From an optimization exercise on the open Yosys and OpenROAD flow, aimed at small area and a short achievable clock period; shortcuts taken in it are not production practice.
In this exercise RTL edits were held to simulation tests only and were not proved equivalent to the original.
Some runs may be left out. An edit can pass the tests and still lose a function that they never use.
Power is estimated from default activity; no workload was simulated.

Run 1, clock tree after CTS:
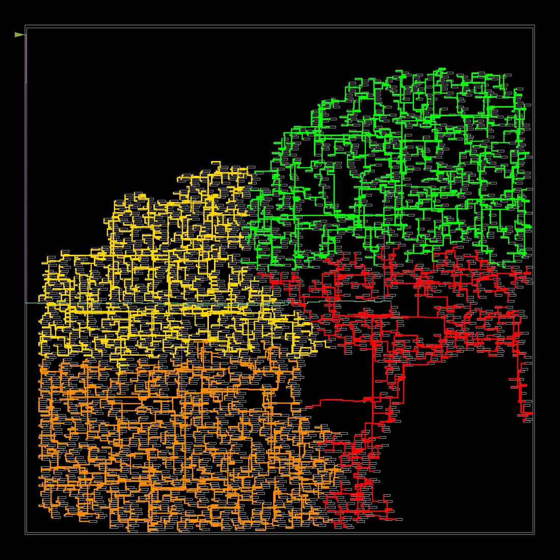
Run 1, signal wires by layer:
Two of the layers only.
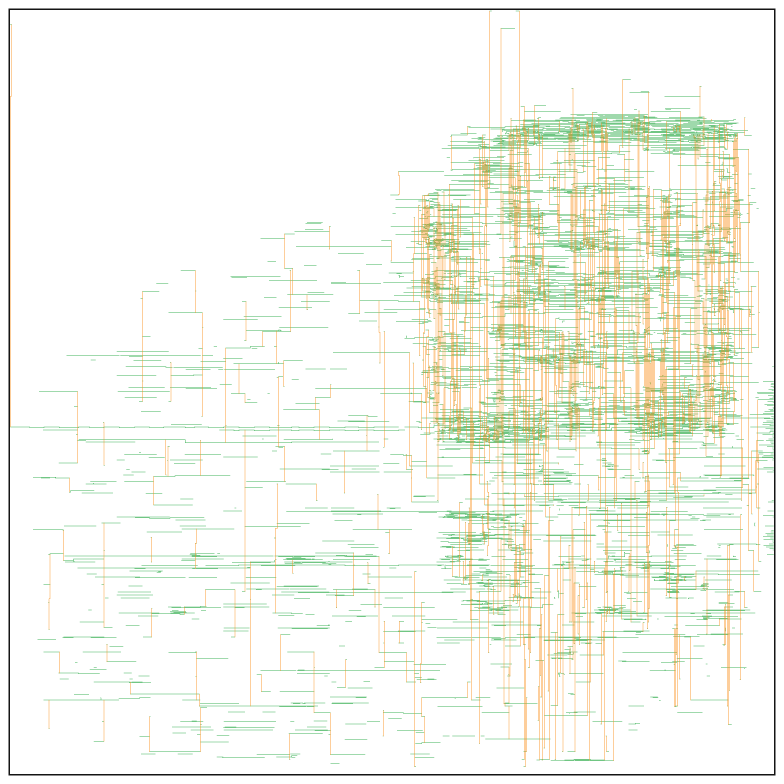
Run 1, local utilization:
The die is cut into 35 by 35 equal tiles; dark blue is low, red is high, 0 to 100% covered.
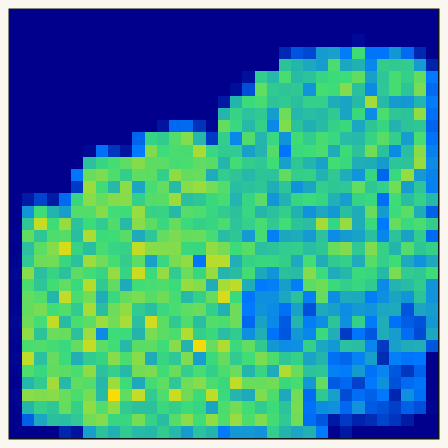
Run 1, M3 wires:
Cells faint in the background.
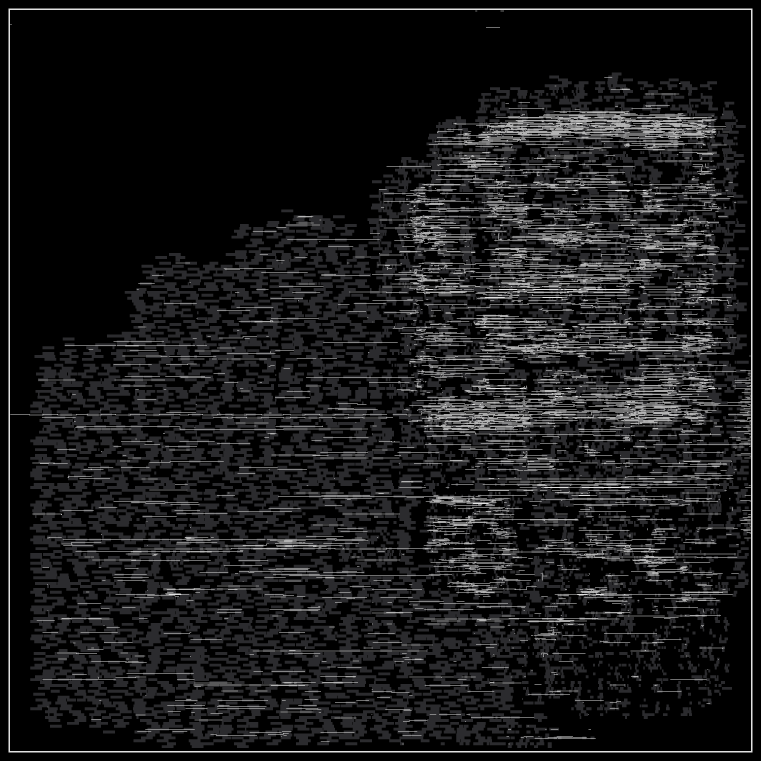
--- design/flow/config.mk ---
export PLATFORM = sky130hd
export DESIGN_NAME = MIPS_Multi_Cycle
export DESIGN_NICKNAME = MIPS_Multi_Cycle
export VERILOG_FILES = /design/flow/design.v
export SDC_FILE = /design/flow/constraint.sdc
export NUM_CORES = 4
export LEC_CHECK = 0
export CAP_MARGIN = 20
export CORE_MARGIN = 2
export CORE_UTILIZATION = 30
export PLACE_DENSITY = 0.45
export SLEW_MARGIN = 20
--- design/flow/constraint.sdc ---
create_clock -name core_clock -period 12.0 [get_ports {clk}]
set_input_delay 2.4000 -clock core_clock [delete_from_list [all_inputs] [get_ports {clk}]]
set_output_delay 2.4000 -clock core_clock [all_outputs]
set_load 0.01 [all_outputs]
--- design/flow/design.v ---
module MIPS_Multi_Cycle
#
(
parameter WIDTH=32
)
(
input clk,
input reset,
input RegDst,
input ALUSrcA,
input PCSrc,
input PCWrite,
input MemWrite,
input IorD,
input IRWrite,
input MomtoReg,
input RegWrite,
input [2:0] ALUControl,
input [1:0] ALUSrcB,
output [WIDTH-1:0] Simulacion,
output [WIDTH-1:0] out,
output [WIDTH-1:0] pcounter,
output [WIDTH-1:0] instr
);
wire [WIDTH-1:0] RF_A;
wire [WIDTH-1:0] RF_B;
reg [WIDTH-1:0] Adr;
reg [WIDTH-1:0] WData;
wire [WIDTH-1:0] Instruction;
Memory_System Mem(.clk(clk), .Write_Data(RF_B), .Address_i(Adr), .Write_Enable_i(MemWrite), .Instruction_o(Instruction));
wire [WIDTH-1:0] Ms_r;
Register #(.WIDTH(WIDTH)) R_MS (.clk(clk), .reset(reset), .d(Instruction), .enable(IRWrite), .q(Ms_r));
wire [4:0] Write_reg;
mux2to1 #(.WIDTH(5)) Mux_RF(.I0(Ms_r[20:16]), .I1(Ms_r[15:11]), .Sel(RegDst), .Data_out(Write_reg));
wire [WIDTH-1:0] SignImm;
Sign_Extend Sign_Ext(.d(Ms_r[15:0]), .q(SignImm));
wire [WIDTH-1:0] Read_data_1;
wire [WIDTH-1:0] Read_data_2;
Register_file2 Reg_file(.clk(clk), .reset(reset), .Read_Data_1_o(Read_data_1), .Read_Data_2_o(Read_data_2),
								.Read_Register_1_i(Ms_r[25:21]), .Read_Register_2_i(Ms_r[20:16]),
								.Write_Register_i(Write_reg), .Reg_Write_i(RegWrite), .Write_Data_i(WData));
Register #(.WIDTH(WIDTH)) R_RF_A(.d(Read_data_1), .clk(clk), .reset(reset), .enable(1'b1), .q(RF_A));
Register #(.WIDTH(WIDTH)) R_RF_B(.d(Read_data_2), .clk(clk), .reset(reset), .enable(1'b1), .q(RF_B));
wire [WIDTH-1:0] PC;
wire [WIDTH-1:0] SrcA;
mux2to1 #(.WIDTH(WIDTH)) Mux_A_PC(.I0(PC), .I1(RF_A), .Sel(ALUSrcA), .Data_out(SrcA));
wire [WIDTH-1:0] SrcB;
mux4to1 MUX_SrcB(.I0(RF_B), .I1(32'd4), .I2(SignImm), .I3(32'd0), .Sel(ALUSrcB), .Data_out(SrcB));
wire [WIDTH:0] ALUResult;
ALU #(.WIDTH(WIDTH)) ALU_i (.y(ALUResult), .a(SrcA), .b(SrcB), .select(ALUControl));
wire [WIDTH-1:0] ALUOut;
Register #(.WIDTH(WIDTH)) R_ALU(.d(ALUResult), .clk(clk), .reset(reset), .enable(1'b1), .q(ALUOut));
reg [WIDTH-1:0] PC1;
always @*
begin 
 if(PCSrc) 
 PC1=ALUOut;
 else 
 PC1=ALUResult; 
end
Register_PC #(.WIDTH(WIDTH)) R_pc(.d(PC1), .clk(clk), .reset(reset), .enable(PCWrite), .q(PC));
always @*
begin 
 if(IorD) 
 Adr=ALUOut;
 else 
 Adr=PC; 
end
wire [WIDTH-1:0] data;
Register #(.WIDTH(WIDTH)) R_data(.d(Instruction), .clk(clk), .reset(reset), .enable(1'b1), .q(data));
always @*
begin 
 if(MomtoReg) 
 WData=data;
 else 
 WData=ALUOut; 
end
assign pcounter=PC;
assign Simulacion = ALUResult;
assign instr=Ms_r;
assign out=ALUOut;
endmodule 
module Memory_System
#
(
parameter DATA_WIDTH=32,
parameter MEMORY_DEPTH=64)
(
input Write_Enable_i,
input clk,
input [DATA_WIDTH-1:0] Write_Data,
input [DATA_WIDTH-1:0] Address_i,
output reg [DATA_WIDTH-1:0] Instruction_o
);
reg [DATA_WIDTH-1:0] rom [MEMORY_DEPTH-1:0];
reg [DATA_WIDTH-1:0] Instruction_o_rom;
reg [DATA_WIDTH-1:0] Instruction_o_ram;
wire [5:0] word_idx = Address_i[7:2];
wire ram_sel = (Address_i >= 32'h10100000);
initial
	begin
		$readmemh("text.dat", rom);
	end
	always @ (*)
	begin
		Instruction_o_rom = rom[word_idx];
	end
reg [DATA_WIDTH-1:0] ram[MEMORY_DEPTH-1:0];
always @ (posedge clk)
begin
	if (Write_Enable_i && ram_sel)
			ram[word_idx] <= Write_Data;
	if (Write_Enable_i && ram_sel)
			Instruction_o_ram <= Write_Data;
	else
			Instruction_o_ram <= ram[word_idx];
end
always @*
begin
if (ram_sel)
	Instruction_o = Instruction_o_ram;
else
	Instruction_o = Instruction_o_rom;
end
endmodule
module Register#(parameter WIDTH = 5)(q, d, clk, reset, enable);
input [WIDTH-1:0] d;
input clk;
input enable;
input reset;
output reg [WIDTH-1:0]	q;
always @ (posedge reset or posedge clk)
begin
	if (reset)
	begin
		q <= 0;
	end
	else
	begin
		if (enable)
		begin
			q <= d;
		end
	end
end
endmodule
module Register_PC #(parameter WIDTH = 5)(q, d, clk, reset, enable);
input [WIDTH-1:0] d;
input clk;
input enable;
input reset;
output reg [WIDTH-1:0]	q;
always @ (posedge reset or posedge clk)
begin
	if (reset)
	begin
		q <= 32'h00400000;
	end
	else
	begin
		if (enable)
		begin
			q <= d;
		end
	end
end
endmodule
module  Register_file2 #(parameter N=32)(
input clk,
input reset,
input Reg_Write_i,
input [4:0] Write_Register_i,
input [4:0] Read_Register_1_i,
input [4:0] Read_Register_2_i,
input [N-1:0] Write_Data_i,
output [N-1:0] Read_Data_1_o,
output [N-1:0] Read_Data_2_o,
output [2**5-1:0] one
);
wire [2**5-1:0] onehot_code;
wire [2**5-1:0] Q [31:0];
onehot #(.WIDTH(5)) decoder_onehot(.WR(Write_Register_i), .onehot_o(onehot_code));
genvar i;
generate
	for(i=0;i<=2**5-1; i = i + 1) begin: Counter
		Register #(.WIDTH(N)) Registros(.q(Q[i]), .clk(clk), .reset(reset), .d(Write_Data_i), 
		.enable(onehot_code[i] & Reg_Write_i));
	end
endgenerate
assign Read_Data_1_o = Q[Read_Register_1_i];
assign Read_Data_2_o = Q[Read_Register_2_i];
assign one=onehot_code;
endmodule
module onehot #(parameter WIDTH = 5) (
    input [WIDTH-1:0] WR,
    output [2**WIDTH-1:0] onehot_o
);
assign onehot_o[0]=1'b0;
    generate
        genvar i;
        for(i=1; i<=2**WIDTH-1; i=i+1) begin: gen_onehot
				assign onehot_o[i] = (WR == i);
        end
    endgenerate
endmodule
module Sign_Extend
(input [15:0] d,
output [31:0] q);
assign q = d[15]? {{16{1'b1}},d} : {{16{1'b0}},d};
endmodule 
module mux2to1#(parameter WIDTH=5)(I0, I1, Sel, Data_out);
   input [WIDTH-1:0] I0;
   input [WIDTH-1:0] I1;
   input Sel;
   output [WIDTH-1:0] Data_out;
assign Data_out=(Sel)? I1:I0;	
endmodule
module mux4to1(I0, I1, I2, I3, Sel, Data_out);
   input [31:0] I0;
   input [31:0] I1;
   input [31:0] I2;   
   input [31:0] I3;
   input [1:0] Sel;
   output [31:0] Data_out;
   reg [31:0] Data_out;
   parameter S0 = 2'b00;
   parameter S1 = 2'b01;
   parameter S2 = 2'b10;
   parameter S3 = 2'b11;
   always @ (*)
   begin
      case(Sel)
         S0: begin
            Data_out <= I0;
         end
         S1: begin
            Data_out <= I1;
         end
         S2: begin
            Data_out <= I2;
         end
         S3: begin
            Data_out <= I3;
         end
			endcase
   end
endmodule
module ALU (y, a, b, select);		  
parameter WIDTH = 3;
output 	[WIDTH: 0] 	y;
input		[WIDTH-1: 0]	a, b;
input		[2: 0]	select;
reg		[WIDTH: 0]	y;
always @ (*)
begin
y= 32'b0;
case (select)
3'b000:	y = a;
4'b001:	y = a + 1'b1;
3'b010:	y = a + b;
3'b011:	y = a + b + 1'b1;
3'b100:	y = a + {1'b0,~b};
3'b101:	y = a + ({1'b0,~b}) + 1'b1;
3'b110:	y = {1'b0,a} - 1'b1;
3'b111:	y = b;
endcase
end
endmodule
--- design/flow/text.dat ---
20090003
200a0007
200b0001
01294820
01495020
01495820
6aa79987
bb91433a
029a7245
d1f6f86c
d340bbcd
cd8778e7
4c73a942
daea58ba
5e503a67
ee897110
3193ca54
452ec40a
90e5e945
6facaa50
29645f8b
5f811cb9
1fcff454
dfc9e3b1
6ed4e94b
42d6cb5c
8fe46024
a091250e
2ca1c789
9c9cea0c
8d9fe5b9
2fd2b7a4
5adad121
bcf74d7a
f543bbcf
bb9d58e4
175f0cd2
87f26aee
fa882692
bc428d42
6980a81f
95c5fb98
8101e89a
2aa4857e
25ece845
34a9af41
b80e3b0d
13ed748b
30a1f6d5
d64a3ce0
57708107
527122dc
06057c82
7576714a
56eaa301
06e0f458
f7acee22
82bde024
fa928906
b0d26ee6
be99854a
6a5ccc2c
00e266d0
01b5577d
--- design/flow/run.sh ---
#!/bin/bash
# synth_recipe.tcl (not shown) runs the flow's synth.tcl, then flattens the netlist and writes it again
# the make line also repeats each setting of config.mk as NAME=value (left out here)
make -C /OpenROAD-flow-scripts/flow DESIGN_CONFIG=/design/flow/config.mk WORK_HOME=/design/flow/orfs CLKGATE_MAP_FILE= SYNTH_SCRIPT=/design/flow/synth_recipe.tcl finish
==> summary.md, run 1 <==
| Metric | Value |
|---|---|
| DIE AREA | 479000 µm² |
| GRT overflow | 0 |
| Critical-path top delay cell | a2111oi_1 |
| Post-Syn Area per Cell | around 14 µm² |
| Critical path's top delay family | compound AO/OA/AOI/OAI gates |
| First-pass iteration count of the detailed router | 12 |
| Die X | 692 µm |
| Fraction of area in multi-input gates | 0.297 |
| Placed cell area | 153000 µm² |
| Crit-path max cell delay | 0.64 ns |
| Most frequent cells after synthesis | 2048 x edfxtp_1, 1379 x nor2_1, 1221 x a21oi_1, 1183 x dfrtp_1, 674 x mux4_2 |
| Clock-pin transition on the worst setup and hold timing paths | 0.06 ns |
| Sequential element share of the synthesized area | 0.642 |
| # Post-CTS Setup Buffers | 0 |
| Antenna-violating nets left | 0 |
| CP Data Arrival Time | 9.22 ns |
| Commonest cells after routing, fill and taps aside | 2048 x edfxtp_1, 1220 x nor2_1, 1218 x a21oi_1, 1151 x dfrtp_1, 674 x mux4_2 |
| Post-Synthesis Cells | about 10000 |
| Number of H-tree levels | 5 |
| Crit Path Category | in -> out |
| TritonCTS clock tree | yes |
| Crit path capture | Simulacion[26] |
| Adder-Cell Fraction of Synth Area | 0.00984 |
| Compound-Gate Fraction of Synth Area | 0.131 |
| Post-place setup slack | 0.0594 ns |
| Fin. Hold Viols | 0 |
| IO Count | 144 |
| Slew Limit Fails | 0 |
| Req. time, crit path | 9.60 ns |
| Number of global-route vias before repair | 98600 |
| Combinational power share | 0.394 |
| Skew final | roughly 0.11 ns |
| Worst r2r dst | R_pc.q[26] |
| Sequential power share | 0.370 |
| DIE HEIGHT | 692 µm |
| Period utilization | 0.968 |
| Net Sw Power | 19.6 mW |
| # fillers | 45200 |
| Signal buffers | 520 |
| Multi-input logic area | 48900 µm² |
| FF+latch count, synth | 3238 |
| Sequential power | ~17 mW |
| Clock buffers | between 400 and 500 |
| R2R cell count | 18 |
| Final Util | 0.349 |
| Post-synthesis xor/xnor area fraction | 0.00487 |
| Ys flop type | edfxtp_1 |
| Met2 wire len | between 200000 and 300000 µm |
| Final wirelength | between 600000 and 700000 µm |
| DR top layer | met5 |
| NonClk Buf Share | 0.0271 |
| Syn Std Cell Area | between 100000 and 150000 µm² |
| Int Power | 27.4 mW |
| GRT Overall Usage | 0.246 |
| First-pass GRT wire length | a little over 800000 µm |
| Well Taps | 6223 |
| Synth warnings | 8 |
| Synth cell types | 129 |
| Leading cell kind | registers |
| Critical Path Stages | 18 |
| PD cells | 285 nW/µm² |
| Core area | 471000 µm² |
| FF+latch count | between 3000 and 4000 |
| Inserted Diodes | 72 |
| Share of the synthesized area in the top cell type | 0.433 |
| Leakage | 57.5 nW |
| Final HPWL DP | 362000 µm |
| Status | no timing/DRC/antenna violations |
| Worst path cell trace | buf_2, buf_4, mux2_2, ha_1, a21oi_2, o21ai_0, a21oi_1, a21oi_1, o21ai_0, a31oi_1, xnor2_1, o21ai_2, nor4_2, buf_4, xor2_1, a2111oi_1, nor2_1, clkdlybuf4s50_1 |
| Relative slew slack | 0.0892 |
| Clock buffer depth | 4 |
| Sw Ratio | 0.416 |
| Sequential cell area share | 0.555 |
| RSZ-0062 raised after global routing | no |
| GR Layer Usage met3 | 0.0549 |
| EDFF count, synth | 2048 |
| Sum Neg Setup Slack | 0 ns |
| Clock latency on the worst-skew pair | 1.02 ns |
| Crit path capture type | primary output |
| Inverters | 96 |
| DR vias | 101000 |
| Clock group | between 10 and 15 mW |
| Startpoint types | input pin |
| Largest net degree at the start of global routing | 158 |
| DRC viols | 0 |
| Post-synth net total | 10300 |
| Final Wtd Congestion | 0.943 |
| Initial antenna violation count | 64 |
| Slew of the pin with the lowest slew margin | 1.36 ns |
| Hold Slack | 0.508 ns |
| Final Critical Period | 11.62 ns |
| CP max FO | 14 |
## Picture notes: 'clock tree after CTS'
clk sink count: 3238
clock root cell: clkbuf_16
CTS Buf Count: 358

## Picture notes: 'signal wires by layer'
Key: green = met3 [wire length 55.5 mm]; orange = met4 [wire length 41.6 mm]

## Picture notes: 'local utilization'
The fullest tile reaches 74%. 25% of the tiles are nearly empty. The emptiest ninth of the die: top left. The mean over all tiles is 33%.

## Picture notes: 'M3 wires'
1244 nets have wire on it. The longest straight run is 189 µm. The layer carries 55.5 mm of wire. The wires run mostly horizontal. The layer holds 9.1% of the routed length.

-- run 1: repair_timing --
action | 4_1_cts | 5_1_grt
setup endpoints to repair | 0 | 3
hold endpoints to repair | 0 | 0
resized for setup | 0 | 8
-- run 1: kinds of logic after synthesis --
group           after synthesis
compound gates             2836
fa+ha+maj                   110
xor+xnor                     79
mux                         820
buf+inv                     890
flops                      3238
simple gates               2225
-- run 1: sequential cells by signal (all words and copies together) (netlist names), named ones only --
signal,count
R_pc.q,32
R_RF_A.q,32
R_ALU.q,32
R_data.q,32
Reg_file.Counter.Registros.q,992
R_MS.q,32
Mem.ram,2048
R_RF_B.q,32
-- run 1: how the worst min path moves through the flow --
stage / start / to / depth (start not counted)
after global placement: R_MS.q[31] / R_MS.q[31] / 1
final: R_MS.q[31] / R_MS.q[31] / 1
after CTS: R_MS.q[31] / R_MS.q[31] / 1
after floorplan: Reg_file.Counter[31].Registros.q[8] / Reg_file.Counter[31].Registros.q[8] / 2
after detailed placement: R_MS.q[30] / R_MS.q[30] / 1
after global routing: R_MS.q[31] / R_MS.q[31] / 1
==> run 2: changes to the inputs <==
==> design/flow/design.v (replaced) <==
module MIPS_Multi_Cycle
#(
parameter WIDTH=32
)
(
input clk,
input reset,
input RegDst,
input ALUSrcA,
input PCSrc,
input PCWrite,
input MemWrite,
input IorD,
input IRWrite,
input MomtoReg,
input RegWrite,
input [2:0] ALUControl,
input [1:0] ALUSrcB,
output [WIDTH-1:0] Simulacion,
output [WIDTH-1:0] out,
output [WIDTH-1:0] pcounter,
output [WIDTH-1:0] instr
);
integer k;
reg [31:0] PC, IR, A, B, ALUOut, Data;
wire [31:0] Adr     = IorD ? ALUOut : PC;
wire [5:0]  idx     = Adr[7:2];
wire        ram_sel = (Adr >= 32'h10100000);
reg [31:0] rom [0:63];
initial $readmemh("text.dat", rom);
wire [31:0] rom_q = rom[idx];
reg  [31:0] ram [0:63];
reg  [5:0]  ram_ra;
wire        ram_we = MemWrite & ram_sel;
genvar gi;
generate
  for (gi = 0; gi < 64; gi = gi + 1) begin : g_ram
    always @(posedge clk)
      if (ram_we && idx == gi)
        ram[gi] <= B;
  end
endgenerate
always @(posedge clk)
  ram_ra <= idx;
reg [63:0] ra_dec;
reg [31:0] ram_q;
always @* begin
  for (k = 0; k < 64; k = k + 1)
    ra_dec[k] = (ram_ra == k);
  ram_q = 32'd0;
  for (k = 0; k < 64; k = k + 1)
    ram_q = ram_q | ({32{ra_dec[k]}} & ram[k]);
end
wire [31:0] Mem = ram_sel ? ram_q : rom_q;
reg [31:0] rf [1:31];
reg [31:1] rf_v;
wire [4:0]  wa = RegDst ? IR[15:11] : IR[20:16];
wire [31:0] wd = MomtoReg ? Data : ALUOut;
generate
  for (gi = 1; gi < 32; gi = gi + 1) begin : g_rf
    always @(posedge clk)
      if (RegWrite && wa == gi)
        rf[gi] <= wd;
    always @(posedge clk or posedge reset)
      if (reset)
        rf_v[gi] <= 1'b0;
      else if (RegWrite && wa == gi)
        rf_v[gi] <= 1'b1;
  end
endgenerate
reg [31:0] rs_dec, rt_dec;
reg [31:0] rd1, rd2;
always @* begin
  rs_dec[0] = 1'b0;
  rt_dec[0] = 1'b0;
  for (k = 1; k < 32; k = k + 1) begin
    rs_dec[k] = rf_v[k] & (IR[25:21] == k);
    rt_dec[k] = rf_v[k] & (IR[20:16] == k);
  end
  rd1 = 32'd0;
  rd2 = 32'd0;
  for (k = 1; k < 32; k = k + 1) begin
    rd1 = rd1 | ({32{rs_dec[k]}} & rf[k]);
    rd2 = rd2 | ({32{rt_dec[k]}} & rf[k]);
  end
end
wire [31:0] SrcA = ALUSrcA ? A : PC;
reg  [31:0] SrcB;
always @* begin
  case (ALUSrcB)
    2'd0: SrcB = B;
    2'd1: SrcB = 32'd4;
    2'd2: SrcB = {{16{IR[15]}}, IR[15:0]};
    default: SrcB = 32'd0;
  endcase
end
reg  [31:0] Y;
reg         cin;
always @* begin
  case (ALUControl)
    3'd0: begin Y = 32'd0;        cin = 1'b0; end
    3'd1: begin Y = 32'd0;        cin = 1'b1; end
    3'd2: begin Y = SrcB;         cin = 1'b0; end
    3'd3: begin Y = SrcB;         cin = 1'b1; end
    3'd4: begin Y = ~SrcB;        cin = 1'b0; end
    3'd5: begin Y = ~SrcB;        cin = 1'b1; end
    3'd6: begin Y = 32'hffffffff; cin = 1'b0; end
    default: begin Y = 32'd0;     cin = 1'b0; end
  endcase
end
wire [32:0] sum = {SrcA, 1'b1} + {Y, cin};
wire [31:0] ALUResult = (ALUControl == 3'd7) ? SrcB : sum[32:1];
always @(posedge clk or posedge reset) begin
  if (reset) begin
    PC     <= 32'h00400000;
    IR     <= 32'd0;
    A      <= 32'd0;
    B      <= 32'd0;
    ALUOut <= 32'd0;
    Data   <= 32'd0;
  end else begin
    A      <= rd1;
    B      <= rd2;
    ALUOut <= ALUResult;
    Data   <= Mem;
    if (IRWrite) IR <= Mem;
    if (PCWrite) PC <= PCSrc ? ALUOut : ALUResult;
  end
end
assign Simulacion = ALUResult;
assign out        = ALUOut;
assign pcounter   = PC;
assign instr      = IR;
endmodule
--- a/design/flow/config.mk
+++ b/design/flow/config.mk
@@ -7,6 +7,7 @@
 export LEC_CHECK = 0
 export CAP_MARGIN = 20
 export CORE_MARGIN = 2
-export CORE_UTILIZATION = 30
-export PLACE_DENSITY = 0.45
+export CORE_UTILIZATION = 50
+export PLACE_DENSITY = 0.65
+export SETUP_SLACK_MARGIN = 4
 export SLEW_MARGIN = 20
Run 2, M3 wires:
Cells faint in the background.
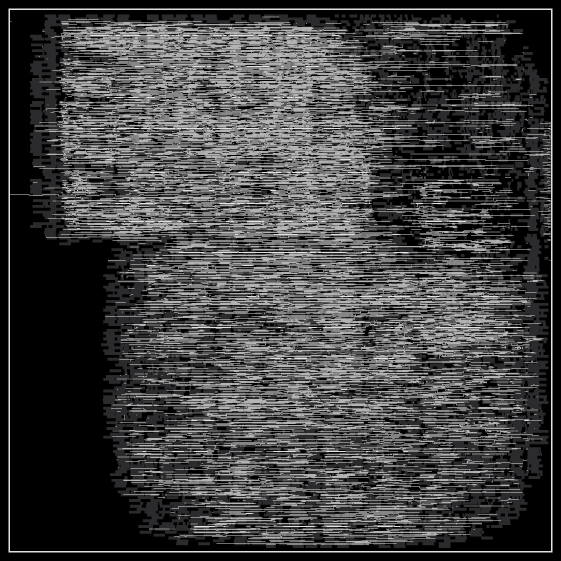
The layer carries 123 mm of wire. The wires run mostly horizontal. The layer holds 20% of the routed length. The longest straight run is 267 µm. 1687 nets have wire on it.

==> run 2 against run 1 <==
  * Area after synthesis shrank 9.8%
  * Critical endpoint is now Simulacion[23]
  * First-iteration DRC count is 86% higher
  * Clock skew fell by 0.0058 ns
  * Die area decreased by 46%
  * Global-route usage rose by 20 points
  * Sequential cell count up 31
  * Still clean on timing, DRC and antenna
  * Setup slack better by 3.4 ns
  * Fmax up 41%
  * Combinational power is about 40% lower
  * Routed wire length fell by 1.0%
==> summary.md, run 2 <==
| Metric | Value |
|---|---|
| Crit Path Category | in -> out |
| Final Util | 0.585 |
| Clock root cell | clkbuf_16 |
| EDFF count, synth | between 3000 and 4000 |
| Req. time, crit path | 9.60 ns |
| Vias/cell | 8.07 |
| CP max FO | 5 |
| Compound-Gate Fraction of Synth Area | 0.144 |
| IO Count | roughly 140 |
| Post-place setup slack | 1.86 ns |
| CP Data Arrival Time | 5.84 ns |
| Ys flop type | edfxtp_1 |
| Commonest cells after routing, fill and taps aside | 3040 x edfxtp_1, 1476 x a22oi_1, 463 x nand2_1, 402 x buf_4, 348 x clkbuf_16 |
| Slew Limit Fails | 0 |
| DR top layer | met5 |
| GRT overflow | 0 |
| Number of H-tree levels | 5 |
| Port buffer count | around 140 |
| Core area | 254000 µm² |
| Worst Hold Path EP | rf_v[9] |
| Number of global-route vias before repair | 88100 |
| Synth cell types | 82 |
| Final Critical Period | 8.24 ns |
| Worst r2r dst | IR[30] |
| Final HPWL DP | 317000 µm |
| Final wirelength | 602000 µm |
| Period utilization | 0.687 |
| Clock-pin transition on the worst setup and hold timing paths | 0.06 ns |
| R2R cell count | 11 |
| Die X | 510 µm |
| CTS Buf Count | 342 |
| Critical path's top delay family | compound AO/OA/AOI/OAI gates |
| Clock buffer depth | 4 |
| Post-Syn Area per Cell | between 15 and 20 µm² |
| Most frequent cells after synthesis | 3040 x edfxtp_1, 1476 x a22oi_1, 469 x clkbuf_1, 463 x nand2_1, 338 x nor2_1 |
| Status | no timing/DRC/antenna violations |
| Worst path cell trace | buf_12, buf_12, mux2i_1, or2_4, o21ai_4, a21oi_4, fa_2, a21oi_4, o211ai_1, a32oi_2, o211ai_1, buf_4, buf_6, a31o_2, a21oi_2, xnor2_1, nor2_1, a21oi_2, buf_2 |
| DIE AREA | between 200000 and 300000 µm² |
| RSZ-0062 raised after global routing | yes |
| TritonCTS clock tree | yes |
| Power consumption | 37.2 mW |
| PD cells | 250 nW/µm² |
| Crit-path max cell delay | 0.41 ns |
| Clock latency on the worst-skew pair | approximately 1.0 ns |
| Slew of the pin with the lowest slew margin | 1.29 ns |
| Share of the synthesized area in the top cell type | 0.712 |
| Relative slew slack | 0.131 |
| Post-cts gate resize count | 224 |
| GRT Overall Usage | 0.450 |
| Adder-Cell Fraction of Synth Area | 0.00455 |
| Post-synth net total | around 8200 |
| Post-synthesis xor/xnor area fraction | 0.00164 |
| Synth warnings | 3 |
| Syn Std Cell Area | 128000 µm² |
| # Post-CTS Setup Buffers | between 80 and 90 |
| Sequential element share of the synthesized area | 0.757 |
| Biggest registers after layout | ram x2048, rf x992 |
| Largest net degree at the start of global routing | 82 |
| Post-Synthesis Cells | 8132 |
| GR Layer Usage met3 | 0.236 |
| Leakage | approximately 49 nW |
| Placed cell area | about 140000 µm² |
| DRC viols | 0 |
| Crit path capture type | primary output |
| Hold Slack | roughly 0.50 ns |
| Worst hold start | rf_v[9] |
| Startpoint types | input pin |
| Clk sink count | roughly 3300 |
| Critical-path top delay cell | fa_2 |
| Met2 wire len | 233000 µm |
| First-pass GRT wire length | slightly below 800000 µm |
| First-pass iteration count of the detailed router | 15 |
| Sum Neg Setup Slack | 0 ns |
| Initial antenna violation count | between 50 and 60 |
| Hold path depth | 1 |
| Biggest register | ram |
Run 2, signal wires by layer:
Two of the layers only.
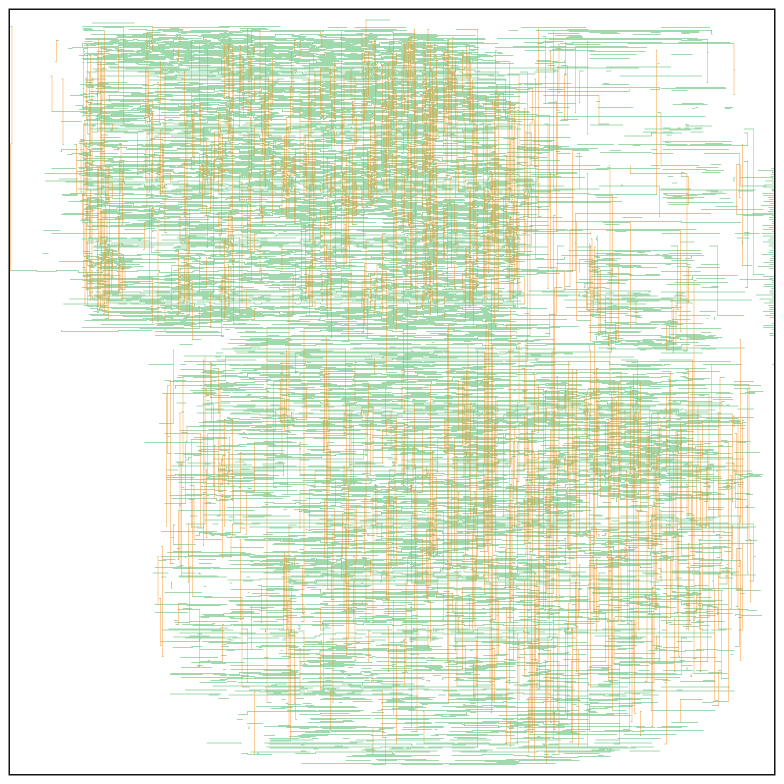
Key: orange = met4 [wire length 48.1 mm]; green = met3 [wire length 123 mm]

-- run 2: cell count changes after synthesis, moves of 61 or more --
cell      delta
a21oi_1   -1083
a22oi_1    +890
buf_1       -61
clkbuf_1   -189
dfrtp_1    -961
edfxtp_1   +992
ha_1        -62
inv_1       -62
mux4_2     -674
nand2_1    +211
nand4_1     +85
nor2_1    -1041
o21ai_0    -105
-- run 2: layout make-up --
| type | count | area [µm²] | share of cell area |
|---|---|---|---|
| flip-flops and latches | 3269 | 97000 | 0.653 |
| inverters | 26 | 106 | 0.000715 |
| multi-input cells | 4275 | 31000 | 0.209 |
| clock buffers | 408 | 9050 | 0.0609 |
| diodes | 69 | 173 | 0.00116 |
| repair buffers | 581 | 5120 | 0.0344 |
| clock inverters | 195 | 1970 | 0.0132 |
| well taps | 3366 | 4210 | 0.0283 |
-- run 2: power breakdown --
group	internal, mW	total, mW	switching (mW)
combinational	2.71	11.1	8.37
sequential	14.6	15.4	0.809
clock	6.15	10.7	4.52
total	23.5	37.2	13.7
Run 2, clock tree after CTS:
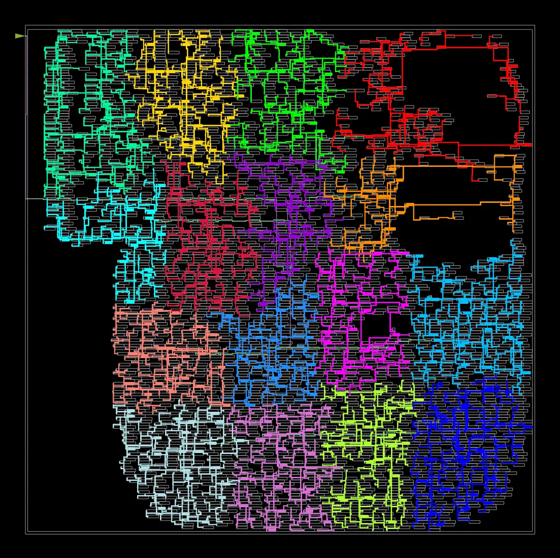

==> run 3: changes to the inputs <==
--- a/design/flow/design.v
+++ b/design/flow/design.v
@@ -84,32 +84,9 @@
     rd2 = rd2 | ({32{rt_dec[k]}} & rf[k]);
   end
 end
-wire [31:0] SrcA = ALUSrcA ? A : PC;
-reg  [31:0] SrcB;
-always @* begin
-  case (ALUSrcB)
-    2'd0: SrcB = B;
-    2'd1: SrcB = 32'd4;
-    2'd2: SrcB = {{16{IR[15]}}, IR[15:0]};
-    default: SrcB = 32'd0;
-  endcase
-end
-reg  [31:0] Y;
-reg         cin;
-always @* begin
-  case (ALUControl)
-    3'd0: begin Y = 32'd0;        cin = 1'b0; end
-    3'd1: begin Y = 32'd0;        cin = 1'b1; end
-    3'd2: begin Y = SrcB;         cin = 1'b0; end
-    3'd3: begin Y = SrcB;         cin = 1'b1; end
-    3'd4: begin Y = ~SrcB;        cin = 1'b0; end
-    3'd5: begin Y = ~SrcB;        cin = 1'b1; end
-    3'd6: begin Y = 32'hffffffff; cin = 1'b0; end
-    default: begin Y = 32'd0;     cin = 1'b0; end
-  endcase
-end
-wire [32:0] sum = {SrcA, 1'b1} + {Y, cin};
-wire [31:0] ALUResult = (ALUControl == 3'd7) ? SrcB : sum[32:1];
+wire [31:0] ALUResult;
+ALU alu_i (.PC(PC), .A(A), .B(B), .Imm(IR[15:0]), .ALUSrcA(ALUSrcA), .ALUSrcB(ALUSrcB),
+           .ALUControl(ALUControl), .y(ALUResult));
 always @(posedge clk or posedge reset) begin
   if (reset) begin
     PC     <= 32'h00400000;
@@ -132,3 +109,33 @@
 assign pcounter   = PC;
 assign instr      = IR;
 endmodule
+module ALU (
+input  [31:0] PC,
+input  [31:0] A,
+input  [31:0] B,
+input  [15:0] Imm,
+input         ALUSrcA,
+input  [1:0]  ALUSrcB,
+input  [2:0]  ALUControl,
+output [31:0] y
+);
+wire [2:0] op   = ALUControl;
+wire       op7  = (op == 3'd7);
+wire       inv  = (op == 3'd4) | (op == 3'd5) | (op == 3'd6);
+wire       useb = op[1] | op[2];
+wire       cin  = op[0] & ~op7;
+wire [31:0] imm = {{16{Imm[15]}}, Imm};
+reg  [31:0] SrcB;
+always @* begin
+  case (ALUSrcB)
+    2'd0: SrcB = B;
+    2'd1: SrcB = 32'd4;
+    2'd2: SrcB = imm;
+    default: SrcB = 32'd0;
+  endcase
+end
+wire [31:0] a = op7 ? 32'd0 : (ALUSrcA ? A : PC);
+wire [31:0] b = (((op == 3'd6) | ~useb) ? 32'd0 : SrcB) ^ {32{inv}};
+wire [32:0] s = {a, 1'b1} + {b, cin};
+assign y = s[32:1];
+endmodule
==> design/flow/flow/run.sh (new file) <==
#!/bin/bash
# Own flow: the standard layout, except that the ALU module is mapped by
# ABC with a delay-driven script (flow/abc_fast.script). The rest of the
# design, its registers included, is synthesized as standard.sh does, but
# without the adder-cell step (ADDER_MAP_FILE empty), so ABC maps the adder.
# Timing repair aims 6 ns above the target, the port buffers are buf_2, and
# clock tree synthesis adds no dummy loads.
set -euo pipefail
W=$(pwd)
rm -rf "$W/scripts"
cp -r "$FLOW_HOME/scripts" "$W/scripts"
cp "$W/flow/abc_fast.script" "$W/scripts/abc_fast.script"
python3 - "$W/scripts/synth.tcl" <<'PY'
import sys
p = sys.argv[1]
s = open(p).read()
old = "  log_cmd abc {*}$abc_args\n"
assert s.count(old) == 1, "abc call not found"
new = ("  set abc_args_fast [lreplace $abc_args 1 1 $::env(SCRIPTS_DIR)/abc_fast.script]\n"
       "  log_cmd abc {*}$abc_args_fast ALU\n"
       "  log_cmd abc {*}$abc_args $::env(DESIGN_NAME)\n")
open(p, "w").write(s.replace(old, new))
PY
bash "$W/standard.sh" "SCRIPTS_DIR=$W/scripts" "ADDER_MAP_FILE=" "SETUP_SLACK_MARGIN=6" \
  "BUFFER_PORTS_ARGS=-buffer_cell sky130_fd_sc_hd__buf_2" \
  "CTS_ARGS=-sink_clustering_enable -repair_clock_nets -sink_clustering_size 25 -sink_clustering_max_diameter 70 -buf_list {sky130_fd_sc_hd__clkbuf_4 sky130_fd_sc_hd__clkbuf_8 sky130_fd_sc_hd__clkbuf_16} -dont_use_dummy_load" finish > "$W/flow_make.log" 2>&1
==> design/flow/flow/abc_fast.script (new file) <==
strash
dch
map -B 0.9
topo
buffer -c
topo
stime -c
upsize -c
dnsize -c
==> design/flow/standard.sh (new file) <==
#!/bin/bash
# synth_recipe.tcl (not shown) runs the flow's synth.tcl, then flattens the netlist and writes it again
# the make line also repeats each setting of config.mk as NAME=value (left out here)
make -C /OpenROAD-flow-scripts/flow DESIGN_CONFIG=/design/flow/config.mk WORK_HOME=/design/flow/orfs CLKGATE_MAP_FILE= SYNTH_SCRIPT=/design/flow/synth_recipe.tcl "${@:-finish}"
--- a/design/flow/config.mk
+++ b/design/flow/config.mk
@@ -8,6 +8,10 @@
 export CAP_MARGIN = 20
 export CORE_MARGIN = 2
 export CORE_UTILIZATION = 50
-export PLACE_DENSITY = 0.65
-export SETUP_SLACK_MARGIN = 4
+export CTS_BUF_LIST = sky130_fd_sc_hd__clkbuf_4 sky130_fd_sc_hd__clkbuf_8 sky130_fd_sc_hd__clkbuf_16
+export CTS_CLUSTER_DIAMETER = 70
+export CTS_CLUSTER_SIZE = 25
+export PLACE_DENSITY = 0.62
+export SETUP_SLACK_MARGIN = 5
 export SLEW_MARGIN = 20
+export SYNTH_HIERARCHICAL = 1
removed: design/flow/run.sh
Run 3, clock tree after CTS:
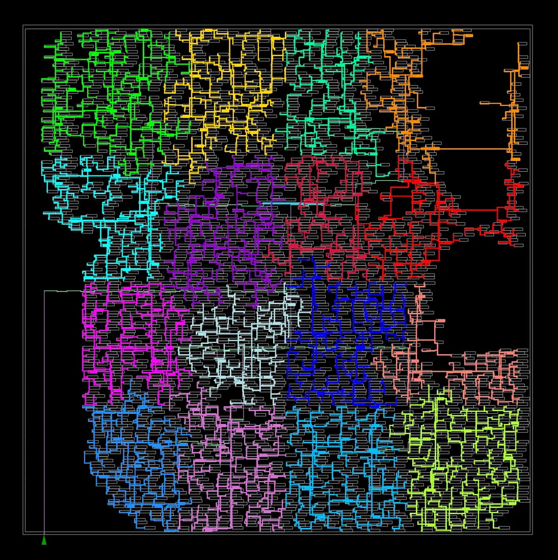
number of H-tree levels: 4
CTS Buf Count: 175

==> run 3 against run 2 <==
  * Area after synthesis grew 2.0%
  * Fmax grew 18%
  * Critical path depth is the same
  * Register-to-register slack lost 0.60 ns
  * Global-route usage grew 2.3 points
  * Cell area shrank 2.4%
  * Count of clock-buffer cells in the layout shrank 233
  * Total power shrank 8.4%
  * Routed wire length grew 7.2%
  * Highest routed layer unchanged
==> summary.md, run 3 <==
| Metric | Value |
|---|---|
| Most frequent cells after synthesis | 3040 x edfxtp_1, 1249 x a22oi_1, 681 x nand2_1, 434 x clkbuf_1, 417 x nand3_1 |
| Well Taps | 3402 |
| Final Wtd Congestion | approximately 0.97 |
| Clock root cell | clkbuf_16 |
| DR vias | between 100k and 150k |
| DIE AREA | 266000 µm² |
| # fillers | 20300 |
| Biggest registers after layout | ram x2048, rf x992 |
| Final HPWL DP | around 350000 µm |
| Inverters | roughly 140 |
| Clock-pin transition on the worst setup and hold timing paths | 0.09 ns |
| Clock latency on the worst-skew pair | 0.93 ns |
| Worst hold start | rf_v[23] |
| Slew of the pin with the lowest slew margin | 1.39 ns |
| Met2 wire len | 246000 µm |
| GRT overflow | 0 |
| Sequential element share of the synthesized area | 0.742 |
| Vias/cell | 8.35 |
| Inserted Diodes | 72 |
| FF+latch count, synth | around 3300 |
| Antenna-violating nets left | 0 |
| Status | no timing/DRC/antenna violations |
| Post-place setup slack | 4.20 ns |
| FF+latch count | 3269 |
| Worst Hold Path EP | rf_v[23] |
| Final wirelength | 645000 µm |
| Post-Synthesis Cells | 8710 |
| Ys flop type | edfxtp_1 |
| GR Layer Usage met3 | 0.275 |
| Syn Std Cell Area | approximately 130000 µm² |
| Max reg flops | 2048 |
| Hold Slack | 0.484 ns |
| Period utilization | 0.582 |
| Clock buffers | 175 |
| Post-cts gate resize count | 220 |
| Final Critical Period | 6.98 ns |
| Sw Ratio | 0.413 |
| Int Power | about 20 mW |
| CP max FO | 6 |
| Sequential cell area share | 0.669 |
| Worst r2r dst | IR[10] |
| Sequential power share | 0.454 |
| Multi-input gates | about 4700 |
| Fraction of area in multi-input gates | 0.233 |
| Crit path capture type | primary output |
| Placed cell area | 138000 µm² |
| Register area | 97100 µm² |
| Skew final | 0.102 ns |
| R2R cell count | 11 |
| DIE HEIGHT | ~500 µm |
| Largest net degree at the start of global routing | 143 |
| Clk sink count | roughly 3300 |
| Worst path cell trace | buf_12, nor2_4, buf_12, buf_16, nand2_4, nand2_2, nand2_2, nand3b_1, nand2_4, inv_4, nand2_1, nor2_4, nand3_1, nand2_4, nand2_1, nand2_1, nand2_1, nand2_2, buf_2 |
| Req. time, crit path | 9.60 ns |
| First-pass GRT wire length | 833000 µm |
| DRC viols | 0 |
| Leading cell kind | registers |
| Synth cell types | 96 |
| Slew Limit Fails | 0 |
| Core area | 260000 µm² |
| Post-Syn Area per Cell | 15.0 µm² |
| EDFF count, synth | 3040 |
Run 3, local utilization:
The die is cut into 26 by 26 equal tiles; dark blue is low, red is high, 0 to 100% covered.
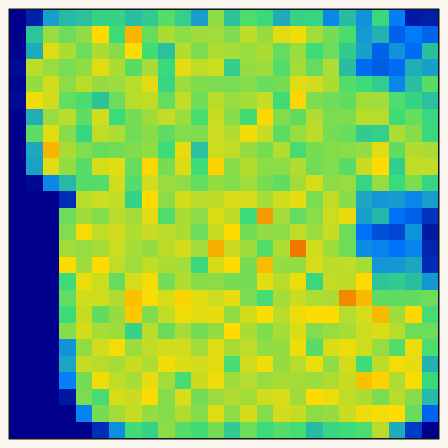
The fullest tile reaches 86%. 3.4% of the tiles are over 75% full. 8.7% of the tiles are nearly empty. The mean over all tiles is 53%. The emptiest ninth of the die: bottom left.

-- run 3: cell count changes after synthesis, sizes merged, moves of 40 or more --
cell | previous run | this run
and3 | 54 | 264
inv | 22 | 135
ha | 45 | 0
nor3 | 105 | 65
a22oi | 1476 | 1249
or4 | 34 | 75
nand2 | 463 | 701
mux2i | 55 | 100
nand3 | 203 | 418
a2111oi | 2 | 71
buf | 95 | 172
-- run 3: power by group through the flow --
| stage | logic [mW] | clock network, mW | registers, mW |
|---|---|---|---|
| 2_1_floorplan | 4.56 | 0 | 15.5 |
| 3_3_place_gp | 10.8 | 0 | 15.6 |
| 3_5_place_dp | 10.9 | 0 | 15.6 |
| 4_1_cts | 11.2 | 6.07 | 15.3 |
| 5_1_grt | 12.1 | 6.43 | 15.4 |
| 6_report | 12.4 | 6.18 | 15.4 |
-- run 3: logic make-up after synthesis --
group	after synthesis	synth area share
compound gates	2256	0.133
xor+xnor	21	0.00141
buf+inv	742	0.0230
flops	3269	0.742
mux	180	0.0146
simple gates	2242	0.0864
Run 3, M3 wires:
Cells faint in the background.
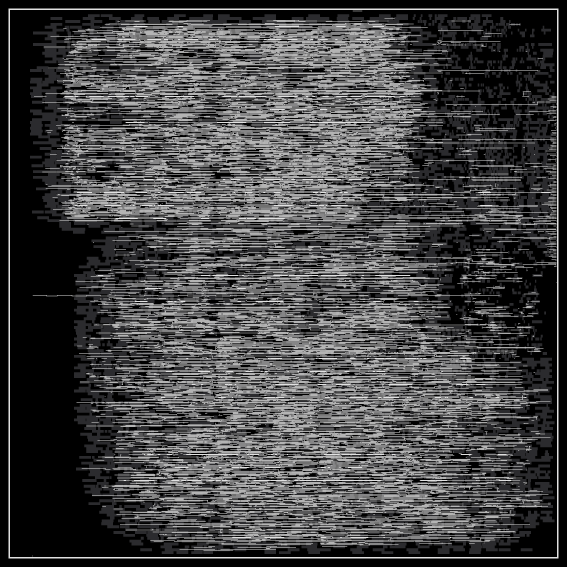

==> run 4: changes to the inputs <==
--- a/design/flow/flow/run.sh
+++ b/design/flow/flow/run.sh
@@ -1,7 +1,8 @@
 #!/bin/bash
 # Own flow: the standard layout, except that the ALU module is mapped by
-# ABC with a delay-driven script (flow/abc_fast.script). The rest of the
-# design, its registers included, is synthesized as standard.sh does, but
+# ABC with a delay-driven script (flow/abc_fast.script) and the rest with an
+# area-oriented one (flow/abc_top.script). The design, its registers
+# included, is otherwise synthesized as standard.sh does, but
 # without the adder-cell step (ADDER_MAP_FILE empty), so ABC maps the adder.
 # Timing repair aims 6 ns above the target, the port buffers are buf_2, and
 # clock tree synthesis adds no dummy loads.
@@ -10,6 +11,7 @@
 rm -rf "$W/scripts"
 cp -r "$FLOW_HOME/scripts" "$W/scripts"
 cp "$W/flow/abc_fast.script" "$W/scripts/abc_fast.script"
+cp "$W/flow/abc_top.script" "$W/scripts/abc_top.script"
 python3 - "$W/scripts/synth.tcl" <<'PY'
 import sys
 p = sys.argv[1]
@@ -18,7 +20,8 @@
 assert s.count(old) == 1, "abc call not found"
 new = ("  set abc_args_fast [lreplace $abc_args 1 1 $::env(SCRIPTS_DIR)/abc_fast.script]\n"
        "  log_cmd abc {*}$abc_args_fast ALU\n"
-       "  log_cmd abc {*}$abc_args $::env(DESIGN_NAME)\n")
+       "  set abc_args_top [lreplace $abc_args 1 1 $::env(SCRIPTS_DIR)/abc_top.script]\n"
+       "  log_cmd abc {*}$abc_args_top $::env(DESIGN_NAME)\n")
 open(p, "w").write(s.replace(old, new))
 PY
 bash "$W/standard.sh" "SCRIPTS_DIR=$W/scripts" "ADDER_MAP_FILE=" "SETUP_SLACK_MARGIN=6" \
==> design/flow/flow/abc_top.script (new file) <==
&get -n
&st
&synch2
&dch
&nf -a
&st
&dch
&nf -a
&put
buffer -c
topo
stime -c
upsize -c
dnsize -c
Run 4, M3 wires:
Cells faint in the background.
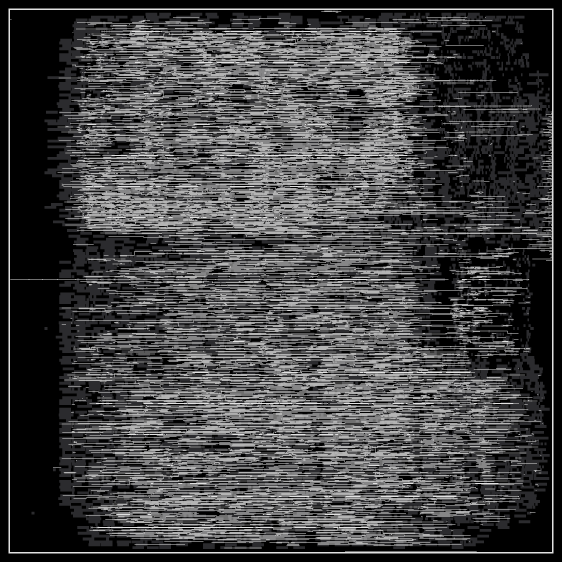
The longest straight run is 298 µm. The layer carries 131 mm of wire.

==> run 4 against run 3 <==
  * Still clean on timing, DRC and antenna
  * Count of clock-buffer cells in the layout fell by 6
  * Critical path depth is 2 higher
  * Setup slack gained 0.061 ns
  * Core utilization fell by 0.20 points
  * Worst hold slack worse by 0.0042 ns
  * Critical endpoint is now Simulacion[27]
==> summary.md, run 4 <==
| Metric | Value |
|---|---|
| Status | no timing/DRC/antenna violations |
| Combinational power share | 0.327 |
| Final Wtd Congestion | 0.964 |
| Final wirelength | 617000 µm |
| Share of the synthesized area in the top cell type | 0.710 |
| Largest family of logic cells by synthesized area | compound AO/OA/AOI/OAI gates |
| Worst path cell trace | buf_12, nor2_4, buf_12, buf_16, buf_12, nand2_8, nand3_4, nand2_4, nand2_4, nand2_4, nor2_4, nand2_4, nand2_4, nand3_2, nand3b_1, buf_6, nand2_2, nand2_1, nand2_1, nand2_2, buf_2 |
| Multi-input gates | 4495 |
| Sequential power | 15.3 mW |
| Commonest cells after routing, fill and taps aside | 3040 x edfxtp_1, 1028 x a22oi_1, 768 x nand2_1, 432 x a222oi_1, 417 x buf_4 |
| Clock buffers | 169 |
| Leakage | 47.5 nW |
| Top Consumer | sequential cells |
| Clock root cell | clkbuf_16 |
| FF+latch count, synth | 3269 |
| Critical Path Stages | 21 |
| Register area | roughly 97000 µm² |
| Power consumption | 31.7 mW |
| Crit path capture type | primary output |
| Sequential cell area share | 0.680 |
| DR vias | 98700 |
| Post-place setup slack | roughly 4.3 ns |
| Relative slew slack | 0.134 |
| Multi-input logic area | 31600 µm² |
| Critical-path top delay cell | nor2_4 |
| Period utilization | 0.576 |
| Crit Path Category | in -> out |
| DIE HEIGHT | 511 µm |
| Crit path capture | Simulacion[27] |
| PD cells | 222 nW/µm² |
| Max reg flops | 2048 |
| RSZ-0062 raised after global routing | yes |
| Post-Syn Area per Cell | 15.1 µm² |
| Clock group | 6.03 mW |
| Number of H-tree levels | 4 |
| Clock buffer depth | 3 |
| First-pass iteration count of the detailed router | 15 |
| Antenna-violating nets left | 0 |
| Skew final | 0.0908 ns |
| Slew Limit Fails | 0 |
| Port buffer count | 143 |
| Biggest registers after layout | ram x2048, rf x992 |
| Die X | 511 µm |
| GRT overflow | 0 |
| Largest net degree at the start of global routing | 74 |
| Clk sink count | about 3300 |
| Post-synthesis xor/xnor area fraction | 0.00143 |
| Synth cell types | 86 |
| GRT Overall Usage | 0.458 |
| Clock network share of area | 0.0296 |
| Syn Std Cell Area | roughly 130000 µm² |
| NonClk Buf Share | 0.0347 |
| Signal buffers | 611 |
| IO Count | 144 |
| Clock power share | 0.190 |
| Worst hold start | rf_v[31] |
| Most frequent cells after synthesis | 3040 x edfxtp_1, 1028 x a22oi_1, 918 x nand2_1, 432 x a222oi_1, 429 x clkbuf_1 |
| Leading cell kind | registers |
| CP max FO | 7 |
| Ys flop type | edfxtp_1 |
| Final HPWL DP | around 330000 µm |
| DIE AREA | 261000 µm² |
| Core area | ~260000 µm² |
| Hold path depth | 1 |
| Comb group | 10.4 mW |
| CP Data Arrival Time | 4.52 ns |
| Sum Neg Setup Slack | 0 ns |
| Worst r2r dst | IR[11] |
| Sw Ratio | 0.388 |
| Compound-Gate Fraction of Synth Area | 0.121 |
Run 4, signal wires by layer:
Two of the layers only.
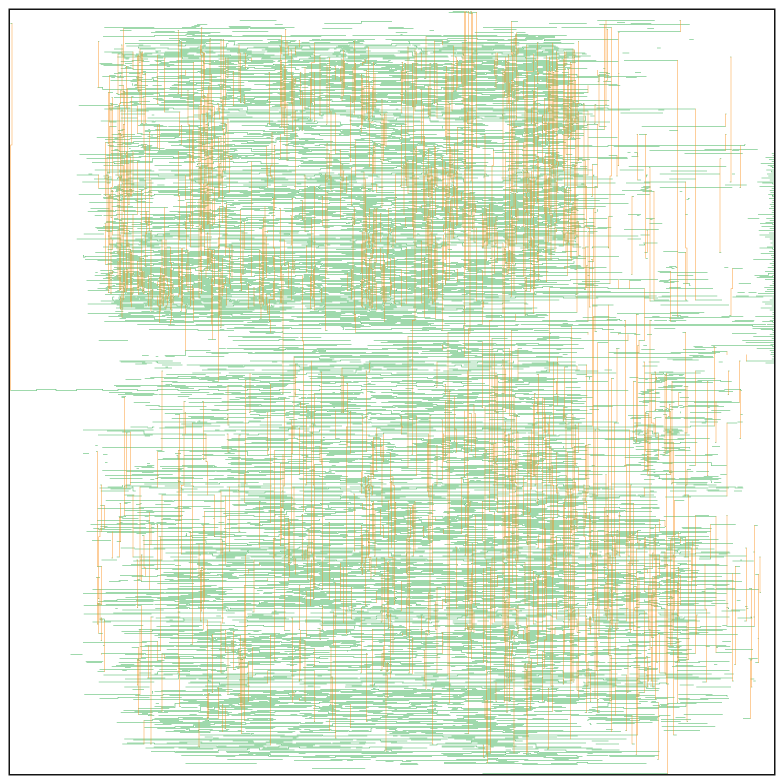
Key: orange = met4 [wire length 44.3 mm]; green = met3 [wire length 131 mm]

-- run 4: cell count changes after synthesis, moves of 140 or more --
cell,before,now
nand4_1,171,329
a222oi_1,73,432
a22o_1,245,62
a221oi_1,194,54
a22oi_1,1249,1028
nand2_1,681,918
-- run 4: per-module statistics from Yosys, one instance, submodules excluded --
module	flops+latches	times used	cell area (µm²)	cells
MIPS_Multi_Cycle	3269	1	125000	7561
ALU	0	1	4060	934
-- run 4: worst reg2reg max path, cell delays in order, from the launching register on --
cell,delay [ns]
dfxtp_1,0.54
nor2b_4,0.21
buf_4,0.32
buf_4,0.59
and2_2,0.60
buf_4,0.63
buf_4,0.56
a22oi_1,0.18
nand4_1,0.14
nor4_1,0.06
a31oi_1,1.00
mux2_2,0.33
-- run 4: metal layers --
metal / GRT usage / share of wire / wire, µm / vias to the layer above
li1: - / - / - / 34800
met1: 0.605 / 0.33 / 204000 / 48800
met2: 0.597 / 0.38 / 238000 / 12200
met3: 0.247 / 0.21 / 131000 / 2808
met4: 0.247 / 0.072 / 44300 / 60
met5: 0.0192 / 0.0017 / 1040 / -
Run 4, clock tree after CTS:
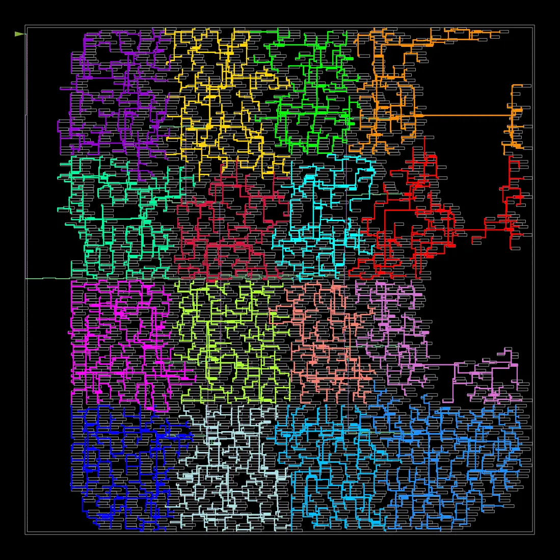

==> run 5: changes to the inputs <==
--- a/design/flow/config.mk
+++ b/design/flow/config.mk
@@ -7,11 +7,11 @@
 export LEC_CHECK = 0
 export CAP_MARGIN = 20
 export CORE_MARGIN = 2
-export CORE_UTILIZATION = 50
+export CORE_UTILIZATION = 60
 export CTS_BUF_LIST = sky130_fd_sc_hd__clkbuf_4 sky130_fd_sc_hd__clkbuf_8 sky130_fd_sc_hd__clkbuf_16
 export CTS_CLUSTER_DIAMETER = 70
 export CTS_CLUSTER_SIZE = 25
-export PLACE_DENSITY = 0.62
+export PLACE_DENSITY = 0.72
 export SETUP_SLACK_MARGIN = 5
 export SLEW_MARGIN = 20
 export SYNTH_HIERARCHICAL = 1
Run 5, clock tree after CTS:
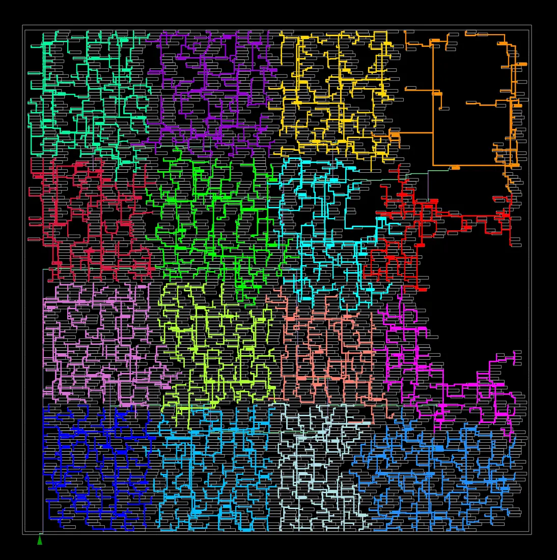
clk sink count: 3269
CTS Buf Count: 167
FF+latch count: 3269

==> run 5 against run 4 <==
  * Register-to-register slack got worse by 0.25 ns
  * Count of clock-buffer cells in the layout decreased by 2
  * Fmax decreased by 1.0%
  * Critical path type unchanged
  * Highest routed layer unchanged
==> summary.md, run 5 <==
| Metric | Value |
|---|---|
| Slew Limit Fails | 0 |
| Post-synthesis mux area share | 0.00521 |
| Post-place setup slack | 4.29 ns |
| Biggest register | ram |
| Synth cell types | 86 |
| Number of H-tree levels | 4 |
| Die X | 467 µm |
| GRT Overall Usage | 0.528 |
| Worst r2r dst | IR[19] |
| Clock buffer depth | 3 |
| # fillers | about 14000 |
| DR top layer | met5 |
| DIE AREA | approximately 220000 µm² |
| DR vias | 101000 |
| Core area | 213000 µm² |
| Combinational power share | 0.331 |
| Crit path capture type | primary output |
| Inverters | ~140 |
| CP Data Arrival Time | about 4.6 ns |
| Commonest cells after routing, fill and taps aside | 3040 x edfxtp_1, 1028 x a22oi_1, 758 x nand2_1, 432 x a222oi_1, 430 x buf_4 |
| Skew final | 0.120 ns |
| Net Sw Power | 12.3 mW |
| First-pass iteration count of the detailed router | 31 |
| Final HPWL DP | between 300000 and 400000 µm |
| GRT busiest layer | met1 |
| Clock power share | 0.187 |
| Adder-Cell Fraction of Synth Area | 0 |
| PD cells | 224 nW/µm² |
| Final Critical Period | 6.99 ns |
| Power consumption | about 32 mW |
| Post-Synthesis Cells | 8495 |
| Sum Neg Setup Slack | 0 ns |
| Post-synthesis xor/xnor area fraction | 0.00143 |
| Ys flop type | edfxtp_1 |
| Clock group | 5.93 mW |
| Worst Hold Path EP | rf_v[21] |
| NonClk Buf Share | 0.0352 |
| First-pass GRT wire length | 769000 µm |
| Status | no timing/DRC/antenna violations |
| Share of the synthesized area in the top cell type | 0.710 |
| RSZ-0062 raised after global routing | yes |
| Critical-path top delay cell | xor2_2 |
| Number of global-route vias before repair | between 80000 and 90000 |
| Worst hold start | rf_v[21] |
| Most frequent cells after synthesis | 3040 x edfxtp_1, 1028 x a22oi_1, 918 x nand2_1, 432 x a222oi_1, 429 x clkbuf_1 |
| Initial antenna violation count | between 50 and 60 |
| Int Power | between 15 and 20 mW |
| Sequential power share | 0.482 |
| Clock root cell | clkbuf_16 |
| Final wirelength | 590000 µm |
| Slew of the pin with the lowest slew margin | 1.40 ns |
| Final Wtd Congestion | around 0.98 |
| Syn Std Cell Area | 129000 µm² |
| Critical path's top delay family | simple AND/OR/NAND/NOR gates |
| FF+latch count, synth | 3269 |
| Compound-Gate Fraction of Synth Area | 0.121 |
| Period utilization | 0.583 |
| Met2 wire len | 219000 µm |
| TritonCTS clock tree | yes |
| Sequential element share of the synthesized area | 0.754 |
| Crit Path Category | in -> out |
| Vias/cell | 8.73 |
| Fin. Hold Viols | 0 |
| Clock latency on the worst-skew pair | 0.90 ns |
| Inserted Diodes | 63 |
| Met1 WL | 180000 µm |
| IO Count | 144 |
| Multi-input logic area | roughly 32000 µm² |
| DRC viols | 0 |
| Synth warnings | 10 |
| Post-synth net total | about 8500 |
| Top Consumer | sequential cells |
| Clock-pin transition on the worst setup and hold timing paths | 0.10 ns |
| Max reg flops | between 2000 and 2500 |
| Largest family of logic cells by synthesized area | compound AO/OA/AOI/OAI gates |
| Biggest registers after layout | ram x2048, rf x992 |
| Synth Area in Simple Gates | 0.0962 |
| Req. time, crit path | around 9.6 ns |
| Worst path cell trace | buf_12, nor2_4, buf_12, buf_8, nand2_2, nand2_1, nand2_1, nand2_1, nand2_2, nand2_4, nor2_4, nand2_2, nand2_2, buf_4, a21oi_2, nand3_2, xor2_2, buf_2 |
| Startpoint types | input pin |
| Met1 GRT Util | 0.675 |
| GRT overflow | 0 |
| Well Taps | 2821 |
| Port buffer count | approximately 140 |
| Signal buffers | 620 |
| Met2 Use GR | 0.673 |
| Crit-path max cell delay | about 0.24 ns |
| Clock buffers | 167 |
| Antenna-violating nets left | 0 |
| Largest net degree at the start of global routing | 140 |
| Relative slew slack | 0.0645 |
| Comb group | 10.5 mW |
Run 5, signal wires by layer:
Two of the layers only.
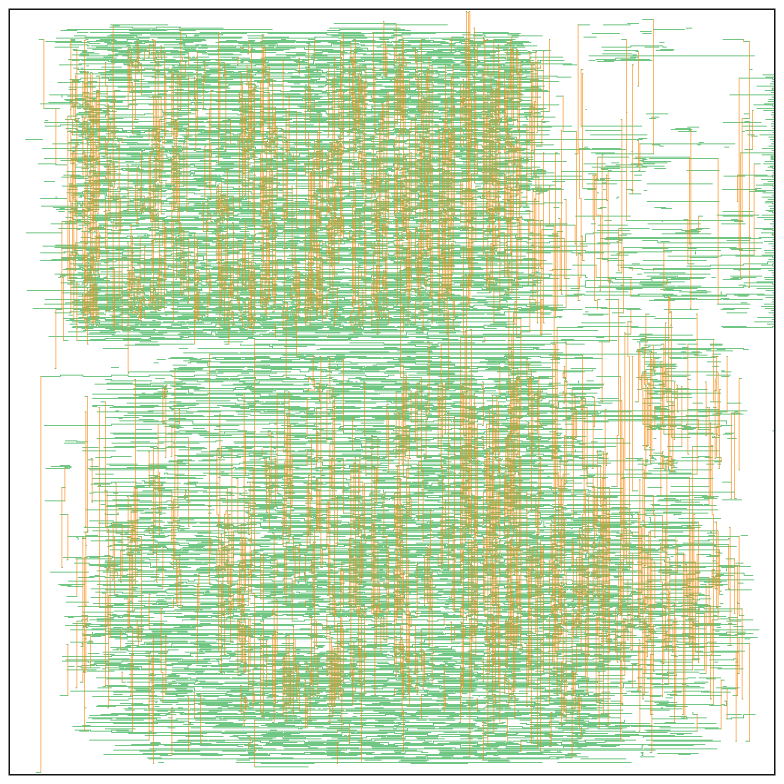
Key: orange = met4 [wire length 52.6 mm]; green = met3 [wire length 136 mm]

[run 5: changes by cell type in the layout (fill, tap and decap cells not counted), sizes merged]
cell,delta
diode,+14
buf,+9
clkbuf,-3
inv,+3
clkinv,-2
clkinvlp,-2
bufbuf,+1
[run 5: how the worst max path moves through the flow]
stage / startpoint / to / slack, ns / cells after the start
after global routing: ALUSrcB[0] / Simulacion[18] / 4.95 / 18
final: ALUSrcB[0] / Simulacion[18] / 5.01 / 18
after floorplan: IorD / ram[18][0] / 5.38 / 6
after CTS: ALUSrcB[1] / Simulacion[27] / 5.17 / 19
after global placement: ALUSrcB[1] / Simulacion[27] / 4.33 / 17
after detailed placement: ALUSrcB[1] / Simulacion[26] / 4.29 / 17
[run 5: stage by stage]
step | cell area, µm² | util | hold slack [ns]
finish | 142000 | 0.668 | 0.488
global route | 142000 | 0.668 | 0.491
CTS | 141000 | 0.663 | 0.484
detailed placement | 135000 | 0.634 | 0.461
global placement | 135000 | 0.634 | 0.459
floorplan | 129000 | - | 0.446
[run 5: per-module statistics from Yosys (local to each module, per instance)]
module            cells  cell area (µm²)  flops+latches
ALU                 934             4060              0
MIPS_Multi_Cycle   7561           125000           3269
Run 5, M3 wires:
Cells faint in the background.
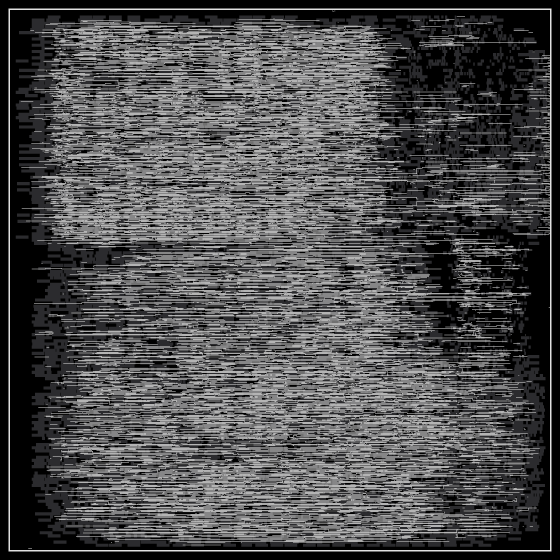

==> run 6: changes to the inputs <==
--- a/design/flow/config.mk
+++ b/design/flow/config.mk
@@ -7,11 +7,11 @@
 export LEC_CHECK = 0
 export CAP_MARGIN = 20
 export CORE_MARGIN = 2
-export CORE_UTILIZATION = 60
+export CORE_UTILIZATION = 65
 export CTS_BUF_LIST = sky130_fd_sc_hd__clkbuf_4 sky130_fd_sc_hd__clkbuf_8 sky130_fd_sc_hd__clkbuf_16
 export CTS_CLUSTER_DIAMETER = 70
 export CTS_CLUSTER_SIZE = 25
-export PLACE_DENSITY = 0.72
+export PLACE_DENSITY = 0.76
 export SETUP_SLACK_MARGIN = 5
 export SLEW_MARGIN = 20
 export SYNTH_HIERARCHICAL = 1
Run 6, M3 wires:
Cells faint in the background.
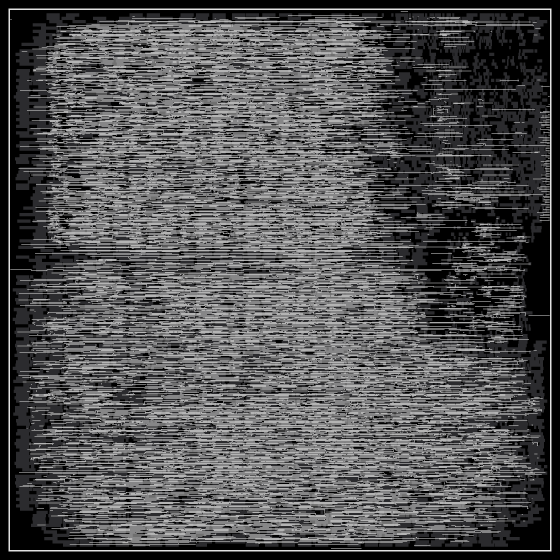
GR Layer Usage met3: 0.394
DR vias: 102000
final wirelength: 586000 µm

==> run 6 against run 5 <==
  * Now fails the layout checks on max-capacitance violations
  * First-iteration DRC count rose by 1.4%
  * Highest routed layer unchanged
  * Largest power group unchanged
  * Routed wire length shrank 0.66%
  * Count of clock-buffer cells in the layout is 2 lower
  * Largest cell class unchanged
  * Clock power barely moved
  * Sequential power about the same
  * Clock skew grew 0.014 ns
  * Worst hold slack worse by 0.0016 ns
==> summary.md, run 6 <==
| Metric | Value |
|---|---|
| Final Critical Period | 6.89 ns |
| CP max FO | 7 |
| Drt initial violations | about 33000 |
| GRT busiest layer | met1 |
| PD cells | 224 nW/µm² |
| Ys flop type | edfxtp_1 |
| CP Data Arrival Time | roughly 4.5 ns |
| # Post-CTS Setup Buffers | 114 |
| FF+latch count, synth | 3269 |
| Sequential element share of the synthesized area | 0.754 |
| Ys async rst share | 0.0682 |
| Skew final | 0.134 ns |
| Min-Delay Path Class | reg -> reg |
| Fin. Hold Viols | 0 |
| Req. time, crit path | 9.60 ns |
| Initial antenna violation count | 60 |
| DR top layer | met5 |
| Post-Syn Area per Cell | 15.1 µm² |
| Status | complete, but fails checks |
| Final setup viols | 0 |
| Post-synthesis mux area share | 0.00521 |
| GRT overflow | 0 |
| Most common cell after layout, fill and taps aside | edfxtp_1 |
| Combinational power share | 0.330 |
| Net Sw Power | 12.3 mW |
| Number of H-tree levels | 4 |
| Vias/cell | roughly 9.0 |
| Compound-Gate Fraction of Synth Area | 0.121 |
| First-pass GRT wire length | 768000 µm |
| Max reg flops | ~2000 |
| Row count | between 150 and 200 |
| Clock buffer depth | 3 |
| EDFF count, synth | between 3000 and 4000 |
| Synth Area in Simple Gates | 0.0962 |
| Crit-path max cell delay | 0.20 ns |
| Die X | between 400 and 500 µm |
| Final HPWL DP | between 300000 and 400000 µm |
| Nets | 8697 |
| Comb group | ~11 mW |
| Commonest cells after routing, fill and taps aside | 3040 x edfxtp_1, 1028 x a22oi_1, 782 x nand2_1, 432 x a222oi_1, 425 x buf_4 |
| Largest family of logic cells by synthesized area | compound AO/OA/AOI/OAI gates |
| First-pass iteration count of the detailed router | 21 |
| TritonCTS clock tree | yes |
| Relative slew slack | 0.0116 |
| Int Power | 19.4 mW |
| Syn Std Cell Area | 129000 µm² |
| Adder-Cell Fraction of Synth Area | 0 |
| GRT Overall Usage | 0.568 |
| Area Growth Syn to Fin | 10.1% |
| MaxCap Viol Count | 1 |
| Clk sink count | approximately 3300 |
| Met2 wire len | 212000 µm |
| Largest net degree at the start of global routing | 162 |
| Number of global-route vias before repair | 90700 |
| DIE AREA | 201000 µm² |
| Slew Limit Fails | 0 |
| Met1 GRT Util | 0.712 |
| Clock latency on the worst-skew pair | about 0.91 ns |
| Final Wtd Congestion | 0.998 |
| Ranking of synthesized cells by area | edfxtp_1 71%, a22oi_1 6.0%, dfrtp_1 4.3% |
| DR WL met3 | about 140000 µm |
| Core area | 197000 µm² |
| Biggest registers after layout | ram x2048, rf x992 |
| Hold Buf Count CTS | 0 |
| Port buffer count | 143 |
| Clock root cell | clkbuf_16 |
| Worst path cell trace | buf_12, inv_8, nor2_4, buf_12, buf_6, nand2_4, nand2_1, nand2_1, nand3b_1, nand2_4, nor2_4, nand2_4, nor2_4, nand3_2, nand2_4, nand2_2, nand2_1, nand2_1, nand2_2, buf_6 |
| Power consumption | 31.7 mW |
| Period utilization | 0.574 |
| Share of cells above drive strength 1 | 0.171 |
| Share of the synthesized area in the top cell type | 0.710 |
| Critical-path top delay cell | nand3b_1 |
| Clock-pin transition on the worst setup and hold timing paths | around 0.070 ns |
| Critical path's top delay family | simple AND/OR/NAND/NOR gates |
| IO Count | 144 |
| Met2 Use GR | 0.698 |
| Avg WL per Cell | roughly 51 µm |
| Post-synthesis xor/xnor area fraction | 0.00143 |
| Antenna-violating nets left | 0 |
| Post-synth net total | 8511 |
| Max Clock Freq | 0.145 GHz |
| Layout Check Fails | max-capacitance violations |
| Sum Neg Setup Slack | 0 ns |
| Sequential power | 15.3 mW |
| Starting Density | 0.653 |
| CTS Buf Count | 165 |
| Clock group | 5.90 mW |
| Crit Path Category | in -> out |
| Slew of the pin with the lowest slew margin | 1.47 ns |
| Worst Path Buf+Inv | 5 |
| Peak VDD IR | about 0.2 mV |
| Met1 WL | 174000 µm |
| Synth warnings | 10 |
| Synth cell types | 86 |
| Post-Synthesis Cells | between 8000 and 9000 |
| # fillers | 12400 |
| Startpoint types | input pin |
| Hold Slack | 0.486 ns |
| Clock power share | 0.186 |
| Final Util | 0.719 |
| RSZ-0062 raised after global routing | yes |
| Crit path capture type | primary output |
| Top Consumer | sequential cells |
| Biggest register | ram |
| DRC viols | 0 |
| Sw Ratio | 0.389 |
| Most common cell in the netlist | edfxtp_1 |
| DIE HEIGHT | 449 µm |
| Leakage | 47.3 nW |
| Most frequent cells after synthesis | 3040 x edfxtp_1, 1028 x a22oi_1, 918 x nand2_1, 432 x a222oi_1, 429 x clkbuf_1 |
| Synth area leader | edfxtp_1 |
| Post-cts gate resize count | 246 |
| Sequential power share | 0.483 |
Run 6, local utilization:
The die is cut into 22 by 22 equal tiles; dark blue is low, red is high, 0 to 100% covered.
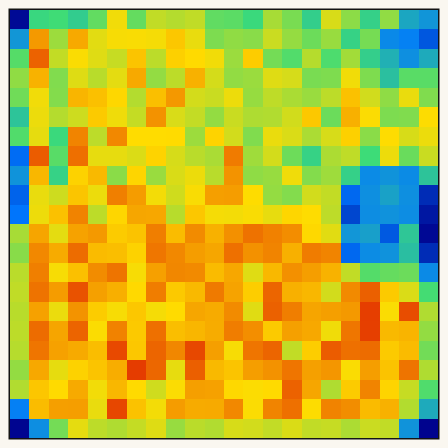
The fullest tile reaches 93%. 42% of the tiles are over 75% full. The emptiest ninth of the die: right middle. 0.60% of the tiles are nearly empty. The mean over all tiles is 69%.

==> run 6: cell counts after synthesis <==
Identical to the previous run, type by type.
==> run 6: final cells by class <==
type	instances	area [µm²]	share of cell area
sequential	3269	97000	0.685
multi-input combinational	4494	31500	0.222
timing repair buffer	614	4940	0.0348
clock buffer	165	4130	0.0291
tap	2640	3300	0.0233
inverter	136	558	0.00394
antenna	90	225	0.00159
timing repair inverter	1	7.51	0.0000530
==> run 6: worst paths after layout <==
kind | start | to | slack, ns | depth (start not counted)
setup / recovery | ALUSrcB[1] | Simulacion[29] | 5.11 | 20
hold / removal | rf_v[13] | rf_v[13] | 0.49 | 1
setup reg to reg | ram_ra[5] | IR[30] | 6.48 | 9
hold reg to reg | rf_v[13] | rf_v[13] | 0.49 | 1
max in group asynchronous | reset | B[29] | 8.49 | 4
min in group asynchronous | reset | IR[30] | 1.80 | 3
==> run 6: metrics by stage <==
stage / instance area [µm²] / instances / setup WS [ns]
2_1_floorplan: 129000 / 8495 / 5.38
3_3_place_gp: 134000 / 11000 / 4.35
3_5_place_dp: 134000 / 11000 / 4.38
4_1_cts: 141000 / 11300 / 5.21
5_1_grt: 142000 / 11300 / 5.01
6_report: 142000 / 11400 / 5.11

-- what the ideal ports hide --
How much do the figures lean on ideal ports? The routed layouts below were timed once more, with nothing changed but the port constraints.
Step 1 sets driving cells, clkbuf_16 on the clock port and buf_2 on the other inputs (assumed; they add their load-dependent delay and slew).
Step 2 times the ports against the registers' clock, not the clock port: input delays grow and output delays shrink by t, the midpoint of the rising clock arrivals with the driver on.
a / b / c = ideal ports / drivers / drivers and shift; a / b = the first two.
run | t (ns) | setup slack, ns | slew at the worst register clock pin (ns) | worst data-port slew with drivers (ns)
run 1 | 1.080 | 0.381 / 0.346 / 0.346 | 0.07 / 0.07 | 0.09
run 2 | 1.077 | 3.760 / 3.704 / 3.704 | 0.07 / 0.07 | 0.09
run 3 | 0.993 | 5.022 / 4.936 / 4.936 | 0.10 / 0.10 | 0.15
run 4 | 0.958 | 5.082 / 5.003 / 4.936 | 0.10 / 0.10 | 0.29
run 5 | 0.947 | 5.010 / 4.933 / 4.933 | 0.10 / 0.10 | 0.12
run 6 | 0.929 | 5.106 / 5.018 / 4.923 | 0.10 / 0.10 | 0.15
The setup slack of run 6, which loses most, moves by -0.088 ns with the drivers and by -0.183 ns with both steps.
